Background: an optimization exercise with open tools, aiming at small area, a short achievable clock period and few clock cycles. Do not read the settings as production practice. At most, simulation tests tie the RTL to the original design; equivalence was not proved. Not every run is shown, and edits may drop behaviour that the tests do not exercise. Only the layout flow was run in runs 3 to 14; the RTL was not checked for function there.

==> run_1/layout.png <==
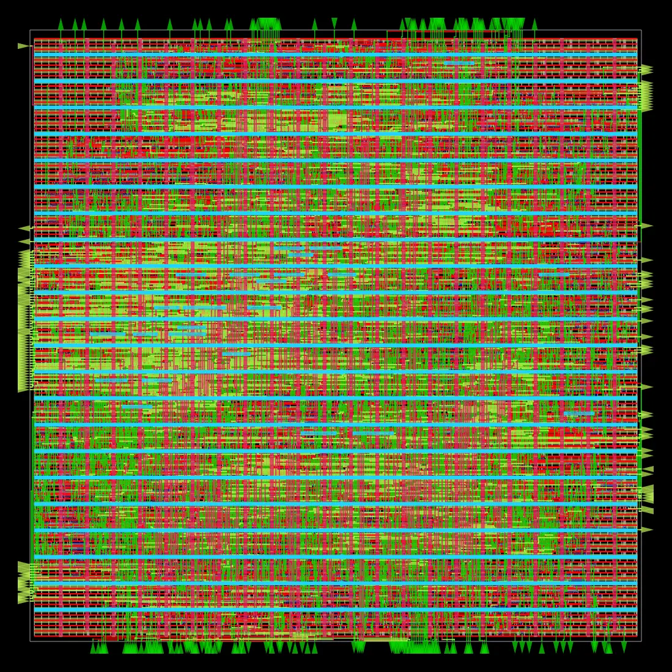
==> run_1/layer_met2.png <==
Scale bar: 100 µm.
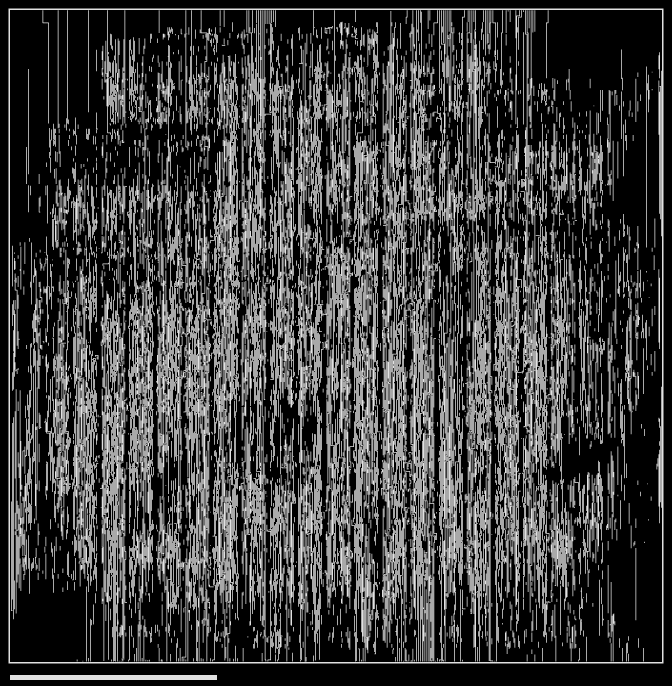
==> run_1/metal_density.png <==
The die is cut into 31 by 31 equal tiles; dark purple is low, yellow is high, scaled to the fullest tile. Values are wire area over tile area, all layers added.
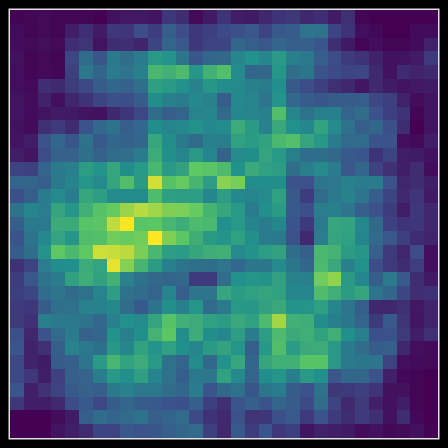
## flow/design.v in outline (module list and top-level ports)
// module mmult: 5741 lines
// module mmult_fa: 4 lines
// module mmult_xor: 3 lines
// module mmult_xnor: 3 lines
// module mmult_or: 3 lines
// module mmult_nor: 3 lines
module mmult#(parameter MATRIX_SIZE = 3,
              parameter INPUT_UNIT_LEN = 8,
              parameter OUTPUT_UNIT_LEN = INPUT_UNIT_LEN*2+1)
             (input clk,
              input reset_n,
              input enable,
              input [0:9*INPUT_UNIT_LEN-1] A_mat,
              input [0:9*INPUT_UNIT_LEN-1] B_mat,
              output valid,
              output wire [0:9*OUTPUT_UNIT_LEN-1] C_mat);
  // ...
==> flow/flow/run.sh <==
#!/bin/bash
# The standard layout (standard.sh, synthesis unchanged), except for
# the port buffers: every input and output port still gets exactly one
# buffer, but a buf_4 instead of the weak buffer buffer_ports picks on its
# own, and after global placement each port buffer is moved from beside its
# pin to the logic it serves (move_port_buffers.tcl); detailed placement
# then legalizes it.  make's output goes to standard.log; each step's log
# stays in orfs/logs.
set -euo pipefail
export BUFFER_PORTS_ARGS="-buffer_cell sky130_fd_sc_hd__buf_4"
export POST_GLOBAL_PLACE_TCL="$PWD/flow/move_port_buffers.tcl"
bash standard.sh finish > standard.log 2>&1
==> flow/flow/move_port_buffers.tcl <==
# Move each port buffer from beside its pin to the logic it serves: an
# input port's buffer to the middle of the cells it drives, an output
# port's buffer next to the cell that drives it.  The port itself drives,
# or is driven by, the longer wire to the pin instead of a small logic
# cell.  Detailed placement legalizes the moved buffers afterwards.
set block [ord::get_db_block]
set moved 0
foreach bterm [$block getBTerms] {
  set net [$bterm getNet]
  if { $net == "NULL" } { continue }
  if { [$net getSigType] != "SIGNAL" } { continue }
  set iterms [$net getITerms]
  if { [llength $iterms] != 1 } { continue }
  set buf [[lindex $iterms 0] getInst]
  set master [[$buf getMaster] getName]
  if { ![string match "sky130_fd_sc_hd__buf_*" $master] } { continue }
  # the buffer's other net
  set other "NULL"
  foreach it [$buf getITerms] {
    set n [$it getNet]
    if { $n == "NULL" || $n == $net } { continue }
    if { [$n getSigType] != "SIGNAL" } { continue }
    set other $n
  }
  if { $other == "NULL" } { continue }
  set xs 0; set ys 0; set cnt 0
  foreach it [$other getITerms] {
    set i [$it getInst]
    if { $i == $buf } { continue }
    set loc [$i getLocation]
    incr xs [lindex $loc 0]; incr ys [lindex $loc 1]; incr cnt
  }
  if { $cnt == 0 } { continue }
  $buf setLocation [expr {$xs / $cnt}] [expr {$ys / $cnt}]
  $buf setPlacementStatus PLACED
  incr moved
}
puts "move_port_buffers: moved $moved port buffers"
==> flow/standard.sh <==
#!/bin/bash
# synth_recipe.tcl (not shown) runs the flow's synth.tcl, then flattens the netlist and writes it again
# the make line also repeats each setting of config.mk as NAME=value (left out here)
make -C /OpenROAD-flow-scripts/flow DESIGN_CONFIG=/design/flow/config.mk WORK_HOME=/design/flow/orfs CLKGATE_MAP_FILE= SYNTH_SCRIPT=/design/flow/synth_recipe.tcl "${@:-finish}"
==> flow/config.mk <==
export PLATFORM = sky130hd
export DESIGN_NAME = mmult
export DESIGN_NICKNAME = mmult
export VERILOG_FILES = /design/flow/design.v
export SDC_FILE = /design/flow/constraint.sdc
export NUM_CORES = 4
export LEC_CHECK = 0
export CAP_MARGIN = 30
export CORE_MARGIN = 2
export CORE_UTILIZATION = 50
export SETUP_SLACK_MARGIN = 3.5
export SLEW_MARGIN = 45
export SYNTH_HIERARCHICAL = 1
export TNS_END_PERCENT = 1
==> flow/constraint.sdc <==
create_clock -name core_clock -period 8.0 [get_ports {clk}]
set_input_delay 1.6000 -clock core_clock [delete_from_list [all_inputs] [get_ports {clk}]]
set_output_delay 1.6000 -clock core_clock [all_outputs]
set_load 0.01 [all_outputs]
==> flow_metrics.tcl, run 1 <==
set metrics [dict create \
    cp.required_ns 8.51 \
    ios 301 \
    hold_path_class "input port to flip-flop" \
    drtIter0Drc 3457 \
    clk_path_buf_depth 3 \
    status "no timing/DRC/antenna violations" \
    min_delay_path_depth 2 \
    gr-usage-met1_pct 45.1 \
    antenna_found_initial 99 \
    cp_data_arrival_time_ns 5.05 \
    synth-async-reset-ratio_pct 0 \
    worst_slew_pin_slew_ns 0.600 \
    setup_viol 0 \
    critPathMaxStageDelay_ns 0.54 \
    core_mm2 0.0953 \
    clk_pin_slew_ns 0.06 \
    synth-edff-count 0 \
    relSlewSlack_pct 59.8 \
    drc 0 \
    maxSlewViolCount 0 \
    grt.met3_usage_pct 14.5 \
    critPathCaptureType "flip-flop" \
    ys_seq_area_share_pct 11.6 \
    stdcell_area_mm2 0.0533 \
    cpLargestDelayFamily "adder cells" \
    cts_buffers 40 \
    worst-setup-path-type "input port to flip-flop" \
    cp-start-kind "input port" \
    setup_tns_ns 0 \
    ys_types 43 \
]
Testbench counts for the RTL of run 1, summed over its fixed seeds: cycles 320.
-- layout.png (at the start) --
routed wire length: 178000 µm
Die W: 315 µm

-- layer_met2.png (at the start) --
longest straight run: 144 µm
nets with wire on the layer: 5563

-- metal_density.png (at the start) --
mean over tiles: 0.33
fullest tile: 0.97
nearly empty tiles: 4.1%
tiles over half the peak: 23%
Via Count: 36261
Total Routing Usage GR: 37.4%
Routed WL per cell: 29.9 µm

## run 1: area by class of cell
class	instances	area, µm²
Tap cell	1265	1580
Multi-Input combinational cell	3901	42000
Fill cell	8261	42000
Antenna cell	73	183
Timing Repair Buffer	313	2350
Clock buffer	51	1120
Inverter	61	229
Clock inverter	22	290
Sequential cell	280	5610
## run 1: logic make-up (layout without fill, tap and decap cells)
family | after synthesis | count (layout) | synth area share [%]
simple gates | 2024 | 2024 | 16.7
fa+ha+maj | 1512 | 1512 | 62.3
buf+inv | 376 | 447 | 3.14
flops | 280 | 280 | 11.6
xor+xnor | 191 | 191 | 3.47
compound gates | 174 | 174 | 2.69
other cells | 0 | 73 | 0
## run 1: layer usage
metal  part of all wire (%)  up-vias
met1                     34    18962
met4                    8.1       48
met5                   0.19        -
li1                       -    13888
met2                     44     2594
met3                     14      769
## run 1: Yosys cell counts (21+ instances only)
cell and number:
a21oi_1 48, a21o_1 24, inv_1 61, o21ai_0 21
ha_1 27, xnor2_1 74, clkbuf_1 288, xor2_1 117
dfxtp_1 280, fa_1 1485, or2_1 27, buf_4 27
nor2_1 147, nand2_1 1774
## run 1: metrics by stage
step / hold WS, ns / utilization (%) / std cells / worst slack, ns
3_5_place_dp: 1.81 / 54.0 / 5807 / 2.86
2_1_floorplan: 1.72 / - / 4557 / 3.40
6_report: 1.17 / 56.0 / 5966 / 3.45
4_1_cts: 1.15 / 55.6 / 5883 / 3.42
3_3_place_gp: 1.80 / 54.0 / 5807 / 2.95
5_1_grt: 1.17 / 56.0 / 5959 / 3.38
## run 1: what timing repair did
item / in CTS / in global routing
setup endpoints to repair: 34 / 57
pin swaps: 7 / 22
gates resized for setup: 21 / 20
cloned: 0 / 0
buffers inserted: 3 / 10
==> run_1/logic_types.png <==
Scale bar: 100 µm.
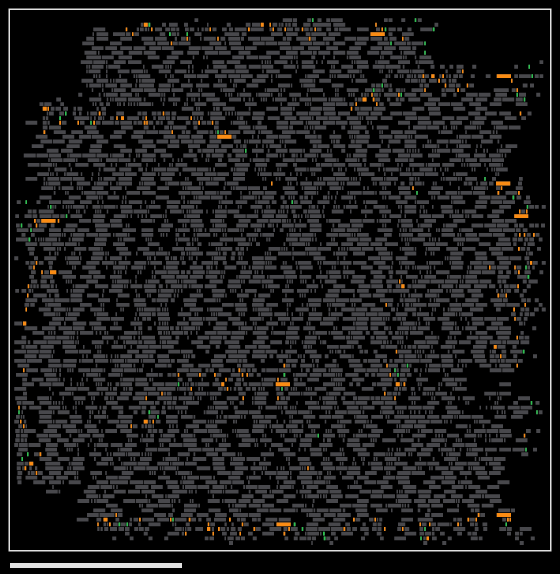

## Run 2: what changed since run 1
==> flow/flow/run.sh (replaced) <==
#!/bin/bash
# The standard layout (standard.sh, synthesis unchanged), except for
# the port buffers: every input and output port still gets exactly one
# buffer, but a buf_4 instead of the weak buffer buffer_ports picks on its
# own; after global placement the output-port buffers are made buf_2
# (downsize_outputs.tcl), and each port buffer is moved from beside its pin
# to the logic it serves (move_port_buffers.tcl); detailed placement then
# legalizes them.  make's output goes to standard.log; each step's log
# stays in orfs/logs.
set -euo pipefail
export BUFFER_PORTS_ARGS="-buffer_cell sky130_fd_sc_hd__buf_4"
export POST_GLOBAL_PLACE_TCL="$PWD/flow/post_gp.tcl"
bash standard.sh finish > standard.log 2>&1
==> flow/flow/downsize_outputs.tcl (new file) <==
# Make the buffers that buffer_ports put on the outputs buf_2: after
# move_port_buffers.tcl each sits by the logic and drives the wire to its pin
# and the pin's 0.01 pF, for which a buf_2 is enough.
set n 0
foreach inst [get_cells *] {
  if { [get_property $inst ref_name] != "sky130_fd_sc_hd__buf_4" } { continue }
  set pin [get_pins -of_objects $inst -filter "direction == output"]
  set net [get_property [get_nets -of_objects $pin] name]
  if { [string match "C_mat*" $net] || $net == "valid" } {
    replace_cell $inst sky130_fd_sc_hd__buf_2
    incr n
  }
}
puts "downsize_outputs: $n output buffers made buf_2"
==> flow/flow/post_gp.tcl (new file) <==
# After global placement: make the output-port buffers buf_2, then move every
# port buffer to the logic it serves.
set here [file dirname [info script]]
source [file join $here downsize_outputs.tcl]
source [file join $here move_port_buffers.tcl]
--- a/flow/config.mk
+++ b/flow/config.mk
@@ -7,8 +7,8 @@
 export LEC_CHECK = 0
 export CAP_MARGIN = 30
 export CORE_MARGIN = 2
-export CORE_UTILIZATION = 50
-export SETUP_SLACK_MARGIN = 3.5
+export CORE_UTILIZATION = 60
+export SETUP_SLACK_MARGIN = 3.3
 export SLEW_MARGIN = 45
 export SYNTH_HIERARCHICAL = 1
-export TNS_END_PERCENT = 1
+export TNS_END_PERCENT = 5
==> run_2/logic_types.png <==
Scale bar: 100 µm.
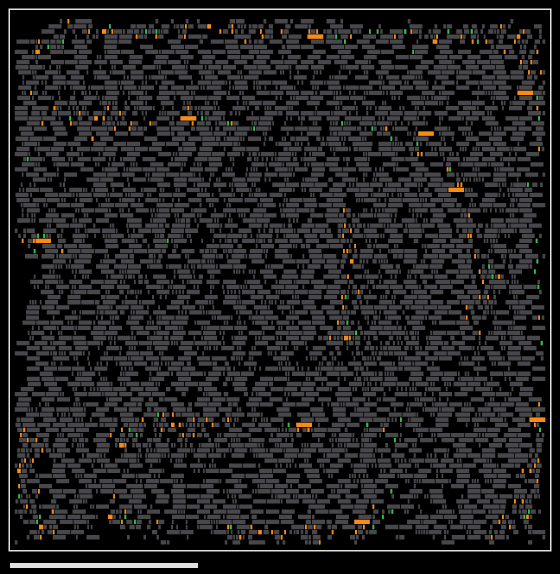
[NOR gates] orange | cells: 172 | where: spread over the die
[inverters] green | cells: 61 | where: spread over the die
fraction of area in multi-input gates: 79.6%
fin cells: 5727
commonest non-fill, non-tap cell in the layout: nand2_1

==> run_2/layout.png <==
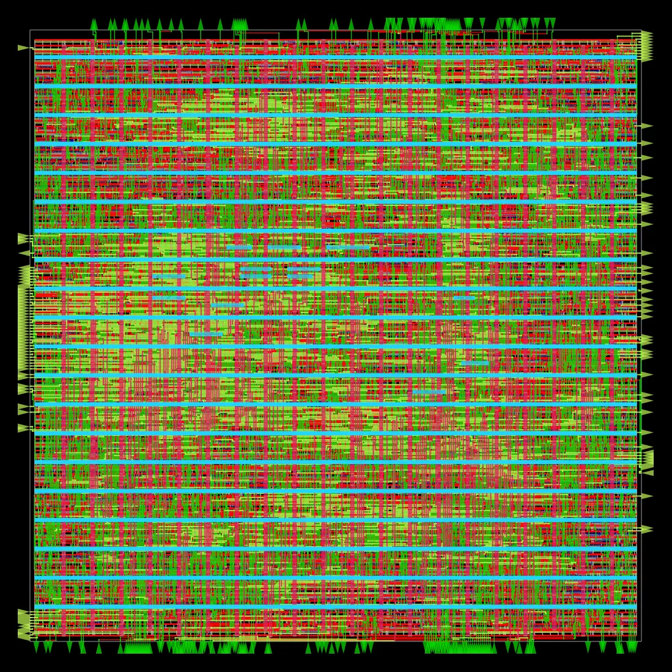
post-layout util: 65.3%
Rows: 103
post-route cell area: 0.0517 mm²
chip height: 288 µm

==> run 2 against run 1 <==
Worst hold slack improved by 0.029 ns. Synthesized cell count stayed put. Sequential share of layout area increased by 0.32 points. Core utilization up 9.3 points. Design area is 3.0% lower. Critical path depth stayed put. Non-clock buffer count decreased by 13. Global-route usage is 6.0 points higher. Synthesized area is the same. Largest cell class unchanged.
==> flow_metrics.tcl, run 2 <==
set metrics [dict create \
    ys_seq_area_share_pct 11.6 \
    overflow 0 \
    cp.required_ns 6.40 \
    yosysMostFrequentCell "nand2_1" \
    critPathCaptureType "output port" \
    hold_slack_ns 1.20 \
    vias 36272 \
    routed_wirelength_um 171000 \
    hold_path_class "input port to flip-flop" \
    postCtsHoldBufs 0 \
    yosys.area.top_type "fa_1" \
    worst_slew_pin_slew_ns 0.636 \
    synth-edff-count 0 \
    antenna_found_initial 78 \
    fmax_mhz 214 \
    htreeDepth 2 \
    multi_input_area_mm2 0.0412 \
    die_width_um 288 \
    cp-start-kind "flip-flop" \
    maxSlewViolCount 0 \
    cap_violations 0 \
    drtIter0Drc 3821 \
    start_util_pct 60.9 \
    grt_pass1_vias 40065 \
    clk_path_buf_depth 3 \
    worst-setup-path-type "flip-flop to output port" \
    cp_data_arrival_time_ns 3.07 \
    num-fill-cells 6365 \
    ios 301 \
    synth_area_mm2 0.0482 \
    cts_buffers 39 \
    dp_hpwl_um 128000 \
    yosysWarnings 7 \
    seqCellArea_mm2 0.00561 \
    synth_common_cells "1774 x nand2_1, 1485 x fa_1, 288 x clkbuf_1" \
    grt_use_total_pct 43.4 \
    status "no timing/DRC/antenna violations" \
    wl_per_cell_um 29.9 \
    rsz0062_at_grt "yes" \
    dp_slack_ns 2.83 \
    synth-async-reset-ratio_pct 0 \
    drtPass1Iterations 6 \
    relSlewSlack_pct 57.4 \
    core_mm2 0.0793 \
    setup_slack_ns 3.33 \
    min_period_ns 4.67 \
    ys_types 43 \
    clk_pin_slew_ns 0.05 \
    drc 0 \
    min_delay_path_depth 2 \
    setup_viol 0 \
    setup_tns_ns 0 \
]
-- run 2: cell counts after synthesis --
Identical to the previous run, type by type.
-- run 2: critical path: stages (launching register included) --
cell,delay (ns)
dfxtp_1,0.31
fa_1,0.54
xor2_2,0.24
a2111o_1,0.43
a21oi_1,0.20
nand2b_4,0.20
o21ai_2,0.09
a211oi_2,0.23
buf_2,0.24
-- run 2: what timing repair did --
item | CTS | global route
buffers inserted | 0 | 0
resized for setup | 0 | 2
hold endpoints to repair | 0 | 0
setup endpoints to repair | 0 | 18
-- run 2: layer usage --
layer  GRT usage, %  vias to the layer above  wire length (µm)
met5              0                        -               180
met4           28.6                       28             13100
met3           17.4                      773             25500
met2           63.3                     2812             75500
met1           53.9                    18797             57000
li1               -                    13862                 -
-- run 2: final cells by class --
| cell class | count | area share [%] |
|---|---|---|
| repair buffers | 300 | 3.61 |
| multi-input cells | 3901 | 79.6 |
| clock inverters | 17 | 0.471 |
| inverters | 61 | 0.442 |
| clock buffers | 54 | 2.21 |
| well taps | 1050 | 2.54 |
| diodes | 64 | 0.309 |
| flip-flops and latches | 280 | 10.8 |
-- run 2: logic make-up (layout without fill, tap and decap cells) --
logic type,Yosys count,after routing,synth area share (%)
flops,280,280,11.6
xor+xnor,191,191,3.47
other cells,0,64,0
buf+inv,376,432,3.14
fa+ha+maj,1512,1512,62.3
compound gates,174,174,2.69
simple gates,2024,2024,16.7
-- run 2: through the flow --
stage / cells / utilization [%] / instance area, µm²
4_1_cts: 5663 / 65.1 / 51600
2_1_floorplan: 4557 / - / 48800
3_5_place_dp: 5592 / 63.3 / 50200
5_1_grt: 5717 / 65.3 / 51700
6_report: 5727 / 65.3 / 51700
3_3_place_gp: 5592 / 63.8 / 50600
==> run_2/wires.png <==
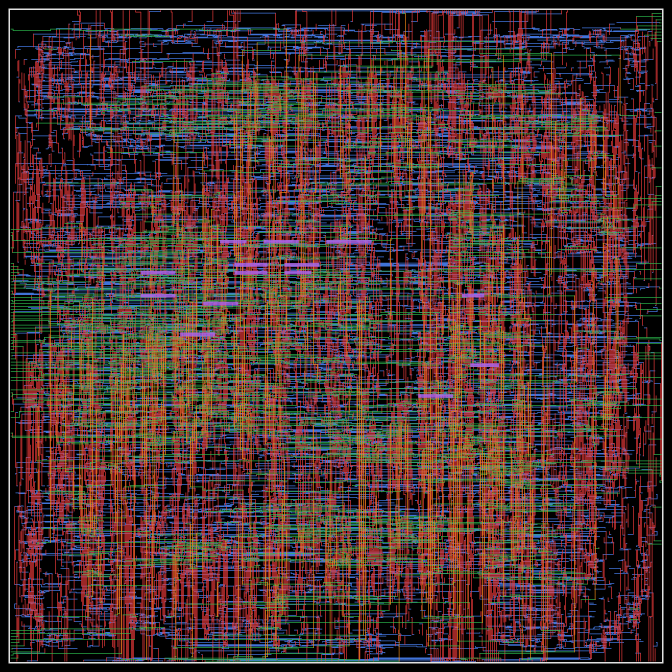

==> run 3: too many edits to list; what changed since run 2 <==
flow/design.v: 5758 -> 6118 lines; modules unchanged: 5
  mmult: edited, 5741 -> 6101 lines
==> flow/flow/run.sh (replaced) <==
#!/bin/bash
# The standard layout (standard.sh, synthesis unchanged), except that
# the port buffers are a stronger buffer than the one buffer_ports picks on
# its own: every input and output port still gets exactly one buffer.
set -euo pipefail
export BUFFER_PORTS_ARGS="-buffer_cell sky130_fd_sc_hd__buf_4"
bash standard.sh finish > standard.log 2>&1
--- a/flow/config.mk
+++ b/flow/config.mk
@@ -8,5 +8,5 @@
 export CAP_MARGIN = 30
 export CORE_MARGIN = 2
-export CORE_UTILIZATION = 60
+export CORE_UTILIZATION = 40
 export SETUP_SLACK_MARGIN = 3.3
 export SLEW_MARGIN = 45
removed: flow/flow/downsize_outputs.tcl
removed: flow/flow/move_port_buffers.tcl
removed: flow/flow/post_gp.tcl
==> run_3/wires.png <==
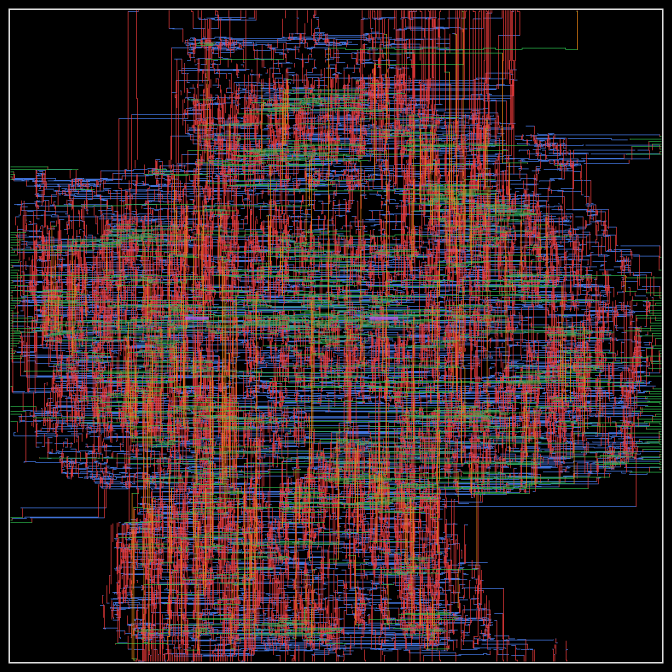
[metal 1] blue | wire length: 61.0 mm
[metal 2] red | wire length: 76.1 mm
[metal 4] orange | wire length: 8350 µm
[metal 5] purple | wire length: 24.8 µm
[metal 3] green | wire length: 19400 µm
Routed WL per cell: 26.3 µm
routed wire length: 165000 µm
Total Routing Usage GR: 27.8%
Via Count: 35778

==> run_3/logic_types.png <==
Scale bar: 100 µm.
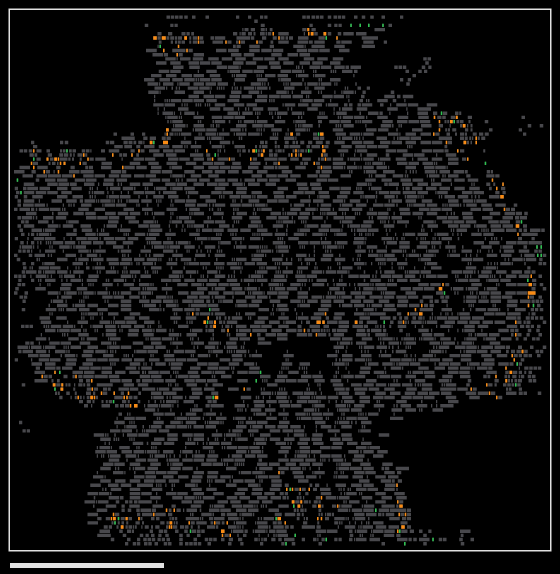
fraction of area in multi-input gates: 78.3%
fin cells: 6272

==> run 3 against run 2 <==
Final cell count is 9.5% higher. Die area is 49% higher. Highest routed layer unchanged.
==> flow_metrics.tcl, run 3 <==
set metrics [dict create \
    yosysMostFrequentCell "nand2_1" \
    drtPass1Iterations 6 \
    seqCellArea_mm2 0.00561 \
    clk_pin_slew_ns 0.06 \
    grt_pass1_vias 40618 \
    maxSlewViolCount 0 \
    setup_slack_ns 3.27 \
    synth-async-reset-ratio_pct 0 \
    crit_slowest_cell "fa_2" \
    fmax_mhz 211 \
    num-fill-cells 11287 \
    worst_slew_pin_slew_ns 0.623 \
    die_width_um 351 \
    cts_buffers 40 \
    cp_data_arrival_time_ns 3.13 \
    rsz0062_at_grt "yes" \
    relSlewSlack_pct 58.3 \
    dpl-instance-area_mm2 0.0513 \
    min_period_ns 4.73 \
    drtIter0Drc 3212 \
    dp_cells 6195 \
    cp-start-kind "flip-flop" \
    clkSinkCount 280 \
    hold_path_class "input port to flip-flop" \
    critPathMaxStageDelay_ns 0.63 \
    ys_seq_area_share_pct 11.6 \
    clk_path_buf_depth 3 \
    die_h_um 351 \
    hold_slack_ns 1.18 \
    stdcell_area_mm2 0.0530 \
    overflow 0 \
    status "no timing/DRC/antenna violations" \
    synth-edff-count 0 \
    core_mm2 0.120 \
    postCtsHoldBufs 0 \
    start_util_pct 40.3 \
    layout_commonest_cell "nand2_1" \
    yosys.area.top_type "fa_1" \
    dp_hpwl_um 118000 \
    setup_viol 0 \
    synth_area_mm2 0.0483 \
    cp.required_ns 6.40 \
    antenna_found_initial 2 \
    worst-setup-path-type "flip-flop to output port" \
    fp-row-count 127 \
    setup_tns_ns 0 \
    ys_types 56 \
    yosysWarnings 7 \
    drc 0 \
    crit_chain "fa_2, xor2_4, a21o_1, a21oi_2, nor3_1, a31o_2, or4_4, buf_4" \
    min_delay_path_depth 2 \
    cap_violations 0 \
    critPathCaptureType "output port" \
    utilization_pct 44.2 \
    ios 301 \
    dp_slack_ns 2.80 \
    synth_common_cells "1766 x nand2_1, 1485 x fa_1, 288 x clkbuf_1" \
]
[run 3: cell families (layout without fill, tap and decap cells)]
kind of cell / after synthesis / count (layout) / synth area share, %
buffers and inverters: 365 / 426 / 3.05
adder cells (fa/ha/maj): 1494 / 1494 / 61.8
other: 0 / 1 / 0
XOR/XNOR: 224 / 224 / 4.06
AO/OA/AOI/OAI: 194 / 194 / 2.64
flip-flops: 280 / 280 / 11.6
multiplexers: 2 / 2 / 0.0415
AND/OR/NAND/NOR: 2039 / 2039 / 16.8
[run 3: critical path: cells and delay by family, from the launching register on]
kind            cells  cell delay [ns]
compound gates      3             0.64
xor+xnor            1             0.13
fa+ha+maj           1             0.63
buf+inv             1             0.19
flops               1             0.32
simple gates        2             0.60
[run 3: what timing repair did]
item	4_1_cts	5_1_grt
setup endpoints to repair	13	28
resized for setup	12	25
pin swaps	3	3
setup buffers	4	1
[run 3: layout make-up]
cell class              instances  share of cell area, %
diodes                          1                0.00472
well taps                    1612                   3.81
inverters                      50                  0.354
multi-input cells            3953                   78.3
flip-flops and latches        280                   10.6
clock inverters                19                  0.617
clock buffers                  52                   2.01
repair buffers                305                   4.32
[run 3: routing by layer]
metal | vias to the layer above | wire [µm] | GRT usage, %
li1 | 13937 | - | -
met2 | 2348 | 76100 | 44.0
met4 | 4 | 8350 | 12.0
met3 | 508 | 19400 | 7.15
met1 | 18981 | 61000 | 36.4
met5 | - | 24 | 0
==> run_3/layout.png <==
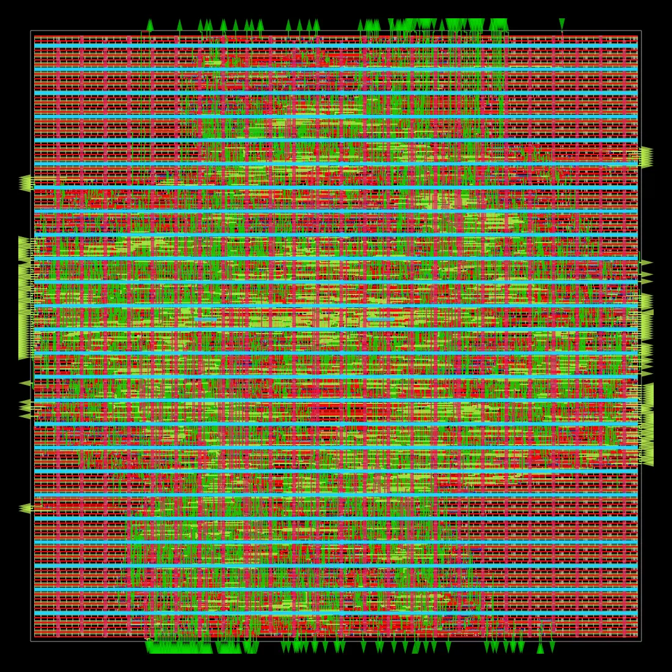

## Run 4: what changed since run 3
--- a/flow/config.mk
+++ b/flow/config.mk
@@ -8,7 +8,7 @@
 export CAP_MARGIN = 30
 export CORE_MARGIN = 2
 export CORE_UTILIZATION = 40
-export SETUP_SLACK_MARGIN = 3.3
+export SETUP_SLACK_MARGIN = 3.5
 export SLEW_MARGIN = 45
 export SYNTH_HIERARCHICAL = 1
 export TNS_END_PERCENT = 5
==> run_4/layout.png <==
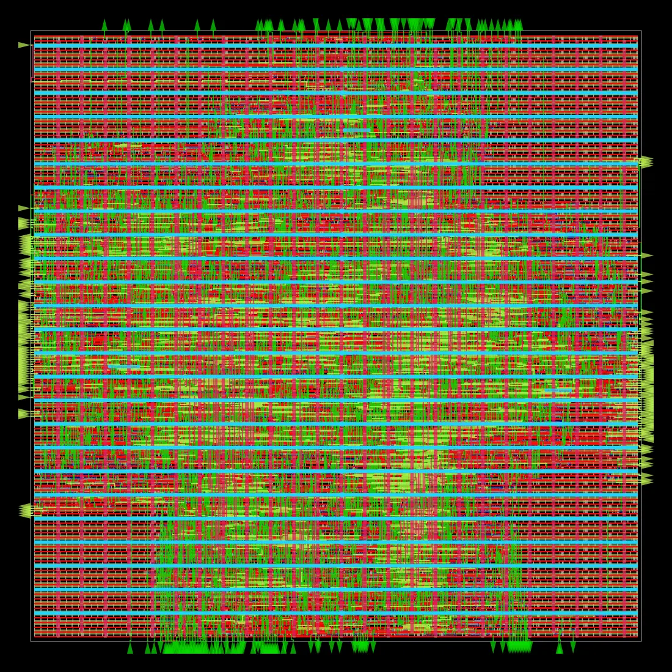
Ports: 301
Die W: 351 µm
Rows: 127

==> run 4 against run 3 <==
First-iteration DRC count shrank 6.9%. Setup slack better by 0.042 ns. Critical path depth is 1 lower. Via count is 1.1% lower. Core utilization up 0.72 points. Sequential cell count unchanged. Critical path type unchanged. Largest cell class unchanged.
==> flow_metrics.tcl, run 4 <==
set metrics [dict create \
    status "no timing/DRC/antenna violations" \
    clk_pin_slew_ns 0.06 \
    worst_slew_pin_slew_ns 0.769 \
    layout_commonest_cell "nand2_1" \
    setup_slack_ns 3.31 \
    dpl-instance-area_mm2 0.0521 \
    critPathMaxStageDelay_ns 0.57 \
    wl_per_cell_um 26.4 \
    routed_wirelength_um 165000 \
    grt_use_total_pct 27.8 \
    cpLargestDelayFamily "simple AND/OR/NAND/NOR gates" \
    stdcell_area_mm2 0.0538 \
    cap_violations 0 \
    grt_pass1_vias 40031 \
    yosysMostFrequentCell "nand2_1" \
    relSlewSlack_pct 48.6 \
    antenna_found_initial 5 \
    core_mm2 0.120 \
    synth-async-reset-ratio_pct 0 \
    yosysWarnings 7 \
    ys_seq_area_share_pct 11.6 \
    maxSlewViolCount 0 \
    crit_slowest_cell "fa_1" \
    rsz0062_at_grt "yes" \
    synth-edff-count 0 \
    min_period_ns 4.69 \
    crit_cells 7 \
    cp.buffers_inverters 1 \
    setup_tns_ns 0 \
    drtIter0Drc 2990 \
    clkSinkCount 280 \
    overflow 0 \
    drtPass1Iterations 6 \
    crit_chain "fa_1, xor2_1, and3_1, a21oi_2, and3_1, or4_1, buf_4" \
    start_util_pct 40.3 \
    cp.required_ns 6.40 \
    cp_data_arrival_time_ns 3.09 \
    worst-setup-path-type "flip-flop to output port" \
    drc 0 \
    cts_buffers 39 \
    postCtsHoldBufs 0 \
    fmax_mhz 213 \
    ys_types 56 \
]
==> run_4/logic_types.png <==
Scale bar: 100 µm.
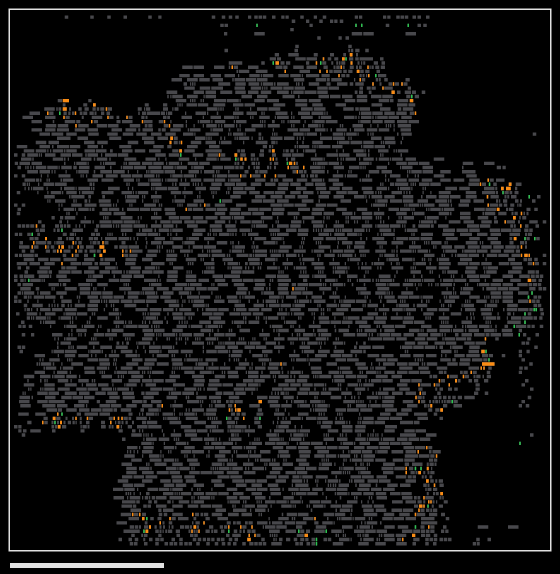
fin cells: 6277
fraction of area in multi-input gates: 78.6%

run 4: layout make-up:
class | count | area (µm²)
Fill cell | 11279 | 66000
Multi-Input combinational cell | 3953 | 42300
Sequential cell | 280 | 5610
Timing Repair Buffer | 309 | 2320
Tap cell | 1612 | 2020
Clock buffer | 51 | 1080
Clock inverter | 19 | 294
Inverter | 50 | 188
Antenna cell | 3 | 7.51
run 4: what timing repair did:
item,CTS,global route
cloned,0,0
endpoints found under the setup margin,30,71
gates resized for setup,27,23
buffers inserted,5,4
pin swaps,5,9
hold endpoints to repair,0,0
run 4: per-layer routing:
layer	GRT usage [%]	share of wire, %	routed length [µm]	vias up
li1	-	-	-	13926
met1	36.8	38	63200	18762
met2	43.1	45	74400	2229
met3	7.85	12	19700	446
met4	11.8	4.9	8190	6
met5	0	0.027	44	-
run 4: metrics by stage:
step | utilization [%] | hold WS [ns]
2_1_floorplan | - | 1.72
3_3_place_gp | 43.5 | 1.80
3_5_place_dp | 43.5 | 1.82
4_1_cts | 44.8 | 1.15
5_1_grt | 44.9 | 1.19
6_report | 44.9 | 1.18
run 4: cells by family after synthesis:
logic type | count (synthesis) | share of synthesized area [%]
flops | 280 | 11.6
xor+xnor | 224 | 4.06
buf+inv | 365 | 3.05
mux | 2 | 0.0415
compound gates | 194 | 2.64
fa+ha+maj | 1494 | 61.8
simple gates | 2039 | 16.8
==> run_4/wires.png <==
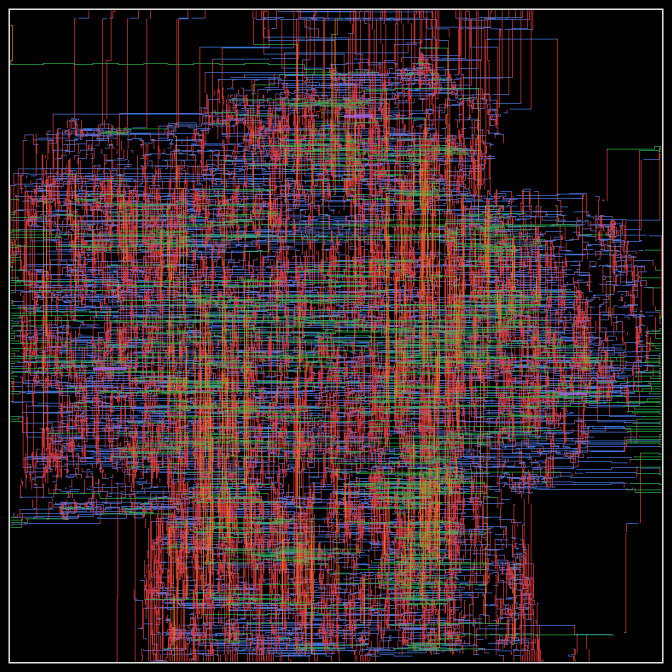

## Run 5: what changed since run 4
--- a/flow/config.mk
+++ b/flow/config.mk
@@ -8,7 +8,7 @@
 export CAP_MARGIN = 30
 export CORE_MARGIN = 2
 export CORE_UTILIZATION = 40
-export SETUP_SLACK_MARGIN = 3.5
+export SETUP_SLACK_MARGIN = 3.7
 export SLEW_MARGIN = 45
 export SYNTH_HIERARCHICAL = 1
 export TNS_END_PERCENT = 5
==> run_5/wires.png <==
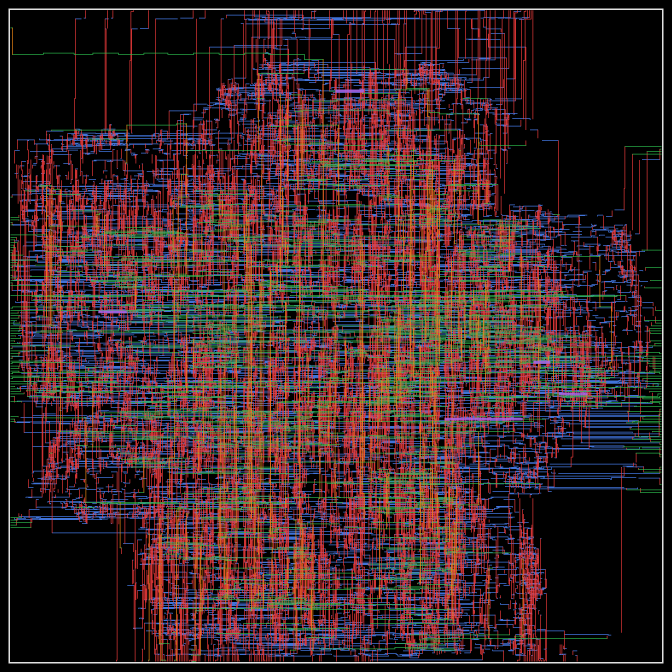
[metal 3] green | wire length: 20.5 mm
[metal 1] blue | wire length: 61.9 mm
[metal 4] orange | wire length: 8080 µm
[metal 2] red | wire length: 78.0 mm
[metal 5] purple | wire length: 89.2 µm
Routed WL per cell: 26.6 µm
Total Routing Usage GR: 28.3%
routed wire length: 168000 µm
Via Count: 35812

==> run 5 against run 4 <==
Still clean. Synthesized area did not move. Worst hold slack improved by 0.0039 ns. Core utilization rose by 0.76 points. Critical path type unchanged.
==> flow_metrics.tcl, run 5 <==
set metrics [dict create \
    core_mm2 0.120 \
    cap_violations 0 \
    drc 0 \
    fp-row-count 127 \
    drtIter0Drc 3153 \
    crit_cells 8 \
    maxSlewViolCount 0 \
    layout_commonest_cell "nand2_1" \
    overflow 0 \
    ys_seq_area_share_pct 11.6 \
    die_width_um 351 \
    grt.met3_usage_pct 8.07 \
    cpLargestDelayFamily "adder cells" \
    yosysMostFrequentCell "nand2_1" \
    cts_buffers 40 \
    cts_tree "done" \
    antenna_found_initial 9 \
    grt.busiest_layer "met2" \
    synth-compound-area-share_pct 2.64 \
    synth-async-reset-ratio_pct 0 \
    num-fill-cells 11140 \
    critPathMaxStageDelay_ns 0.63 \
    clkSinkCount 280 \
    synthSimpleGateAreaFrac_pct 16.8 \
    setup_tns_ns 0 \
    rsz0062_at_grt "yes" \
    crit_slowest_cell "fa_2" \
    use_met2_pct 45.2 \
    drtPass1Iterations 6 \
    min_delay_path_depth 2 \
    start_util_pct 40.3 \
    ys_types 56 \
    yosysWarnings 7 \
    synth-edff-count 0 \
    crit_chain "fa_2, xor2_2, and4_4, a221oi_4, nand3b_1, a311oi_2, xor2_1, buf_4" \
    ios 301 \
    fmax_mhz 216 \
    grt_pass1_vias 40823 \
    cp.buffers_inverters 1 \
    status "no timing/DRC/antenna violations" \
    synth_mux_area_share_pct 0.0415 \
    fin_nets 6324 \
    gr-usage-met1_pct 36.4 \
    min_period_ns 4.63 \
    worst_slew_pin_slew_ns 0.662 \
    postCtsHoldBufs 0 \
    cp_data_arrival_time_ns 3.03 \
    synth_fa_ha_area_share_pct 61.8 \
    worst-setup-path-type "flip-flop to output port" \
]
==> run_5/layout.png <==
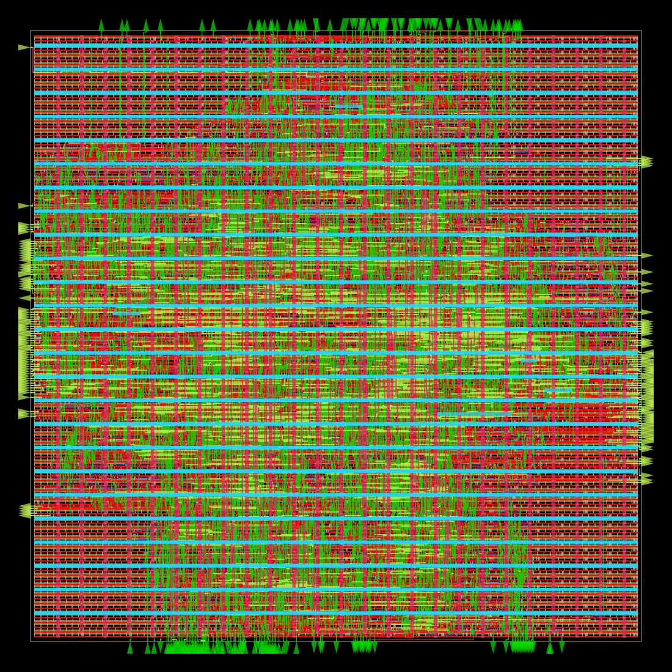
post-layout util: 45.7%
chip height: 351 µm
die area: 0.123 mm²
post-route cell area: 0.0547 mm²
fin cells: 6328

==> run 5: cell counts after synthesis <==
Identical to the previous run, type by type.
==> run 5: layout make-up <==
class,instances,area (µm²),share of cell area [%]
antenna,5,12.5,0.0229
tap,1612,2020,3.68
inverter,50,188,0.343
clock inverter,16,239,0.437
sequential,280,5620,10.3
multi-input combinational,3953,42800,78.2
timing repair buffer,358,2710,4.94
clock buffer,54,1150,2.09
==> run 5: through the flow <==
stage	util (%)	cells	setup WS [ns]	cell area (µm²)
floorplan	-	4598	3.40	50400
global placement	43.5	6195	2.89	52100
detailed placement	43.5	6195	2.84	52100
CTS	45.2	6292	3.38	54200
global route	45.7	6324	3.27	54700
finish	45.7	6328	3.37	54700
==> run 5: cells by family (layout without fill, tap and decap cells) <==
family | count (synthesis) | after routing
mux | 2 | 2
simple gates | 2039 | 2039
other cells | 0 | 5
compound gates | 194 | 194
xor+xnor | 224 | 224
flops | 280 | 280
fa+ha+maj | 1494 | 1494
buf+inv | 365 | 478
==> run 5: repair_timing <==
| action | CTS | global route |
|---|---|---|
| cloned | 0 | 0 |
| gates resized for setup | 79 | 68 |
| setup endpoints to repair | 137 | 202 |
| pin swaps | 31 | 49 |
| setup buffers | 27 | 31 |
==> run 5: layer usage <==
layer | wire [µm] | part of all wire, % | up-vias
li1 | - | - | 14021
met1 | 61900 | 37 | 19014
met2 | 78000 | 46 | 2282
met3 | 20500 | 12 | 485
met4 | 8080 | 4.8 | 10
met5 | 89 | 0.053 | -
==> run_5/logic_types.png <==
Scale bar: 100 µm.
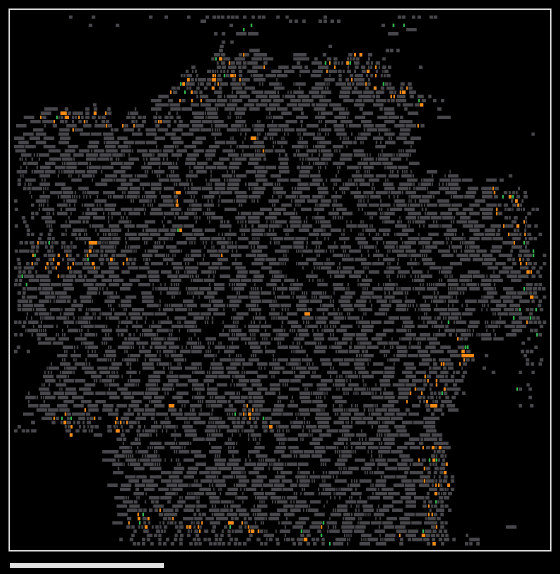

## Run 6: what changed since run 5
==> flow/flow/run.sh (replaced) <==
#!/bin/bash
# The standard layout (standard.sh, synthesis unchanged), except for
# the port buffers: every input and output port still gets exactly one
# buffer, but a buf_4 instead of the weak buffer buffer_ports picks on its
# own, and after global placement the input-port buffers, which each drive
# the 24 partial products of one operand bit, are made buf_8
# (upsize_inputs.tcl).  make's output goes to standard.log; each step's log
# stays in orfs/logs.
set -euo pipefail
export BUFFER_PORTS_ARGS="-buffer_cell sky130_fd_sc_hd__buf_4"
export POST_GLOBAL_PLACE_TCL="$PWD/flow/upsize_inputs.tcl"
bash standard.sh finish > standard.log 2>&1
==> flow/flow/upsize_inputs.tcl (new file) <==
# Make the buffers that buffer_ports put on the A_mat and B_mat inputs buf_8.
set n 0
foreach inst [get_cells *] {
  if { [get_property $inst ref_name] != "sky130_fd_sc_hd__buf_4" } { continue }
  set pin [get_pins -of_objects $inst -filter "direction == input"]
  set net [get_property [get_nets -of_objects $pin] name]
  if { [string match "A_mat*" $net] || [string match "B_mat*" $net] } {
    replace_cell $inst sky130_fd_sc_hd__buf_8
    incr n
  }
}
puts "upsize_inputs: $n input buffers made buf_8"
--- a/flow/config.mk
+++ b/flow/config.mk
@@ -8,7 +8,7 @@
 export CAP_MARGIN = 30
 export CORE_MARGIN = 2
 export CORE_UTILIZATION = 40
-export SETUP_SLACK_MARGIN = 3.7
+export SETUP_SLACK_MARGIN = 3.3
 export SLEW_MARGIN = 45
 export SYNTH_HIERARCHICAL = 1
 export TNS_END_PERCENT = 5
==> run_6/logic_types.png <==
Scale bar: 100 µm.
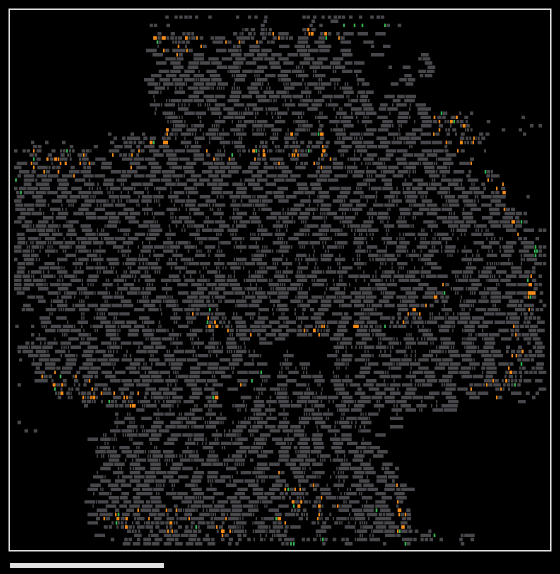
fin cells: 6269
fraction of area in multi-input gates: 76.8%

==> run_6/wires.png <==
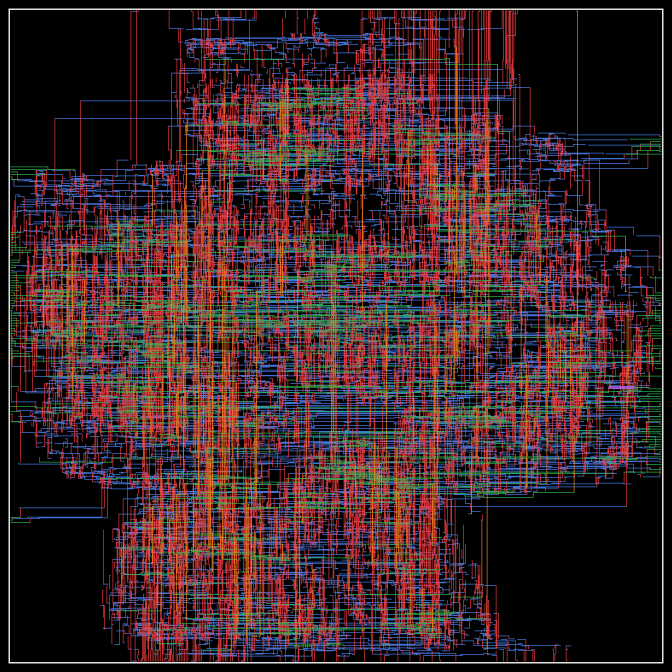
[metal 2] red | wire length: 76.0 mm
[metal 3] green | wire length: 18600 µm
[metal 1] blue | wire length: 61.6 mm
[metal 4] orange | wire length: 8770 µm
[metal 5] purple | wire length: 12.0 µm
Routed WL per cell: 26.3 µm
Via Count: 35544
routed wire length: 165000 µm

==> run 6 against run 5 <==
Worst hold slack better by 0.0084 ns. Global-route usage is 0.52 points lower. Non-clock buffer count is 54 lower. Fmax is 2.3% lower. Synthesized cell count stayed put. Setup slack worse by 0.11 ns. Critical path type unchanged. Highest routed layer unchanged.
==> flow_metrics.tcl, run 6 <==
set metrics [dict create \
    stdcell_area_mm2 0.0540 \
    min_delay_path_depth 2 \
    fp-row-count 127 \
    postCtsHoldBufs 0 \
    yosysWarnings 7 \
    grt_use_total_pct 27.8 \
    worst-setup-path-type "flip-flop to output port" \
    layout-drive-gt1-share_pct 9.88 \
    cp-start-kind "flip-flop" \
    die_width_um 351 \
    fmax_mhz 211 \
    clkSinkCount 280 \
    overflow 0 \
    cp_data_arrival_time_ns 3.14 \
    min_period_ns 4.74 \
    dp_hpwl_um 118000 \
    layout_common_cells "1766 x nand2_1, 1460 x fa_1, 280 x dfxtp_1" \
    status "no timing/DRC/antenna violations" \
    maxSlewViolCount 0 \
    hold_path_class "input port to flip-flop" \
    ios 301 \
    ys_seq_area_share_pct 11.6 \
    core_mm2 0.120 \
    die_h_um 351 \
    cts_buffers 39 \
    drc 0 \
    ys_types 56 \
    grt_pass1_vias 40541 \
    drtIter0Drc 3128 \
    yosysMostFrequentCell "nand2_1" \
    setup_tns_ns 0 \
    antenna_found_initial 1 \
    drtPass1Iterations 6 \
    rsz0062_at_grt "yes" \
    cap_violations 0 \
    root_buffer "clkbuf_16" \
    antenna_cells 0 \
    fin_nets 6269 \
    num-fill-cells 11107 \
    yosys.area.top_type "fa_1" \
    start_util_pct 40.3 \
    cts_tree "done" \
]
## run 6: timing repair
action | 4_1_cts | 5_1_grt
hold endpoints to repair | 0 | 0
buffers inserted | 1 | 3
pin swaps | 3 | 5
endpoints found under the setup margin | 13 | 28
gates resized for setup | 8 | 29
## run 6: stage by stage
stage	setup slack [ns]	util [%]	cells
floorplan	3.28	-	4598
global placement	2.84	42.8	6195
detailed placement	2.98	43.7	6195
CTS	3.17	44.9	6266
global route	3.18	45.1	6269
finish	3.26	45.1	6269
## run 6: worst max-delay path, cell delays in order (launching register included)
cell and delay [ns]:
dfxtp_1 0.31, xnor2_1 0.30, xor2_1 0.33, nand3b_1 0.24, o21ai_4 0.27, a21oi_2 0.12, and3_1 0.16, or4_4 0.59
buf_4 0.18
## run 6: kinds of logic after synthesis
family / after synthesis / share of synthesized area [%]
and+or+nand+nor: 2039 / 16.8
adders and majority gates: 1494 / 61.8
buffers and inverters: 365 / 3.05
DFF: 280 / 11.6
xor gates and xnor gates: 224 / 4.06
AOI/OAI and AO/OA: 194 / 2.64
muxes: 2 / 0.0415
## run 6: cell type report
class                      count  area, µm²  share of cell area [%]
clock buffer                  50       1100                    2.03
clock inverter                20        236                   0.438
timing repair buffer         304       3360                    6.23
sequential                   280       5610                    10.4
inverter                      50        188                   0.348
tap                         1612       2020                    3.74
multi-input combinational   3953      41500                    76.8
## run 6: per-layer routing
layer  part of all wire, %  global-route usage (%)
met1                    37                    36.7
met2                    46                    44.1
met3                    11                    6.26
met4                   5.3                    12.5
met5                0.0067                       0
==> run_6/layer_met2.png <==
Scale bar: 100 µm.
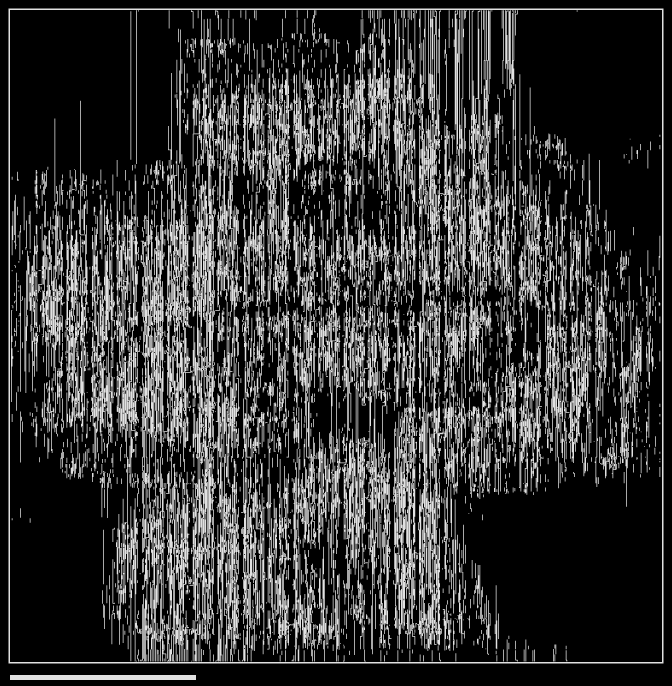

## Run 7: files that changed since run 6, shown whole
removed: flow/flow/run.sh
removed: flow/flow/upsize_inputs.tcl
removed: flow/standard.sh
==> flow/design.v <==
`timescale 1ns / 1ps
module mmult#(parameter MATRIX_SIZE = 3,
              parameter INPUT_UNIT_LEN = 8,
              parameter OUTPUT_UNIT_LEN = INPUT_UNIT_LEN*2+1)
             (input clk,                                       
              input reset_n,                                   
              input enable,                                    
              input [0:9*INPUT_UNIT_LEN-1] A_mat,              
              input [0:9*INPUT_UNIT_LEN-1] B_mat,              
              output valid,                                    
              output wire [0:9*OUTPUT_UNIT_LEN-1] C_mat);      
    reg valid_store;
    reg [0:9*INPUT_UNIT_LEN-1] A_store,B_store;
    reg [0:9*OUTPUT_UNIT_LEN-1] C_store;
    reg[1:0] idx;
    reg[1:0] current_state,next_state;
    localparam S_IDLE = 0, S_ADD = 1, S_OUT = 2;
    integer i;
    always @(posedge clk) begin
        if (!reset_n)current_state                <= S_IDLE;
        else if (reset_n && enable) current_state <= next_state;
        else current_state                        <= S_IDLE;
    end
    wire add_done;
    assign add_done = (idx == 0);
    always @(*) begin
        case(current_state)
            S_IDLE: next_state = (enable)? S_ADD : S_IDLE;
            S_ADD: next_state  = (add_done)? S_OUT:S_ADD;
            S_OUT: next_state  = S_IDLE;
            default:next_state = S_IDLE;
        endcase
    end
    always @(posedge clk) begin
        if (!reset_n)idx <= 0;
        else if (enable && current_state == S_IDLE) idx <= MATRIX_SIZE-1;
        else if (enable && current_state == S_ADD) idx <= idx-1;
        else idx <= idx;
    end
    always @(posedge clk) begin
        if (!reset_n)A_store <= 0;
        else if (enable && current_state == S_IDLE) A_store<= A_mat;
        else A_store <= A_store;
    end
    always @(posedge clk) begin
        if (!reset_n)B_store <= 0;
        else if (enable && current_state == S_IDLE) B_store <= B_mat;
        else B_store <= B_store;
    end
    integer  k;
    always @(posedge clk) begin
        if (!reset_n)C_store <= 0;
        else if (enable && current_state == S_ADD) begin
        for (k = 0; k<3; k = k+1) begin
            if ((2-k) == idx)begin
                for(i = 0;i<MATRIX_SIZE;i = i+1)begin
                    C_store[OUTPUT_UNIT_LEN*(3*k+i)+:OUTPUT_UNIT_LEN] <= add_sum(
                    A_store[(3*k+0)*INPUT_UNIT_LEN+:INPUT_UNIT_LEN],
                    A_store[(3*k+1)*INPUT_UNIT_LEN+:INPUT_UNIT_LEN],
                    A_store[(3*k+2)*INPUT_UNIT_LEN+:INPUT_UNIT_LEN],
                    B_store[INPUT_UNIT_LEN*(0+i)+:INPUT_UNIT_LEN],
                    B_store[INPUT_UNIT_LEN*(3+i)+:INPUT_UNIT_LEN],
                    B_store[INPUT_UNIT_LEN*(6+i)+:INPUT_UNIT_LEN]
                    );
                end
            end
        end
    end
    else C_store <= C_store;
    end
    function [OUTPUT_UNIT_LEN-1:0] add_sum;
        input [INPUT_UNIT_LEN-1:0] a1 ,a2 ,a3, b1, b2, b3;
        reg [OUTPUT_UNIT_LEN-2:0] temp1, temp2, temp3;
        begin
            temp1   = a1*b1;
            temp2   = a2*b2;
            temp3   = a3*b3;
            add_sum = temp1+temp2+temp3;
        end
    endfunction
    always @(posedge clk) begin
        if (!reset_n)valid_store <= 0;
        else if (enable && current_state == S_OUT) valid_store <= 1;
        else valid_store <= 0;
    end
    assign C_mat = C_store;
    assign valid = valid_store;
endmodule
==> flow/run.sh <==
#!/bin/bash
# synth_recipe.tcl (not shown) runs the flow's synth.tcl, then flattens the netlist and writes it again
# the make line also repeats each setting of config.mk as NAME=value (left out here)
make -C /OpenROAD-flow-scripts/flow DESIGN_CONFIG=/design/flow/config.mk WORK_HOME=/design/flow/orfs CLKGATE_MAP_FILE= SYNTH_SCRIPT=/design/flow/synth_recipe.tcl finish
==> flow/config.mk <==
export PLATFORM = sky130hd
export DESIGN_NAME = mmult
export DESIGN_NICKNAME = mmult
export VERILOG_FILES = /design/flow/design.v
export SDC_FILE = /design/flow/constraint.sdc
export NUM_CORES = 4
export LEC_CHECK = 0
export CAP_MARGIN = 30
export CORE_MARGIN = 2
export CORE_UTILIZATION = 40
export SLEW_MARGIN = 45
==> run_7/layer_met2.png <==
Scale bar: 100 µm.
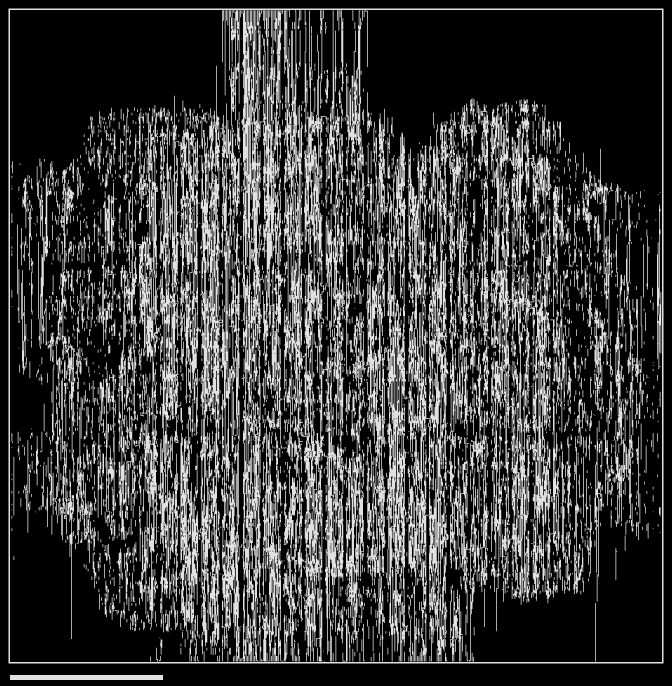
wire length on this layer: 104 mm
nets with wire on the layer: 9076
share of all routed wire: 47%
longest straight run: 177 µm
routed wire length: 219000 µm
met2 usage: 41.0%
Via Count: 53340

==> run_7/layout.png <==
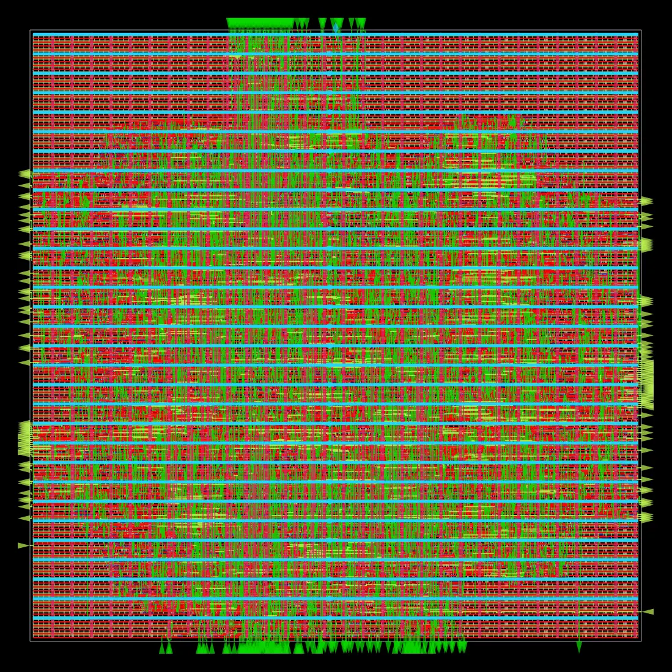
fin cells: 10747
Rows: 155

==> run 7 against run 6 <==
Via count up 50%. Die area up 48%. Count of clock-buffer cells in the layout up 4. Highest routed layer is now met4.
==> flow_metrics.tcl, run 7 <==
set metrics [dict create \
    cp-start-kind "flip-flop" \
    die_width_um 427 \
    hold_path_class "flip-flop to flip-flop" \
    min_period_ns 6.88 \
    dp_hpwl_um 180000 \
    layout-drive-gt1-share_pct 4.08 \
    grt_pass1_vias 57765 \
    utilization_pct 44.6 \
    maxSlewViolCount 0 \
    status "no timing/DRC/antenna violations" \
    rsz0062_at_grt "no" \
    start_util_pct 40.2 \
    stdcell_area_mm2 0.0794 \
    cap_violations 0 \
    cts_setup_buffers 0 \
    root_buffer "clkbuf_16" \
    die_h_um 427 \
    drtIter0Drc 3063 \
    postCtsHoldBufs 0 \
    core_mm2 0.178 \
    dpl-instance-area_mm2 0.0779 \
    layout_common_cells "2044 x inv_1, 1440 x fa_1, 1140 x and2_1" \
    fin_nets 10815 \
    cp.required_ns 8.55 \
    overflow 0 \
    dp_cells 10660 \
    drtPass1Iterations 6 \
    min_delay_path_depth 2 \
    worst-setup-path-type "flip-flop to flip-flop" \
    drc 0 \
    wl_per_cell_um 20.4 \
    clkSinkCount 302 \
    setup_tns_ns 0 \
    antenna_found_initial 7 \
    ios 301 \
    cts_tree "done" \
    syn_nets 10652 \
    grt_use_total_pct 24.6 \
    cts_buffers 44 \
    fmax_mhz 145 \
    yosys.area.top_type "fa_1" \
    synth_top_area_share_pct 40.2 \
    yosysWarnings 1 \
    setup_slack_ns 1.12 \
]
[run 7: cell count changes in the layout (fill, tap and decap cells not counted), sizes merged, moves of 112 or more]
cell / before / now
inv: 53 / 2052
ha: 9 / 876
clkdlybuf4s50: 0 / 299
xor2: 130 / 18
and2: 3 / 1140
a21oi: 87 / 306
nand2: 1766 / 1065
[run 7: layout make-up]
class,instances,area (µm²)
inverters,2045,7680
flip-flops and latches,302,6100
clock inverters,25,294
multi-input cells,5451,56600
diodes,7,17.5
fillers,17508,98800
well taps,2355,2950
clock buffers,54,1180
repair buffers,508,4640
[run 7: cells by family (layout without fill, tap and decap cells)]
| kind of cell | after synthesis | count (layout) | synth area share, % |
|---|---|---|---|
| and+or+nand+nor | 2484 | 2484 | 17.6 |
| DFF | 302 | 302 | 8.43 |
| other | 0 | 7 | 0 |
| AOI/OAI and AO/OA | 558 | 558 | 4.62 |
| buffers and inverters | 2436 | 2632 | 12.8 |
| muxes | 2 | 2 | 0.0279 |
| xor gates and xnor gates | 91 | 91 | 1.11 |
| adders and majority gates | 2316 | 2316 | 55.5 |
[run 7: worst max-delay path: stages, from the launching register on]
cell and delay [ns]:
dfxtp_1 0.77, buf_4 0.37, nand2_1 0.11, fa_1 0.54
fa_1 0.55, inv_1 0.05, fa_1 0.48, fa_1 0.58
fa_1 0.44, fa_1 0.50, inv_1 0.05, fa_1 0.47
inv_1 0.04, ha_1 0.32, o21a_1 0.14, o31a_1 0.19
o2111ai_1 0.14, a21oi_1 0.25, o211ai_1 0.12, a2111oi_0 0.46
a311o_1 0.18
[run 7: metal layers]
metal / vias to the layer above / wire length, µm / track usage (%)
li1: 24325 / - / -
met1: 27200 / 90600 / 31.7
met2: 1461 / 104000 / 41.0
met3: 354 / 11500 / 2.70
met4: 0 / 13200 / 12.2
met5: - / 0 / 0
==> run_7/wires.png <==
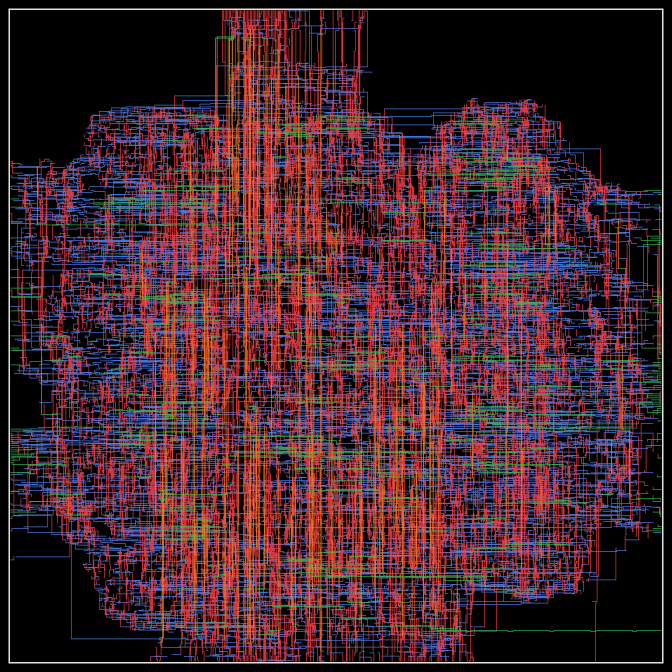

## Run 8: what changed since run 7
==> flow/design.v (replaced) <==
`timescale 1ns / 1ps
module mmult#(parameter MATRIX_SIZE = 3,
              parameter INPUT_UNIT_LEN = 8,
              parameter OUTPUT_UNIT_LEN = INPUT_UNIT_LEN*2+1)
             (input clk,
              input reset_n,
              input enable,
              input [0:9*INPUT_UNIT_LEN-1] A_mat,
              input [0:9*INPUT_UNIT_LEN-1] B_mat,
              output valid,
              output wire [0:9*OUTPUT_UNIT_LEN-1] C_mat);
    reg valid_store;
    reg [0:9*OUTPUT_UNIT_LEN-1] C_store;
    integer r, c;
    always @(posedge clk) begin
        for (r = 0; r < 3; r = r + 1)
            for (c = 0; c < 3; c = c + 1)
                C_store[OUTPUT_UNIT_LEN*(3*r+c)+:OUTPUT_UNIT_LEN] <=
                    A_mat[(3*r+0)*8+:8] * B_mat[(0+c)*8+:8] +
                    A_mat[(3*r+1)*8+:8] * B_mat[(3+c)*8+:8] +
                    A_mat[(3*r+2)*8+:8] * B_mat[(6+c)*8+:8];
    end
    always @(posedge clk) begin
        if (!reset_n) valid_store <= 1'b0;
        else          valid_store <= enable;
    end
    assign C_mat = C_store;
    assign valid = valid_store;
endmodule
==> run_8/wires.png <==
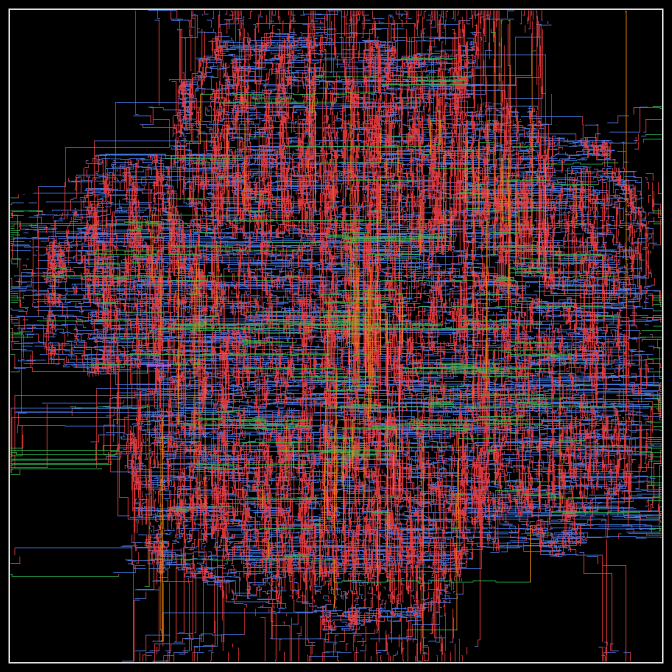
[metal 3] green | wire length: 11000 µm
[metal 2] red | wire length: 90.1 mm
[metal 5] purple | wire length: 13.8 µm
[metal 1] blue | wire length: 76.9 mm
[metal 4] orange | wire length: 6090 µm
Routed WL per cell: 18.9 µm
routed wire length: 184000 µm

==> run_8/layer_met2.png <==
Scale bar: 100 µm.
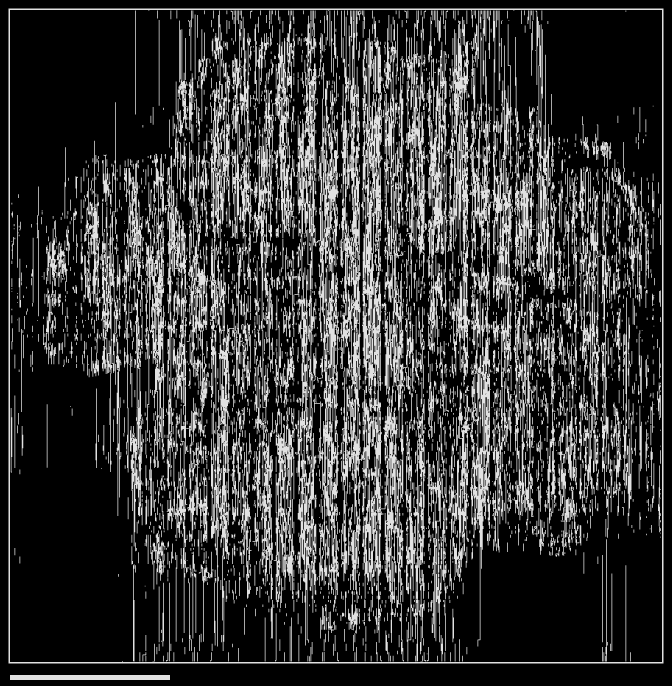
wire length on this layer: 90.1 mm
share of all routed wire: 49%

==> run 8 against run 7 <==
Final cell count decreased by 9.6%. Critical path depth increased by 2. Still clean on timing, DRC and antenna. Sequential cell count fell by 148. Highest routed layer is now met5.
==> flow_metrics.tcl, run 8 <==
set metrics [dict create \
    root_buffer "clkbuf_16" \
    crit_cells 22 \
    postCtsHoldBufs 0 \
    grt_use_total_pct 23.1 \
    grt.busiest_layer "met2" \
    layout_common_cells "2068 x inv_1, 1440 x fa_1, 1121 x and2_1" \
    syn_nets 9646 \
    antenna_found_initial 14 \
    cp_common_cell "fa_1" \
    die_width_um 407 \
    dpl-instance-area_mm2 0.0738 \
    min_delay_path_depth 2 \
    utilization_pct 45.9 \
    die_h_um 407 \
    cp.buffers_inverters 8 \
    hold_path_class "input port to flip-flop" \
    maxSlewViolCount 0 \
    cpLargestDelayFamily "adder cells" \
    stdcell_area_mm2 0.0745 \
    ios 301 \
    cts_tree "done" \
    grt.met3_usage_pct 3.43 \
    cts_buffers 17 \
    status "no timing/DRC/antenna violations" \
    cp.required_ns 8.46 \
    min_period_ns 7.58 \
    cp-start-kind "input port" \
    cap_violations 0 \
    start_util_pct 40.1 \
]
[run 8: cell types whose count changed after synthesis, moves of 23 or more]
cell / previous run / this run
xnor2_1: 73 / 96
dfxtp_1: 302 / 154
inv_1: 2045 / 2068
nand3_1: 56 / 17
nor3_1: 45 / 20
a21oi_1: 305 / 73
nand2_1: 1065 / 637
clkbuf_1: 376 / 297
[run 8: per-stage QoR]
stage | cells | setup slack, ns | hold WS, ns | TNS (ns)
floorplan | 7186 | 0.859 | 1.72 | 0
global placement | 9684 | -0.0792 | 2.17 | -0.128
detailed placement | 9684 | -0.169 | 2.17 | -0.405
CTS | 9715 | 0.483 | 1.51 | 0
global route | 9716 | 0.209 | 1.56 | 0
finish | 9720 | 0.420 | 1.59 | 0
[run 8: logic make-up after synthesis]
logic type      after synthesis  share of synthesized area (%)
mux                           3                         0.0461
buf+inv                    2366                           13.6
simple gates               1947                           16.0
xor+xnor                    111                           1.49
compound gates              292                           3.04
fa+ha+maj                  2313                           61.1
flops                       154                           4.74
[run 8: per-layer routing]
layer  part of all wire [%]  up-vias
met4                    3.3        2
li1                       -    21341
met5                 0.0071        -
met3                    6.0      261
met2                     49     1319
met1                     42    24141
[run 8: final cells by class]
| type | instances | area (µm²) |
|---|---|---|
| fill | 15654 | 87700 |
| multi-input combinational | 4666 | 53100 |
| inverter | 2068 | 7760 |
| timing repair buffer | 621 | 7160 |
| sequential | 154 | 3080 |
| tap | 2175 | 2720 |
| clock buffer | 20 | 447 |
| clock inverter | 11 | 170 |
| antenna | 5 | 12.5 |
==> run_8/layout.png <==
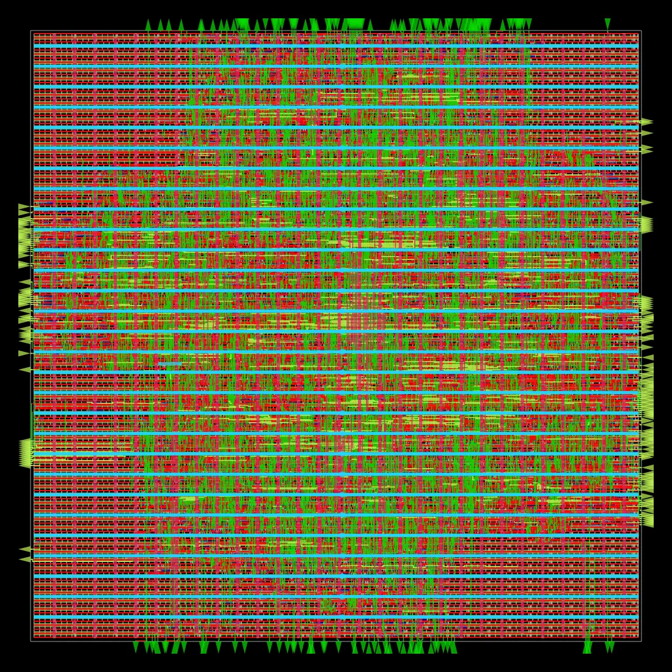

==> run 9: too many edits to list; what changed since run 8 <==
flow/design.v: 29 -> 4827 lines; modules unchanged: 0
  mmult: edited, 28 -> 4814 lines
  mmult_fa: new, 4 lines
  mmult_ha: new, 4 lines
  mmult_ho: new, 4 lines
==> module mmult_ha as of run 9 <==
module mmult_ha(input a, input b, output s, output co);
    assign s  = a ^ b;
    assign co = a & b;
endmodule
==> module mmult_ho as of run 9 <==
module mmult_ho(input a, input b, output s, output co);
    assign s  = a ^ b;
    assign co = a | b;
endmodule
==> module mmult_fa as of run 9 <==
module mmult_fa(input a, input b, input c, output s, output co);
    assign s  = a ^ b ^ c;
    assign co = (a & b) | (a & c) | (b & c);
endmodule
--- a/flow/config.mk
+++ b/flow/config.mk
@@ -10,2 +10,3 @@
 export CORE_UTILIZATION = 40
 export SLEW_MARGIN = 45
+export SYNTH_HIERARCHICAL = 1
==> run_9/layout.png <==
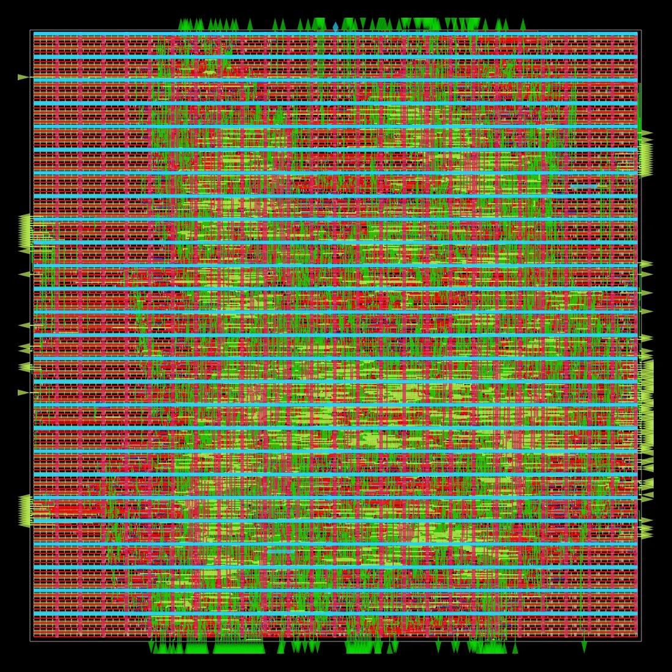
die area: 0.129 mm²
routed wire length: 172000 µm
fin cells: 6583

==> run 9 against run 8 <==
Synthesized cell count is 34% lower. First-iteration DRC count is 46% higher. Worst hold slack worse by 0.050 ns. Fmax is 23% higher. Via count is 21% lower. Sequential share of layout area is 8.4 points higher. Setup slack better by 1.4 ns. Routed wire length is 6.4% lower. Die area is 23% lower.
==> flow_metrics.tcl, run 9 <==
set metrics [dict create \
    cpLargestDelayFamily "adder cells" \
    min_delay_path_depth 2 \
    maxSlewViolCount 0 \
    status "no timing/DRC/antenna violations" \
    setup_slack_ns 1.83 \
    dp_cells 6484 \
    hold_path_class "input port to flip-flop" \
    antenna_found_initial 10 \
    hold_slack_ns 1.54 \
    dp_slack_ns 2.44 \
    crit_cells 10 \
    synth_fa_ha_area_share_pct 62.3 \
    cp.required_ns 6.40 \
    wl_per_cell_um 26.2 \
    min_period_ns 6.17 \
    cp_common_cell "fa_1" \
    root_buffer "clkbuf_16" \
    synthSimpleGateAreaFrac_pct 14.8 \
    start_util_pct 40.2 \
    grt_use_total_pct 27.9 \
]
==> run_9/metal_density.png <==
The die is cut into 36 by 36 equal tiles; dark purple is low, yellow is high, scaled to the fullest tile. Values are wire area over tile area, all layers added.
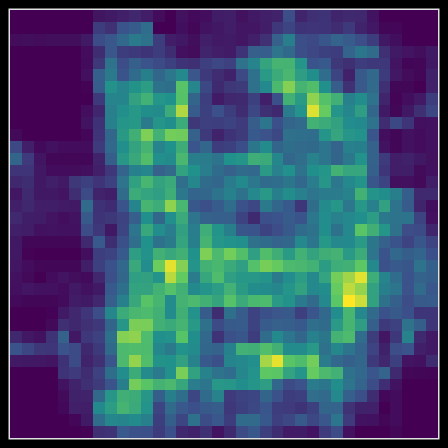
fullest tile: 0.80
nearly empty tiles: 13%
densest ninth of the die: middle

[run 9: cell count changes in the layout (fill, tap and decap cells not counted), moves of 91 or more]
| cell | change |
|---|---|
| inv_1 | -1784 |
| nand2_1 | +1125 |
| and2_1 | -1118 |
| clkdlybuf4s50_1 | -91 |
| ha_1 | -747 |
| dfxtp_1 | +198 |
| buf_12 | -140 |
[run 9: stage by stage]
step           utilization (%)  cell area [µm²]
2_1_floorplan                -            50300
3_3_place_gp              43.5            54400
3_5_place_dp              43.6            54600
4_1_cts                   44.9            56200
5_1_grt                   45.0            56300
6_report                  45.0            56300
[run 9: kinds of logic after synthesis]
| logic type | count (synthesis) |
|---|---|
| compound gates | 201 |
| xor+xnor | 111 |
| buf+inv | 577 |
| flops | 352 |
| mux | 1 |
| fa+ha+maj | 1611 |
| simple gates | 1899 |
[run 9: layout make-up]
cell class,count,area (µm²),area share (%)
Tap cell,1650,2060,3.67
Inverter,284,1070,1.89
Clock buffer,60,1350,2.39
Sequential cell,352,7050,12.5
Clock inverter,28,269,0.478
Multi-Input combinational cell,3823,41100,72.9
Antenna cell,8,20.0,0.0355
Timing Repair Buffer,378,3450,6.12
[run 9: per-layer routing]
metal  GRT usage [%]  vias up  wire, µm
met4            12.9        4      9610
met1            36.3    19395     64300
met5               0        -        27
met3            6.71      651     18900
met2            44.4     2525     79400
li1                -    14556         -
==> run_9/layer_met2.png <==
Scale bar: 100 µm.
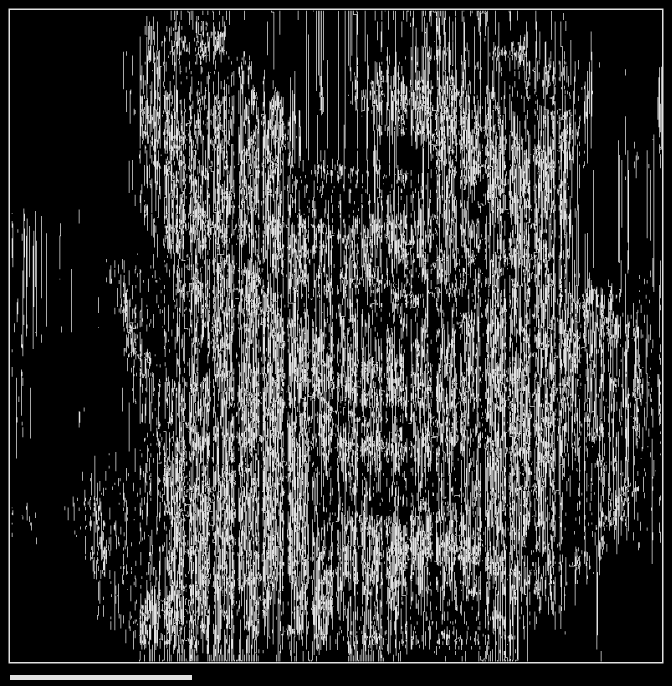

## Run 10: what changed since run 9
--- a/flow/config.mk
+++ b/flow/config.mk
@@ -8,5 +8,6 @@
 export CAP_MARGIN = 30
 export CORE_MARGIN = 2
 export CORE_UTILIZATION = 40
+export SETUP_SLACK_MARGIN = 3.5
 export SLEW_MARGIN = 45
 export SYNTH_HIERARCHICAL = 1
==> run_10/layer_met2.png <==
Scale bar: 100 µm.
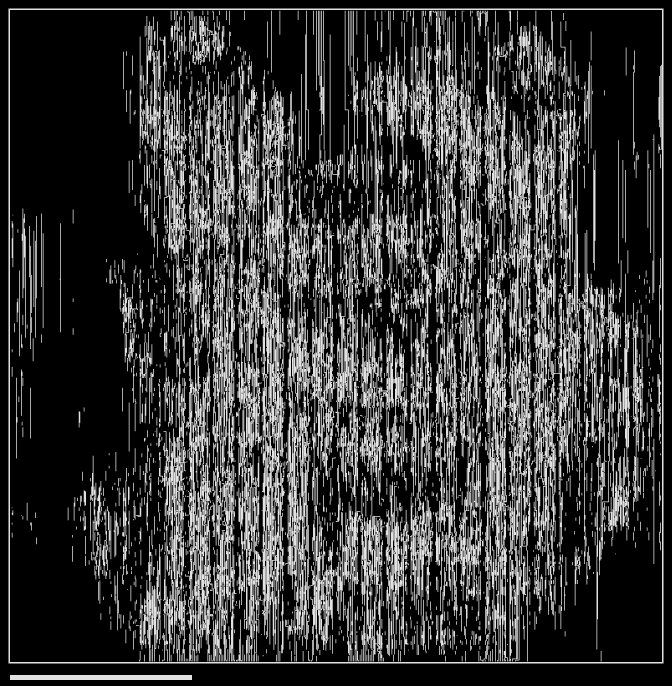
met2 usage: 45.0%
routed wire length: 175000 µm

==> run 10 against run 9 <==
Final cell count increased by 1.0%. Sequential cell count is the same. Still clean. Core utilization grew 1.9 points. Design area rose by 4.3%. First-iteration DRC count down 2.0%. Synthesized cell count unchanged. Worst hold slack gained 0.00076 ns.
==> flow_metrics.tcl, run 10 <==
set metrics [dict create \
    status "no timing/DRC/antenna violations" \
    grt.busiest_layer "met2" \
    wl_per_cell_um 26.2 \
    cp-start-kind "flip-flop" \
    dieArea_mm2 0.129 \
    min_period_ns 5.31 \
    grt_use_total_pct 28.2 \
    rsz0062_at_grt "yes" \
    cap_violations 0 \
    grt_max_degree 25 \
    cp.required_ns 6.40 \
    antenna_found_initial 8 \
    grt.met3_usage_pct 6.69 \
    dpl-instance-area_mm2 0.0546 \
    setup_slack_ns 2.69 \
    cp_common_cell "fa_1" \
    seqCellArea_mm2 0.00707 \
    fmax_mhz 188 \
    gr-usage-met1_pct 36.5 \
    multi_input_area_mm2 0.0428 \
    hold_path_class "input port to flip-flop" \
    worst-setup-path-type "flip-flop to output port" \
    setup_tns_ns 0 \
    dp_slack_ns 2.44 \
    maxSlewViolCount 0 \
    root_buffer "clkbuf_16" \
    start_util_pct 40.2 \
    stdcell_area_mm2 0.0587 \
    syn_inst 4752 \
    ys_types 62 \
    syn_area_per_cell_um2 10.6 \
]
==> run_10/layout.png <==
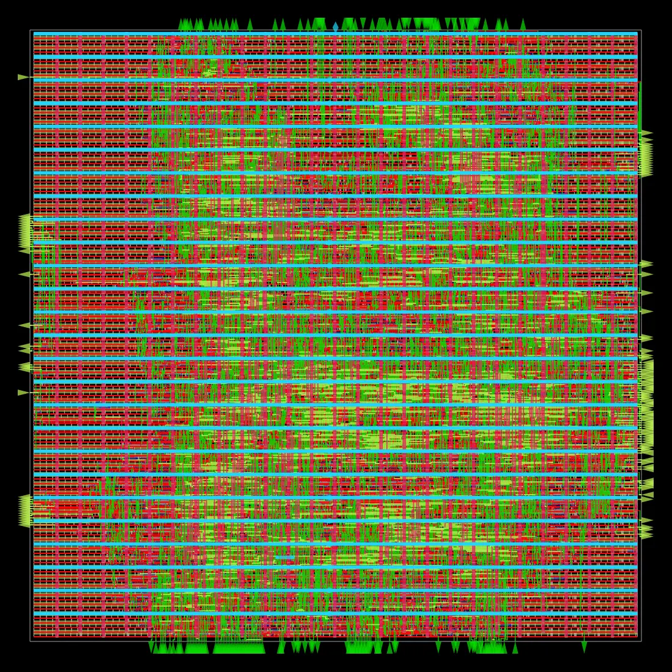
chip height: 358 µm
fin cells: 6652
Rows: 130
Die W: 358 µm
post-layout util: 46.9%

==> run 10: stage by stage <==
stage | instances | utilization (%) | hold slack [ns]
3_3_place_gp | 6476 | 43.5 | 2.17
6_report | 6652 | 46.9 | 1.54
2_1_floorplan | 4752 | - | 1.72
5_1_grt | 6650 | 46.9 | 1.52
4_1_cts | 6615 | 46.0 | 1.49
3_5_place_dp | 6484 | 43.6 | 2.17
==> run 10: cell families (layout without fill, tap and decap cells) <==
logic type	Yosys count	after routing	share of synthesized area [%]
mux	1	1	0.0199
simple gates	1899	1899	14.8
other cells	0	9	0
buf+inv	577	818	4.31
compound gates	201	201	2.69
fa+ha+maj	1611	1611	62.3
flops	352	352	14.0
xor+xnor	111	111	1.93
==> run 10: routing by layer <==
layer	part of all wire (%)	vias to the layer above
met5	0.0052	-
met1	37	19648
li1	-	14701
met4	5.9	2
met2	46	2492
met3	11	680
==> run 10: timing repair <==
action,in CTS,in global routing
hold endpoints to repair,0,0
gates resized for setup,571,213
endpoints found under the setup margin,214,175
pin swaps,117,108
buffers inserted,43,25
gates cloned,0,0
==> run 10: area by class of cell <==
cell class,count,area share (%)
multi-input combinational,3823,72.9
sequential,352,12.0
timing repair buffer,446,6.96
tap,1650,3.52
clock buffer,60,2.29
inverter,284,1.82
clock inverter,28,0.458
antenna,9,0.0384
==> run 10: worst max-delay path: cells and delay by family, from the launching register on <==
kind | cells | cell delay (ns)
XOR/XNOR | 1 | 0.35
AND/OR/NAND/NOR | 2 | 0.38
flip-flops | 1 | 0.32
AO/OA/AOI/OAI | 2 | 0.52
adder cells (fa/ha/maj) | 3 | 1.24
buffers and inverters | 2 | 0.26
==> run_10/logic_types.png <==
Scale bar: 100 µm.
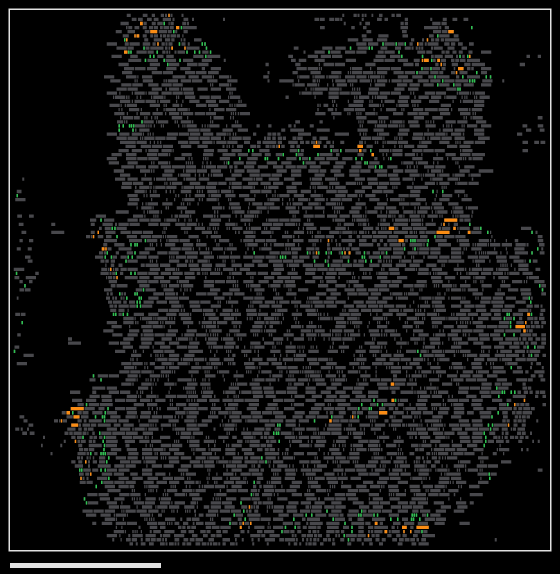

## Run 11: what changed since run 10
--- a/flow/config.mk
+++ b/flow/config.mk
@@ -8,6 +8,6 @@
 export CAP_MARGIN = 30
 export CORE_MARGIN = 2
 export CORE_UTILIZATION = 40
-export SETUP_SLACK_MARGIN = 3.5
+export SETUP_SLACK_MARGIN = 3.0
 export SLEW_MARGIN = 45
 export SYNTH_HIERARCHICAL = 1
==> run_11/logic_types.png <==
Scale bar: 100 µm.
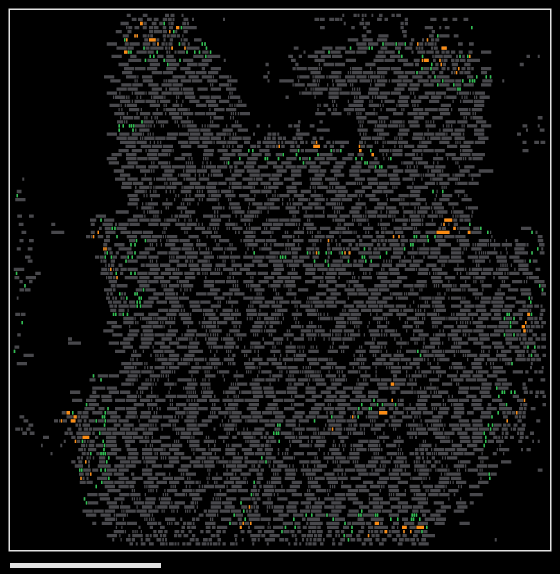
[NOR gates] orange | cells: 76 | where: spread over the die
[inverters] green | cells: 284 | where: spread over the die
fraction of area in multi-input gates: 73.2%
fin cells: 6623

==> run 11 against run 10 <==
Routed wire length shrank 0.84%. Design area shrank 2.2%. Synthesized area is the same. First-iteration DRC count is essentially flat. Critical path type unchanged.
==> flow_metrics.tcl, run 11 <==
set metrics [dict create \
    status "no timing/DRC/antenna violations" \
    grt_max_degree 25 \
    rsz0062_at_grt "yes" \
    min_period_ns 5.31 \
    fp-row-count 130 \
    die_width_um 358 \
    cp.buffers_inverters 2 \
    cp_common_cell "fa_1" \
    crit_cells 10 \
    root_buffer "clkbuf_16" \
    utilization_pct 45.9 \
    stdcell_area_mm2 0.0575 \
    maxSlewViolCount 0 \
    start_util_pct 40.2 \
    hold_slack_ns 1.54 \
    ys_types 62 \
    dp_cells 6484 \
    dpl-instance-area_mm2 0.0546 \
    dieArea_mm2 0.129 \
    routed_wirelength_um 173000 \
    setup_slack_ns 2.69 \
    dp_slack_ns 2.44 \
    cpLargestDelayFamily "adder cells" \
    setup_tns_ns 0 \
    die_h_um 358 \
    grt_use_total_pct 28.1 \
    cap_violations 0 \
    worst-setup-path-type "flip-flop to output port" \
    syn_inst 4752 \
]
==> run_11/wires.png <==
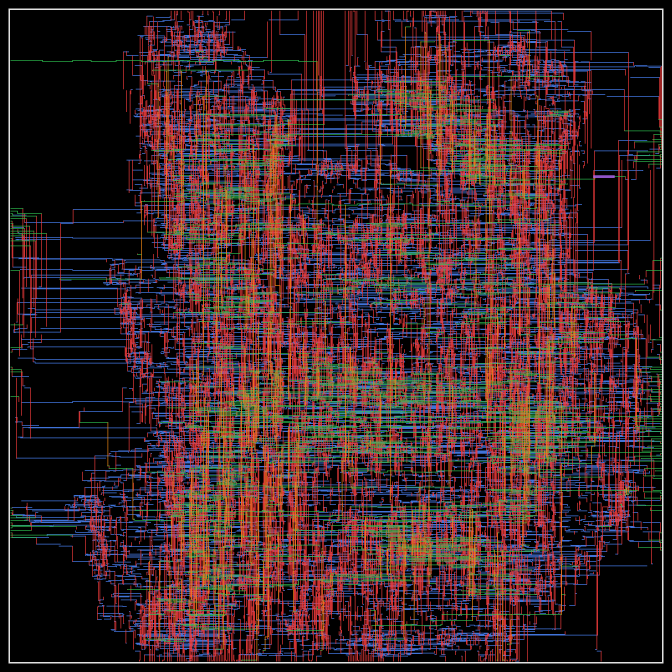
Routed WL per cell: 26.1 µm
Via Count: 37339

[run 11: cell counts after synthesis]
Identical to the previous run, type by type.
[run 11: final cells by class]
class | count | area [µm²]
flip-flops and latches | 352 | 7060
multi-input cells | 3823 | 42100
fillers | 11500 | 67600
inverters | 284 | 1070
repair buffers | 417 | 3560
clock inverters | 28 | 269
diodes | 9 | 22.5
clock buffers | 60 | 1350
well taps | 1650 | 2060
[run 11: timing repair]
| action | CTS | global route |
|---|---|---|
| cloned | 0 | 0 |
| resized for setup | 303 | 111 |
| setup endpoints to repair | 67 | 56 |
| setup buffers | 17 | 22 |
| pin swaps | 70 | 69 |
[run 11: cells by family (layout without fill, tap and decap cells)]
logic type,Yosys count,count (layout),share of synthesized area [%]
muxes,1,1,0.0199
and+or+nand+nor,1899,1899,14.8
other,0,9,0
adders and majority gates,1611,1611,62.3
buffers and inverters,577,789,4.31
DFF,352,352,14.0
xor gates and xnor gates,111,111,1.93
AOI/OAI and AO/OA,201,201,2.69
[run 11: metal layers]
metal	global-route usage (%)	share of wire, %
met5	0	0.0058
met4	13.0	5.8
met3	6.76	11
met2	44.7	46
met1	36.4	37
==> run_11/metal_density.png <==
The die is cut into 36 by 36 equal tiles; dark purple is low, yellow is high, scaled to the fullest tile. Values are wire area over tile area, all layers added.
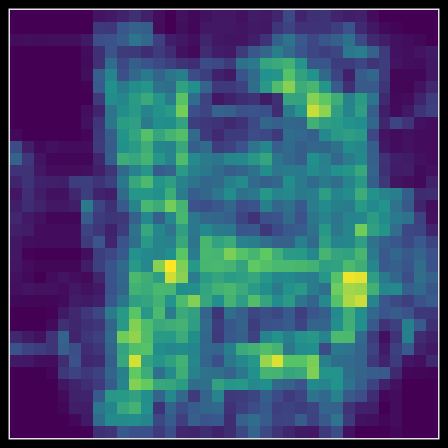

==> run 12: too many edits to list; what changed since run 11 <==
flow/design.v: 4827 -> 4827 lines; modules unchanged: 3
  mmult: edited, 4814 -> 4814 lines
--- a/flow/config.mk
+++ b/flow/config.mk
@@ -9,5 +9,6 @@
 export CORE_MARGIN = 2
 export CORE_UTILIZATION = 40
-export SETUP_SLACK_MARGIN = 3.0
+export SETUP_SLACK_MARGIN = 3.5
 export SLEW_MARGIN = 45
 export SYNTH_HIERARCHICAL = 1
+export TNS_END_PERCENT = 5
==> run_12/metal_density.png <==
The die is cut into 35 by 35 equal tiles; dark purple is low, yellow is high, scaled to the fullest tile. Values are wire area over tile area, all layers added.
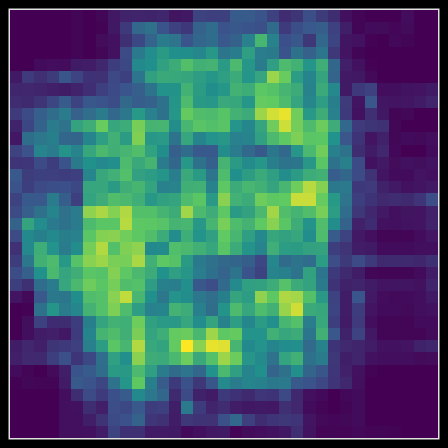
mean over tiles: 0.31
emptiest ninth of the die: bottom right
tiles over half the peak: 32%
fullest tile: 0.91
nearly empty tiles: 13%

==> run 12 against run 11 <==
Critical path depth decreased by 4. Highest routed layer unchanged. Routed wire length rose by 15%. Fmax rose by 11%. Final cell count decreased by 3.1%. Critical endpoint is now C_mat[75]. Sequential cell count decreased by 108. Largest cell class unchanged.
==> flow_metrics.tcl, run 12 <==
set metrics [dict create \
    cap_violations 0 \
    vias 38024 \
    yosysMostFrequentCell "nand2_1" \
    worst-setup-path-type "flip-flop to output port" \
    synth-async-reset-ratio_pct 0 \
    cts_buffers 36 \
    layout-drive-gt1-share_pct 21.2 \
    routed_wirelength_um 199000 \
    drc 0 \
    grt_max_degree 25 \
    grt_use_total_pct 33.9 \
    status "no timing/DRC/antenna violations" \
    place.port_buffers 300 \
    wl_per_cell_um 31.0 \
    htreeDepth 2 \
    num-fill-cells 10142 \
    synth-edff-count 0 \
    maxSlewViolCount 0 \
    worst_slew_pin_slew_ns 0.720 \
    fin_nets 6590 \
    min_period_ns 4.80 \
    relSlewSlack_pct 51.7 \
    synth_common_cells "1752 x nand2_1, 1503 x fa_1, 288 x clkbuf_1" \
    synth_area_mm2 0.0473 \
    die_h_um 348 \
    post-route-period-util_pct 60.0 \
    cp_data_arrival_time_ns 3.20 \
    die_width_um 348 \
    syn_inst 4473 \
    clkSinkCount 244 \
    hold_viol 0 \
    rsz0062_at_grt "yes" \
    root_buffer "clkbuf_16" \
    hold_path_class "input port to flip-flop" \
    start_util_pct 40.2 \
    crit_slowest_cell "clkdlybuf4s50_1" \
    layout_common_cells "1679 x nand2_1, 1142 x fa_1, 361 x fa_2" \
    crit_chain "fa_2, nor4_4, buf_4, a31oi_1, xnor2_1, clkdlybuf4s50_1" \
    setup_tns_ns 0 \
    fp-row-count 126 \
    ys_types 53 \
]
==> run_12/layout.png <==
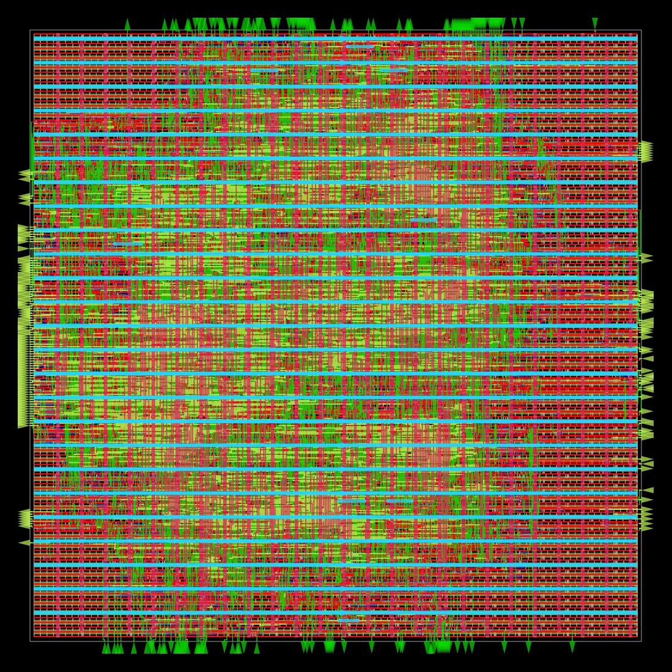
post-layout util: 51.9%
fin cells: 6416
die area: 0.121 mm²

## run 12: logic make-up (layout without fill, tap and decap cells)
| logic type | Yosys count | count (layout) | share of synthesized area (%) |
|---|---|---|---|
| buffers and inverters | 503 | 905 | 4.00 |
| AO/OA/AOI/OAI | 147 | 147 | 2.18 |
| XOR/XNOR | 113 | 113 | 2.09 |
| AND/OR/NAND/NOR | 1873 | 1873 | 15.3 |
| other | 0 | 5 | 0 |
| flip-flops | 244 | 244 | 10.3 |
| adder cells (fa/ha/maj) | 1593 | 1593 | 66.1 |
## run 12: cell type report
| class | instances | area, µm² | area share [%] |
|---|---|---|---|
| well taps | 1536 | 1920 | 3.15 |
| multi-input cells | 3726 | 42100 | 69.0 |
| repair buffers | 627 | 10100 | 16.5 |
| clock buffers | 49 | 1030 | 1.69 |
| inverters | 215 | 807 | 1.32 |
| diodes | 5 | 12.5 | 0.0205 |
| flip-flops and latches | 244 | 4890 | 8.01 |
| clock inverters | 14 | 185 | 0.303 |
## run 12: through the flow
| step | instance area, µm² | cells | setup slack, ns | hold slack [ns] |
|---|---|---|---|---|
| after floorplan | 49800 | 4473 | 2.99 | 1.72 |
| after CTS | 60800 | 6407 | 3.22 | 1.40 |
| after global placement | 52200 | 6110 | 1.53 | 2.17 |
| after detailed placement | 52400 | 6116 | 1.71 | 2.17 |
| after global routing | 61000 | 6412 | 3.13 | 1.41 |
| final | 61000 | 6416 | 3.20 | 1.42 |
## run 12: repair_timing
item | CTS | global route
gates resized for setup | 1186 | 48
pin swaps | 170 | 13
buffers inserted | 121 | 4
endpoints found under the setup margin | 244 | 157
gates cloned | 107 | 0
endpoints found under the hold margin | 0 | 0
## run 12: worst max-delay path, delay by kind of cell (launching register included)
kind / cells / cell delay (ns)
and+or+nand+nor: 1 / 0.25
AOI/OAI and AO/OA: 1 / 0.09
adders and majority gates: 1 / 0.48
buffers and inverters: 2 / 0.89
xor gates and xnor gates: 1 / 0.50
DFF: 1 / 0.35
## run 12: per-layer routing
metal | routed length [µm] | GRT usage (%) | up-vias
met1 | 66300 | 39.9 | 19489
met5 | 105 | 0 | -
met3 | 30100 | 14.7 | 1145
met2 | 82900 | 49.0 | 3181
met4 | 19600 | 25.3 | 16
li1 | - | - | 14193
==> run_12/logic_types.png <==
Scale bar: 100 µm.
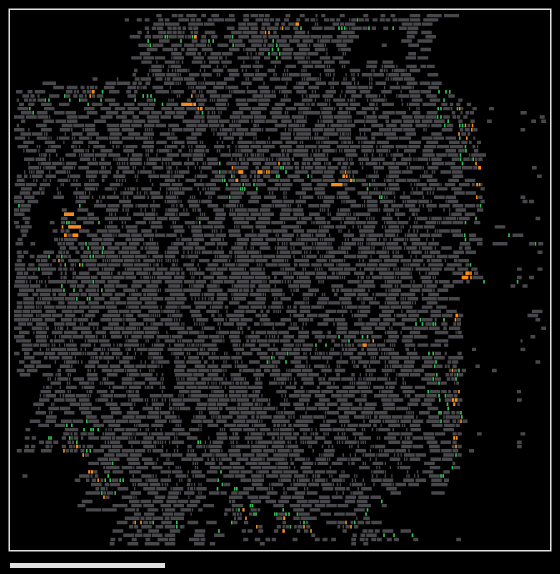

## Run 13: large edit since run 12, in outline
flow/design.v: 4827 -> 4827 lines; modules unchanged: 3
  mmult: edited, 4814 -> 4814 lines
==> flow/flow/run.sh (new file) <==
#!/bin/bash
# The standard layout (standard.sh, synthesis unchanged), except that
# the port buffers are a stronger buffer than the one buffer_ports picks on
# its own: every input and output port still gets exactly one buffer.
set -euo pipefail
export BUFFER_PORTS_ARGS="-buffer_cell sky130_fd_sc_hd__buf_4"
bash standard.sh finish > standard.log 2>&1
==> flow/standard.sh (new file) <==
#!/bin/bash
# synth_recipe.tcl (not shown) runs the flow's synth.tcl, then flattens the netlist and writes it again
# the make line also repeats each setting of config.mk as NAME=value (left out here)
make -C /OpenROAD-flow-scripts/flow DESIGN_CONFIG=/design/flow/config.mk WORK_HOME=/design/flow/orfs CLKGATE_MAP_FILE= SYNTH_SCRIPT=/design/flow/synth_recipe.tcl "${@:-finish}"
removed: flow/run.sh
==> run_13/logic_types.png <==
Scale bar: 100 µm.
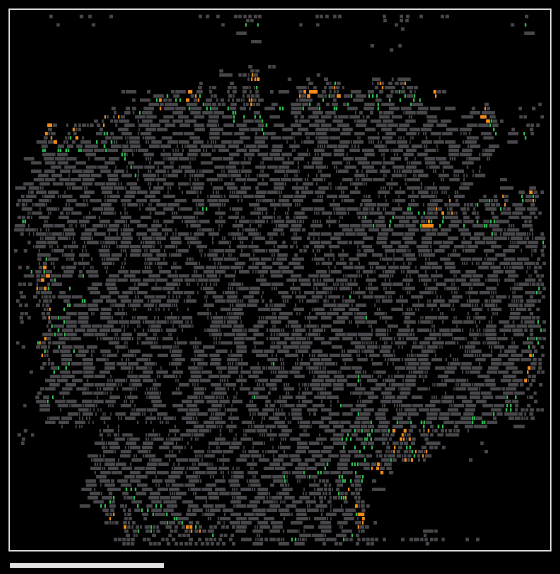
[inverters] green | cells: 249 | where: spread over the die
[NOR gates] orange | cells: 92 | where: spread over the die

==> run 13 against run 12 <==
Synthesized area up 1.9%. Fmax shrank 2.7%. Count of clock-buffer cells in the layout shrank 7. Core utilization fell by 7.0 points. Global-route usage is 5.3 points lower. First-iteration DRC count down 17%. Critical path type unchanged. Synthesized cell count increased by 3.0%. Largest cell class unchanged.
==> flow_metrics.tcl, run 13 <==
set metrics [dict create \
    status "no timing/DRC/antenna violations" \
    synth_common_cells "1765 x nand2_1, 1494 x fa_1, 291 x clkbuf_1" \
    seqCellArea_mm2 0.00525 \
    place.port_buffers 300 \
    min_period_ns 4.93 \
    fp-row-count 127 \
    cpLargestDelayFamily "compound AO/OA/AOI/OAI gates" \
    synth_area_mm2 0.0482 \
    yosysMostFrequentCell "nand2_1" \
    stdcell_area_mm2 0.0537 \
    dpl-instance-area_mm2 0.0520 \
    crit_slowest_cell "fa_1" \
    hold_viol 0 \
    vias 35980 \
    dieArea_mm2 0.123 \
    stdcell_count 6308 \
    layout_common_cells "1732 x nand2_1, 1292 x fa_1, 312 x buf_4" \
    cts_buffers 37 \
    multi_input_area_mm2 0.0419 \
    root_buffer "clkbuf_16" \
    crit_chain "fa_1, inv_2, ha_4, a2111o_1, a31oi_4, o41ai_4, a21oi_4, xor2_4, buf_6" \
    relSlewSlack_pct 53.5 \
    die_h_um 351 \
    worst-setup-path-type "flip-flop to output port" \
    clkSinkCount 262 \
    crit_cells 9 \
    drc 0 \
    worst_slew_pin_slew_ns 0.696 \
    die_width_um 351 \
    start_util_pct 40.3 \
    setup_tns_ns 0 \
    synth-async-reset-ratio_pct 0 \
    syn_inst 4605 \
    cp.buffers_inverters 2 \
    hold_slack_ns 1.18 \
    rsz0062_at_grt "yes" \
    maxSlewViolCount 0 \
    cap_violations 0 \
]
==> run_13/metal_density.png <==
The die is cut into 35 by 35 equal tiles; dark purple is low, yellow is high, scaled to the fullest tile. Values are wire area over tile area, all layers added.
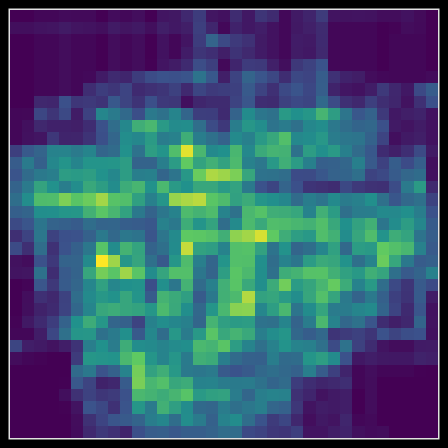
tiles over half the peak: 23%
densest ninth of the die: middle
fullest tile: 0.78
emptiest ninth of the die: top left
nearly empty tiles: 13%
mean over tiles: 0.24
Total Routing Usage GR: 28.6%
Routed WL per cell: 26.9 µm
routed wire length: 170000 µm

run 13: what timing repair did:
item                       CTS  global route
setup endpoints to repair   98           163
pin swaps                   11            21
gates resized for setup     29            48
setup buffers                5             7
run 13: logic make-up after synthesis:
family                     after synthesis  share of synthesized area, %
muxes                                    6                         0.125
DFF                                    262                          10.9
buffers and inverters                  540                          4.21
xor gates and xnor gates               102                          1.85
AOI/OAI and AO/OA                      191                          2.64
and+or+nand+nor                       1902                          15.4
adders and majority gates             1602                          64.9
run 13: final cells by class:
| cell class | instances | share of cell area (%) |
|---|---|---|
| Multi-Input combinational cell | 3803 | 78.0 |
| Sequential cell | 262 | 9.78 |
| Timing Repair Buffer | 315 | 4.43 |
| Tap cell | 1612 | 3.76 |
| Clock buffer | 42 | 1.84 |
| Inverter | 249 | 1.74 |
| Clock inverter | 20 | 0.408 |
| Antenna cell | 5 | 0.0233 |
run 13: stage by stage:
step | utilization (%) | worst slack [ns]
final | 44.9 | 3.07
after detailed placement | 43.4 | 2.70
after global routing | 44.9 | 2.97
after floorplan | - | 3.19
after CTS | 44.6 | 3.05
after global placement | 43.4 | 2.74
run 13: metal layers:
| metal | share of wire [%] | track usage (%) |
|---|---|---|
| met1 | 36 | 35.8 |
| met5 | 0.097 | 0 |
| met3 | 12 | 7.82 |
| met2 | 47 | 46.0 |
| met4 | 5.2 | 13.3 |
==> run_13/layout.png <==
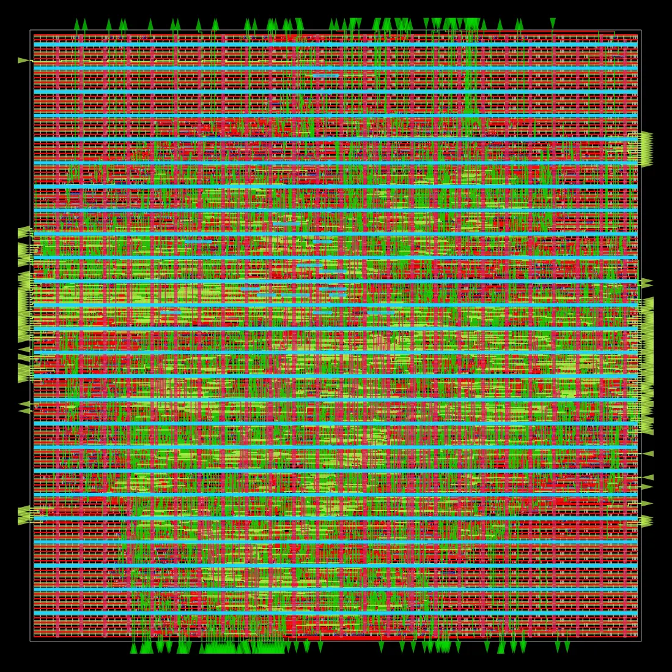

==> run 14: too many edits to list; what changed since run 13 <==
flow/design.v: 4827 -> 5713 lines; modules unchanged: 1
  mmult: edited, 4814 -> 5696 lines
  mmult_xor: new, 3 lines
  mmult_xnor: new, 3 lines
  mmult_or: new, 3 lines
  mmult_nor: new, 3 lines
  removed: mmult_ha, mmult_ho
==> module mmult_xor as of run 14 <==
module mmult_xor(input a, input b, output y);
    assign y = a ^ b;
endmodule
==> module mmult_nor as of run 14 <==
module mmult_nor(input a, input b, output y);
    assign y = ~(a | b);
endmodule
==> module mmult_or as of run 14 <==
module mmult_or(input a, input b, output y);
    assign y = a | b;
endmodule
==> module mmult_xnor as of run 14 <==
module mmult_xnor(input a, input b, output y);
    assign y = ~(a ^ b);
endmodule
--- a/flow/config.mk
+++ b/flow/config.mk
@@ -9,5 +9,5 @@
 export CORE_MARGIN = 2
 export CORE_UTILIZATION = 40
-export SETUP_SLACK_MARGIN = 3.5
+export SETUP_SLACK_MARGIN = 3.3
 export SLEW_MARGIN = 45
 export SYNTH_HIERARCHICAL = 1
==> run_14/layout.png <==
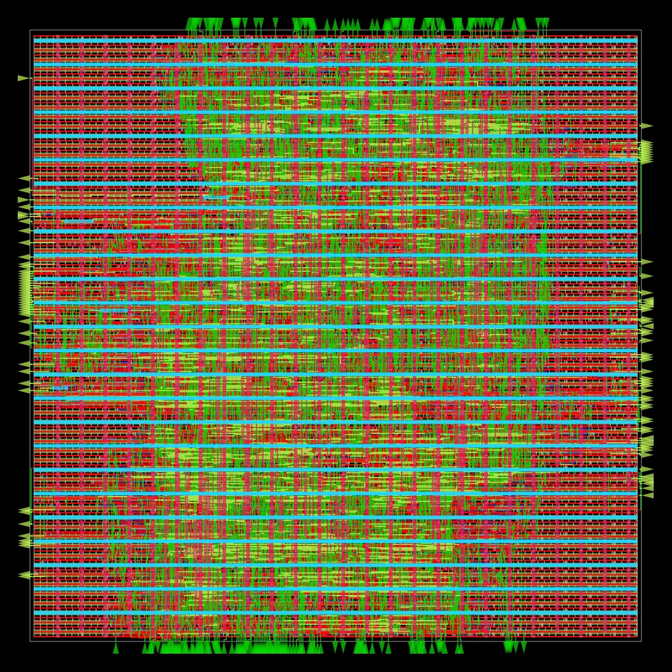
fin cells: 6111
post-layout util: 44.8%
Rows: 126
Die W: 349 µm
routed wire length: 165000 µm

==> run 14 against run 13 <==
Synthesized area shrank 1.3%. Synthesized cell count decreased by 2.0%. Global-route usage down 0.57 points. Sequential share of layout area up 0.15 points. Non-clock buffer count up 1. Core utilization down 0.11 points. Critical path depth unchanged. Critical path type is now input port to flip-flop. First-iteration DRC count down 5.8%.
==> flow_metrics.tcl, run 14 <==
set metrics [dict create \
    synth_area_mm2 0.0476 \
    stdcell_area_mm2 0.0528 \
    synth-async-reset-ratio_pct 0 \
    crit_slowest_cell "fa_1" \
    layout_common_cells "1730 x nand2_1, 1298 x fa_1, 302 x buf_4" \
    dpl-instance-area_mm2 0.0510 \
    cts_buffers 38 \
    status "no timing/DRC/antenna violations" \
    worst-setup-path-type "input port to flip-flop" \
    yosysMostFrequentCell "nand2_1" \
    clkSinkCount 262 \
    grt_first_pass_wirelength_um 251000 \
    min_period_ns 4.71 \
    start_util_pct 40.3 \
    dieArea_mm2 0.122 \
    crit_chain "buf_4, nand2_1, fa_2, fa_1, fa_1, fa_2, fa_1, fa_2, fa_1" \
    dp_slack_ns 2.68 \
    place.port_buffers 300 \
    synth_common_cells "1755 x nand2_1, 1494 x fa_1, 288 x clkbuf_1" \
    drc 0 \
    setup_tns_ns 0 \
    maxSlewViolCount 0 \
    rsz0062_at_grt "yes" \
    worst_slew_pin_slew_ns 0.571 \
    grt_pass1_vias 39305 \
    relSlewSlack_pct 62.0 \
    syn_inst 4511 \
    synth.area.top_cells "fa_1 63%, nand2_1 14%, dfxtp_1 11%" \
]
==> run_14/metal_density.png <==
The die is cut into 35 by 35 equal tiles; dark purple is low, yellow is high, scaled to the fullest tile. Values are wire area over tile area, all layers added.
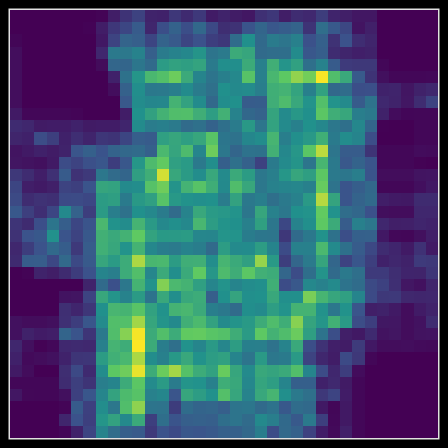
nearly empty tiles: 17%
fullest tile: 0.76
tiles over half the peak: 25%
emptiest ninth of the die: top left
Routed WL per cell: 27.0 µm
Total Routing Usage GR: 28.0%
Via Count: 34881

-- run 14: cell count changes in the layout (fill, tap and decap cells not counted), sizes merged, moves of 16 or more --
cell,change
xor2,+84
inv,-204
or2,+18
xnor2,-24
ha,-81
nor2,+133
a21oi,-19
o31a,+16
nand2b,+16
nor3,+19
a31oi,-17
-- run 14: area by class of cell --
class | instances | area [µm²]
fillers | 10992 | 65100
multi-input cells | 3880 | 41700
flip-flops and latches | 262 | 5250
repair buffers | 316 | 2420
well taps | 1536 | 1920
clock buffers | 49 | 1070
clock inverters | 19 | 273
inverters | 45 | 169
diodes | 4 | 10.0
-- run 14: cell families (layout without fill, tap and decap cells) --
| group | count (synthesis) | count (layout) | synth area share (%) |
|---|---|---|---|
| flops | 262 | 262 | 11.0 |
| xor+xnor | 162 | 162 | 2.98 |
| compound gates | 135 | 135 | 1.94 |
| fa+ha+maj | 1521 | 1521 | 63.6 |
| other cells | 0 | 4 | 0 |
| buf+inv | 369 | 429 | 3.15 |
| simple gates | 2053 | 2053 | 17.1 |
| mux | 9 | 9 | 0.189 |
-- run 14: through the flow --
stage,util (%),std cells
finish,44.8,6111
global route,44.8,6109
detailed placement,43.2,6023
floorplan,-,4511
CTS,44.4,6091
global placement,43.2,6023
-- run 14: timing repair --
action / 4_1_cts / 5_1_grt
setup endpoints to repair: 9 / 46
pin swaps: 0 / 14
resized for setup: 9 / 47
cloned: 0 / 0
hold buffers: 0 / 0
buffers inserted: 0 / 16
-- run 14: per-layer routing --
metal  GRT usage (%)  vias up  wire, µm
met1            35.8    18374     60100
met2            44.5     2322     76800
met3            7.56      556     19100
met5               0        -        48
li1                -    13621         -
met4            12.9        8      9110
-- run 14: worst max-delay path, delay by kind of cell --
family | cells | cell delay, ns
AND/OR/NAND/NOR | 1 | 0.16
buffers and inverters | 1 | 0.38
adder cells (fa/ha/maj) | 7 | 3.04

==> screenshots <==
Gate families picked out.
Scale bar: 100 µm.
Plate I
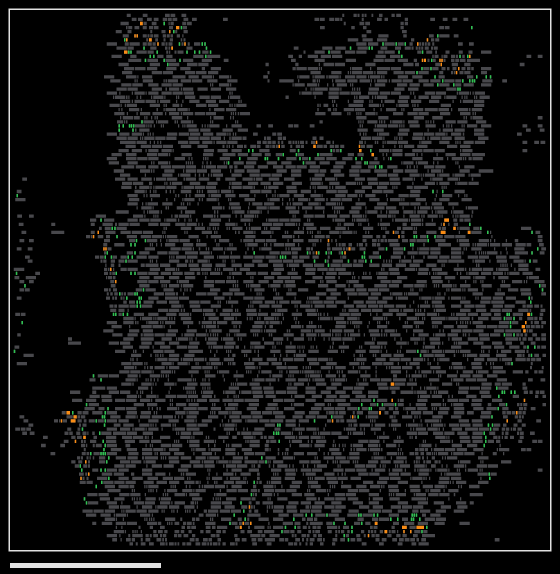
Plate II
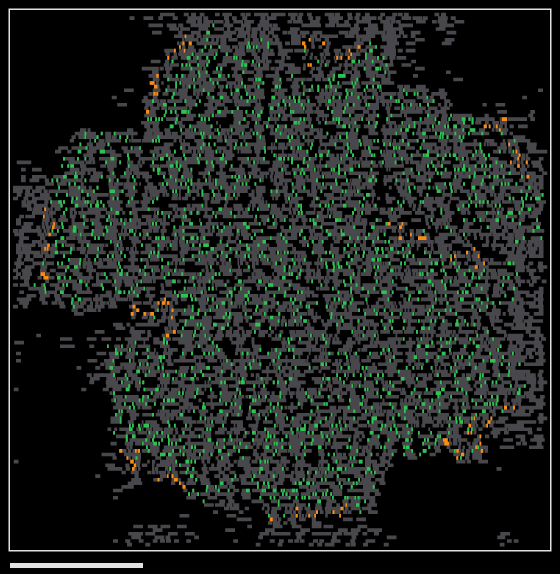
Plate III
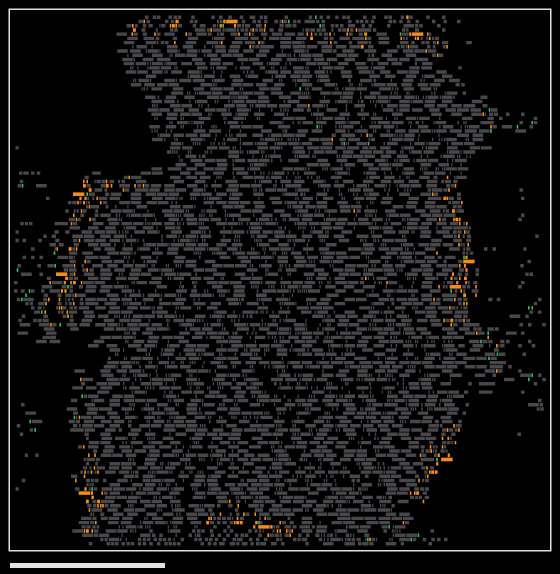
| picture | from |
|---|---|
| Plate II | run 8 |
| Plate III | run 14 |
| Plate I | run 9 |

Key to Plate I:
[NOR gates] orange | cells: 76 | where: spread over the die
[inverters] green | cells: 284 | where: spread over the die


==> gallery <==
Wiring heat map.
image #1
The die is cut into 35 by 35 equal tiles; dark purple is low, yellow is high, scaled to the fullest tile. Values are wire area over tile area, all layers added.
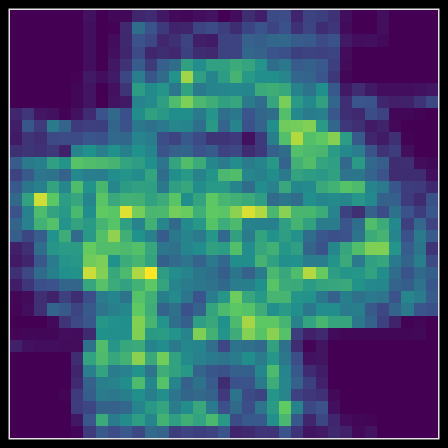
image #2
The die is cut into 20 by 20 equal tiles; dark purple is low, yellow is high, scaled to the fullest tile. Values are wire area over tile area, all layers added.
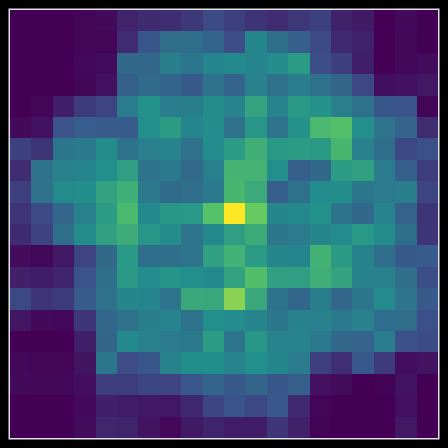
image #3
The die is cut into 36 by 36 equal tiles; dark purple is low, yellow is high, scaled to the fullest tile. Values are wire area over tile area, all layers added.
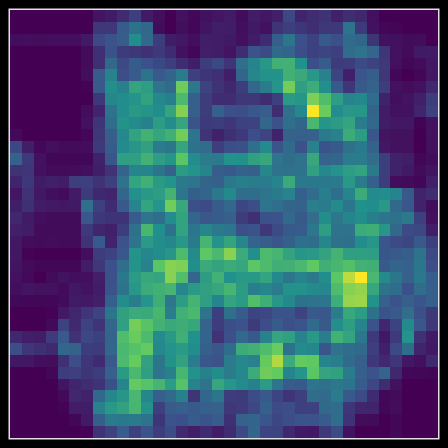
image #4
The die is cut into 35 by 35 equal tiles; dark purple is low, yellow is high, scaled to the fullest tile. Values are wire area over tile area, all layers added.
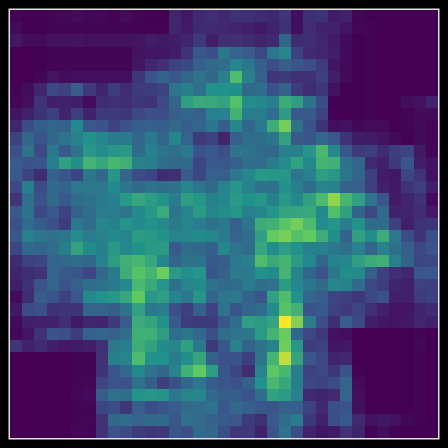
image #5
The die is cut into 29 by 29 equal tiles; dark purple is low, yellow is high, scaled to the fullest tile. Values are wire area over tile area, all layers added.
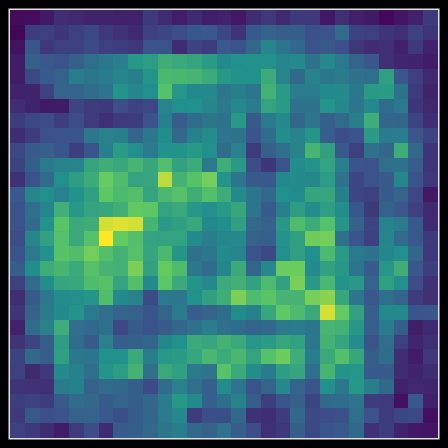
run 8: image #2
run 3: image #1
run 10: image #3
run 4: image #4
run 2: image #5

Key to image #3:
mean over tiles: 0.23
densest ninth of the die: middle
emptiest ninth of the die: top left
fullest tile: 0.83
nearly empty tiles: 13%
tiles over half the peak: 19%

static timing again, ports no longer ideal:
The flow's constraints put no driver on any port. The routed layouts listed below were extracted and timed again, unchanged, in two steps.
Step 1 sets driving cells, clkbuf_16 on the clock port and buf_2 on the other inputs (assumed; they add their load-dependent delay and slew).
Step 2 moves the port delays by t, midway between the first and last clock arrival at a register: inputs arrive t later, outputs are due t later. That takes back most of the time a late clock gives input paths.
a / b / c = no drivers / after step 1 / after step 2; a / b = the first two.
run	t, ns	setup WS [ns]	worst setup path after step 2	latest minus earliest clock arrival (ns)
run 1	0.693	3.454 / 3.339 / 2.646	input to register	0.031 / 0.030
run 2	0.665	3.325 / 3.241 / 2.575	input to register	0.026 / 0.027
run 3	0.682	3.269 / 3.194 / 2.710	input to register	0.035 / 0.035
run 4	0.676	3.311 / 3.239 / 2.831	input to register	0.053 / 0.053
run 5	0.693	3.372 / 3.295 / 2.776	input to register	0.040 / 0.040
run 6	0.683	3.262 / 3.189 / 2.896	input to register	0.041 / 0.041
run 7	0.715	1.123 / 1.123 / 1.123	register to register	0.048 / 0.048
run 8	0.647	0.420 / 0.465 / -0.182	input to register	0.026 / 0.026
run 9	0.704	1.833 / 1.758 / 2.374	input to register	0.017 / 0.017
run 10	0.704	2.692 / 2.617 / 2.852	input to register	0.020 / 0.019
run 11	0.704	2.692 / 2.617 / 2.360	input to register	0.019 / 0.018
run 12	0.706	3.203 / 3.122 / 2.478	input to register	0.030 / 0.031
run 13	0.683	3.070 / 2.992 / 2.524	input to register	0.036 / 0.037
run 14	0.681	3.290 / 3.230 / 2.644	input to register	0.040 / 0.040
Met with ideal ports but missed after step 2: setup timing in run 8. For run 1, which loses most, drivers alone change the setup slack by -0.115 ns; drivers and shift together by -0.808 ns.
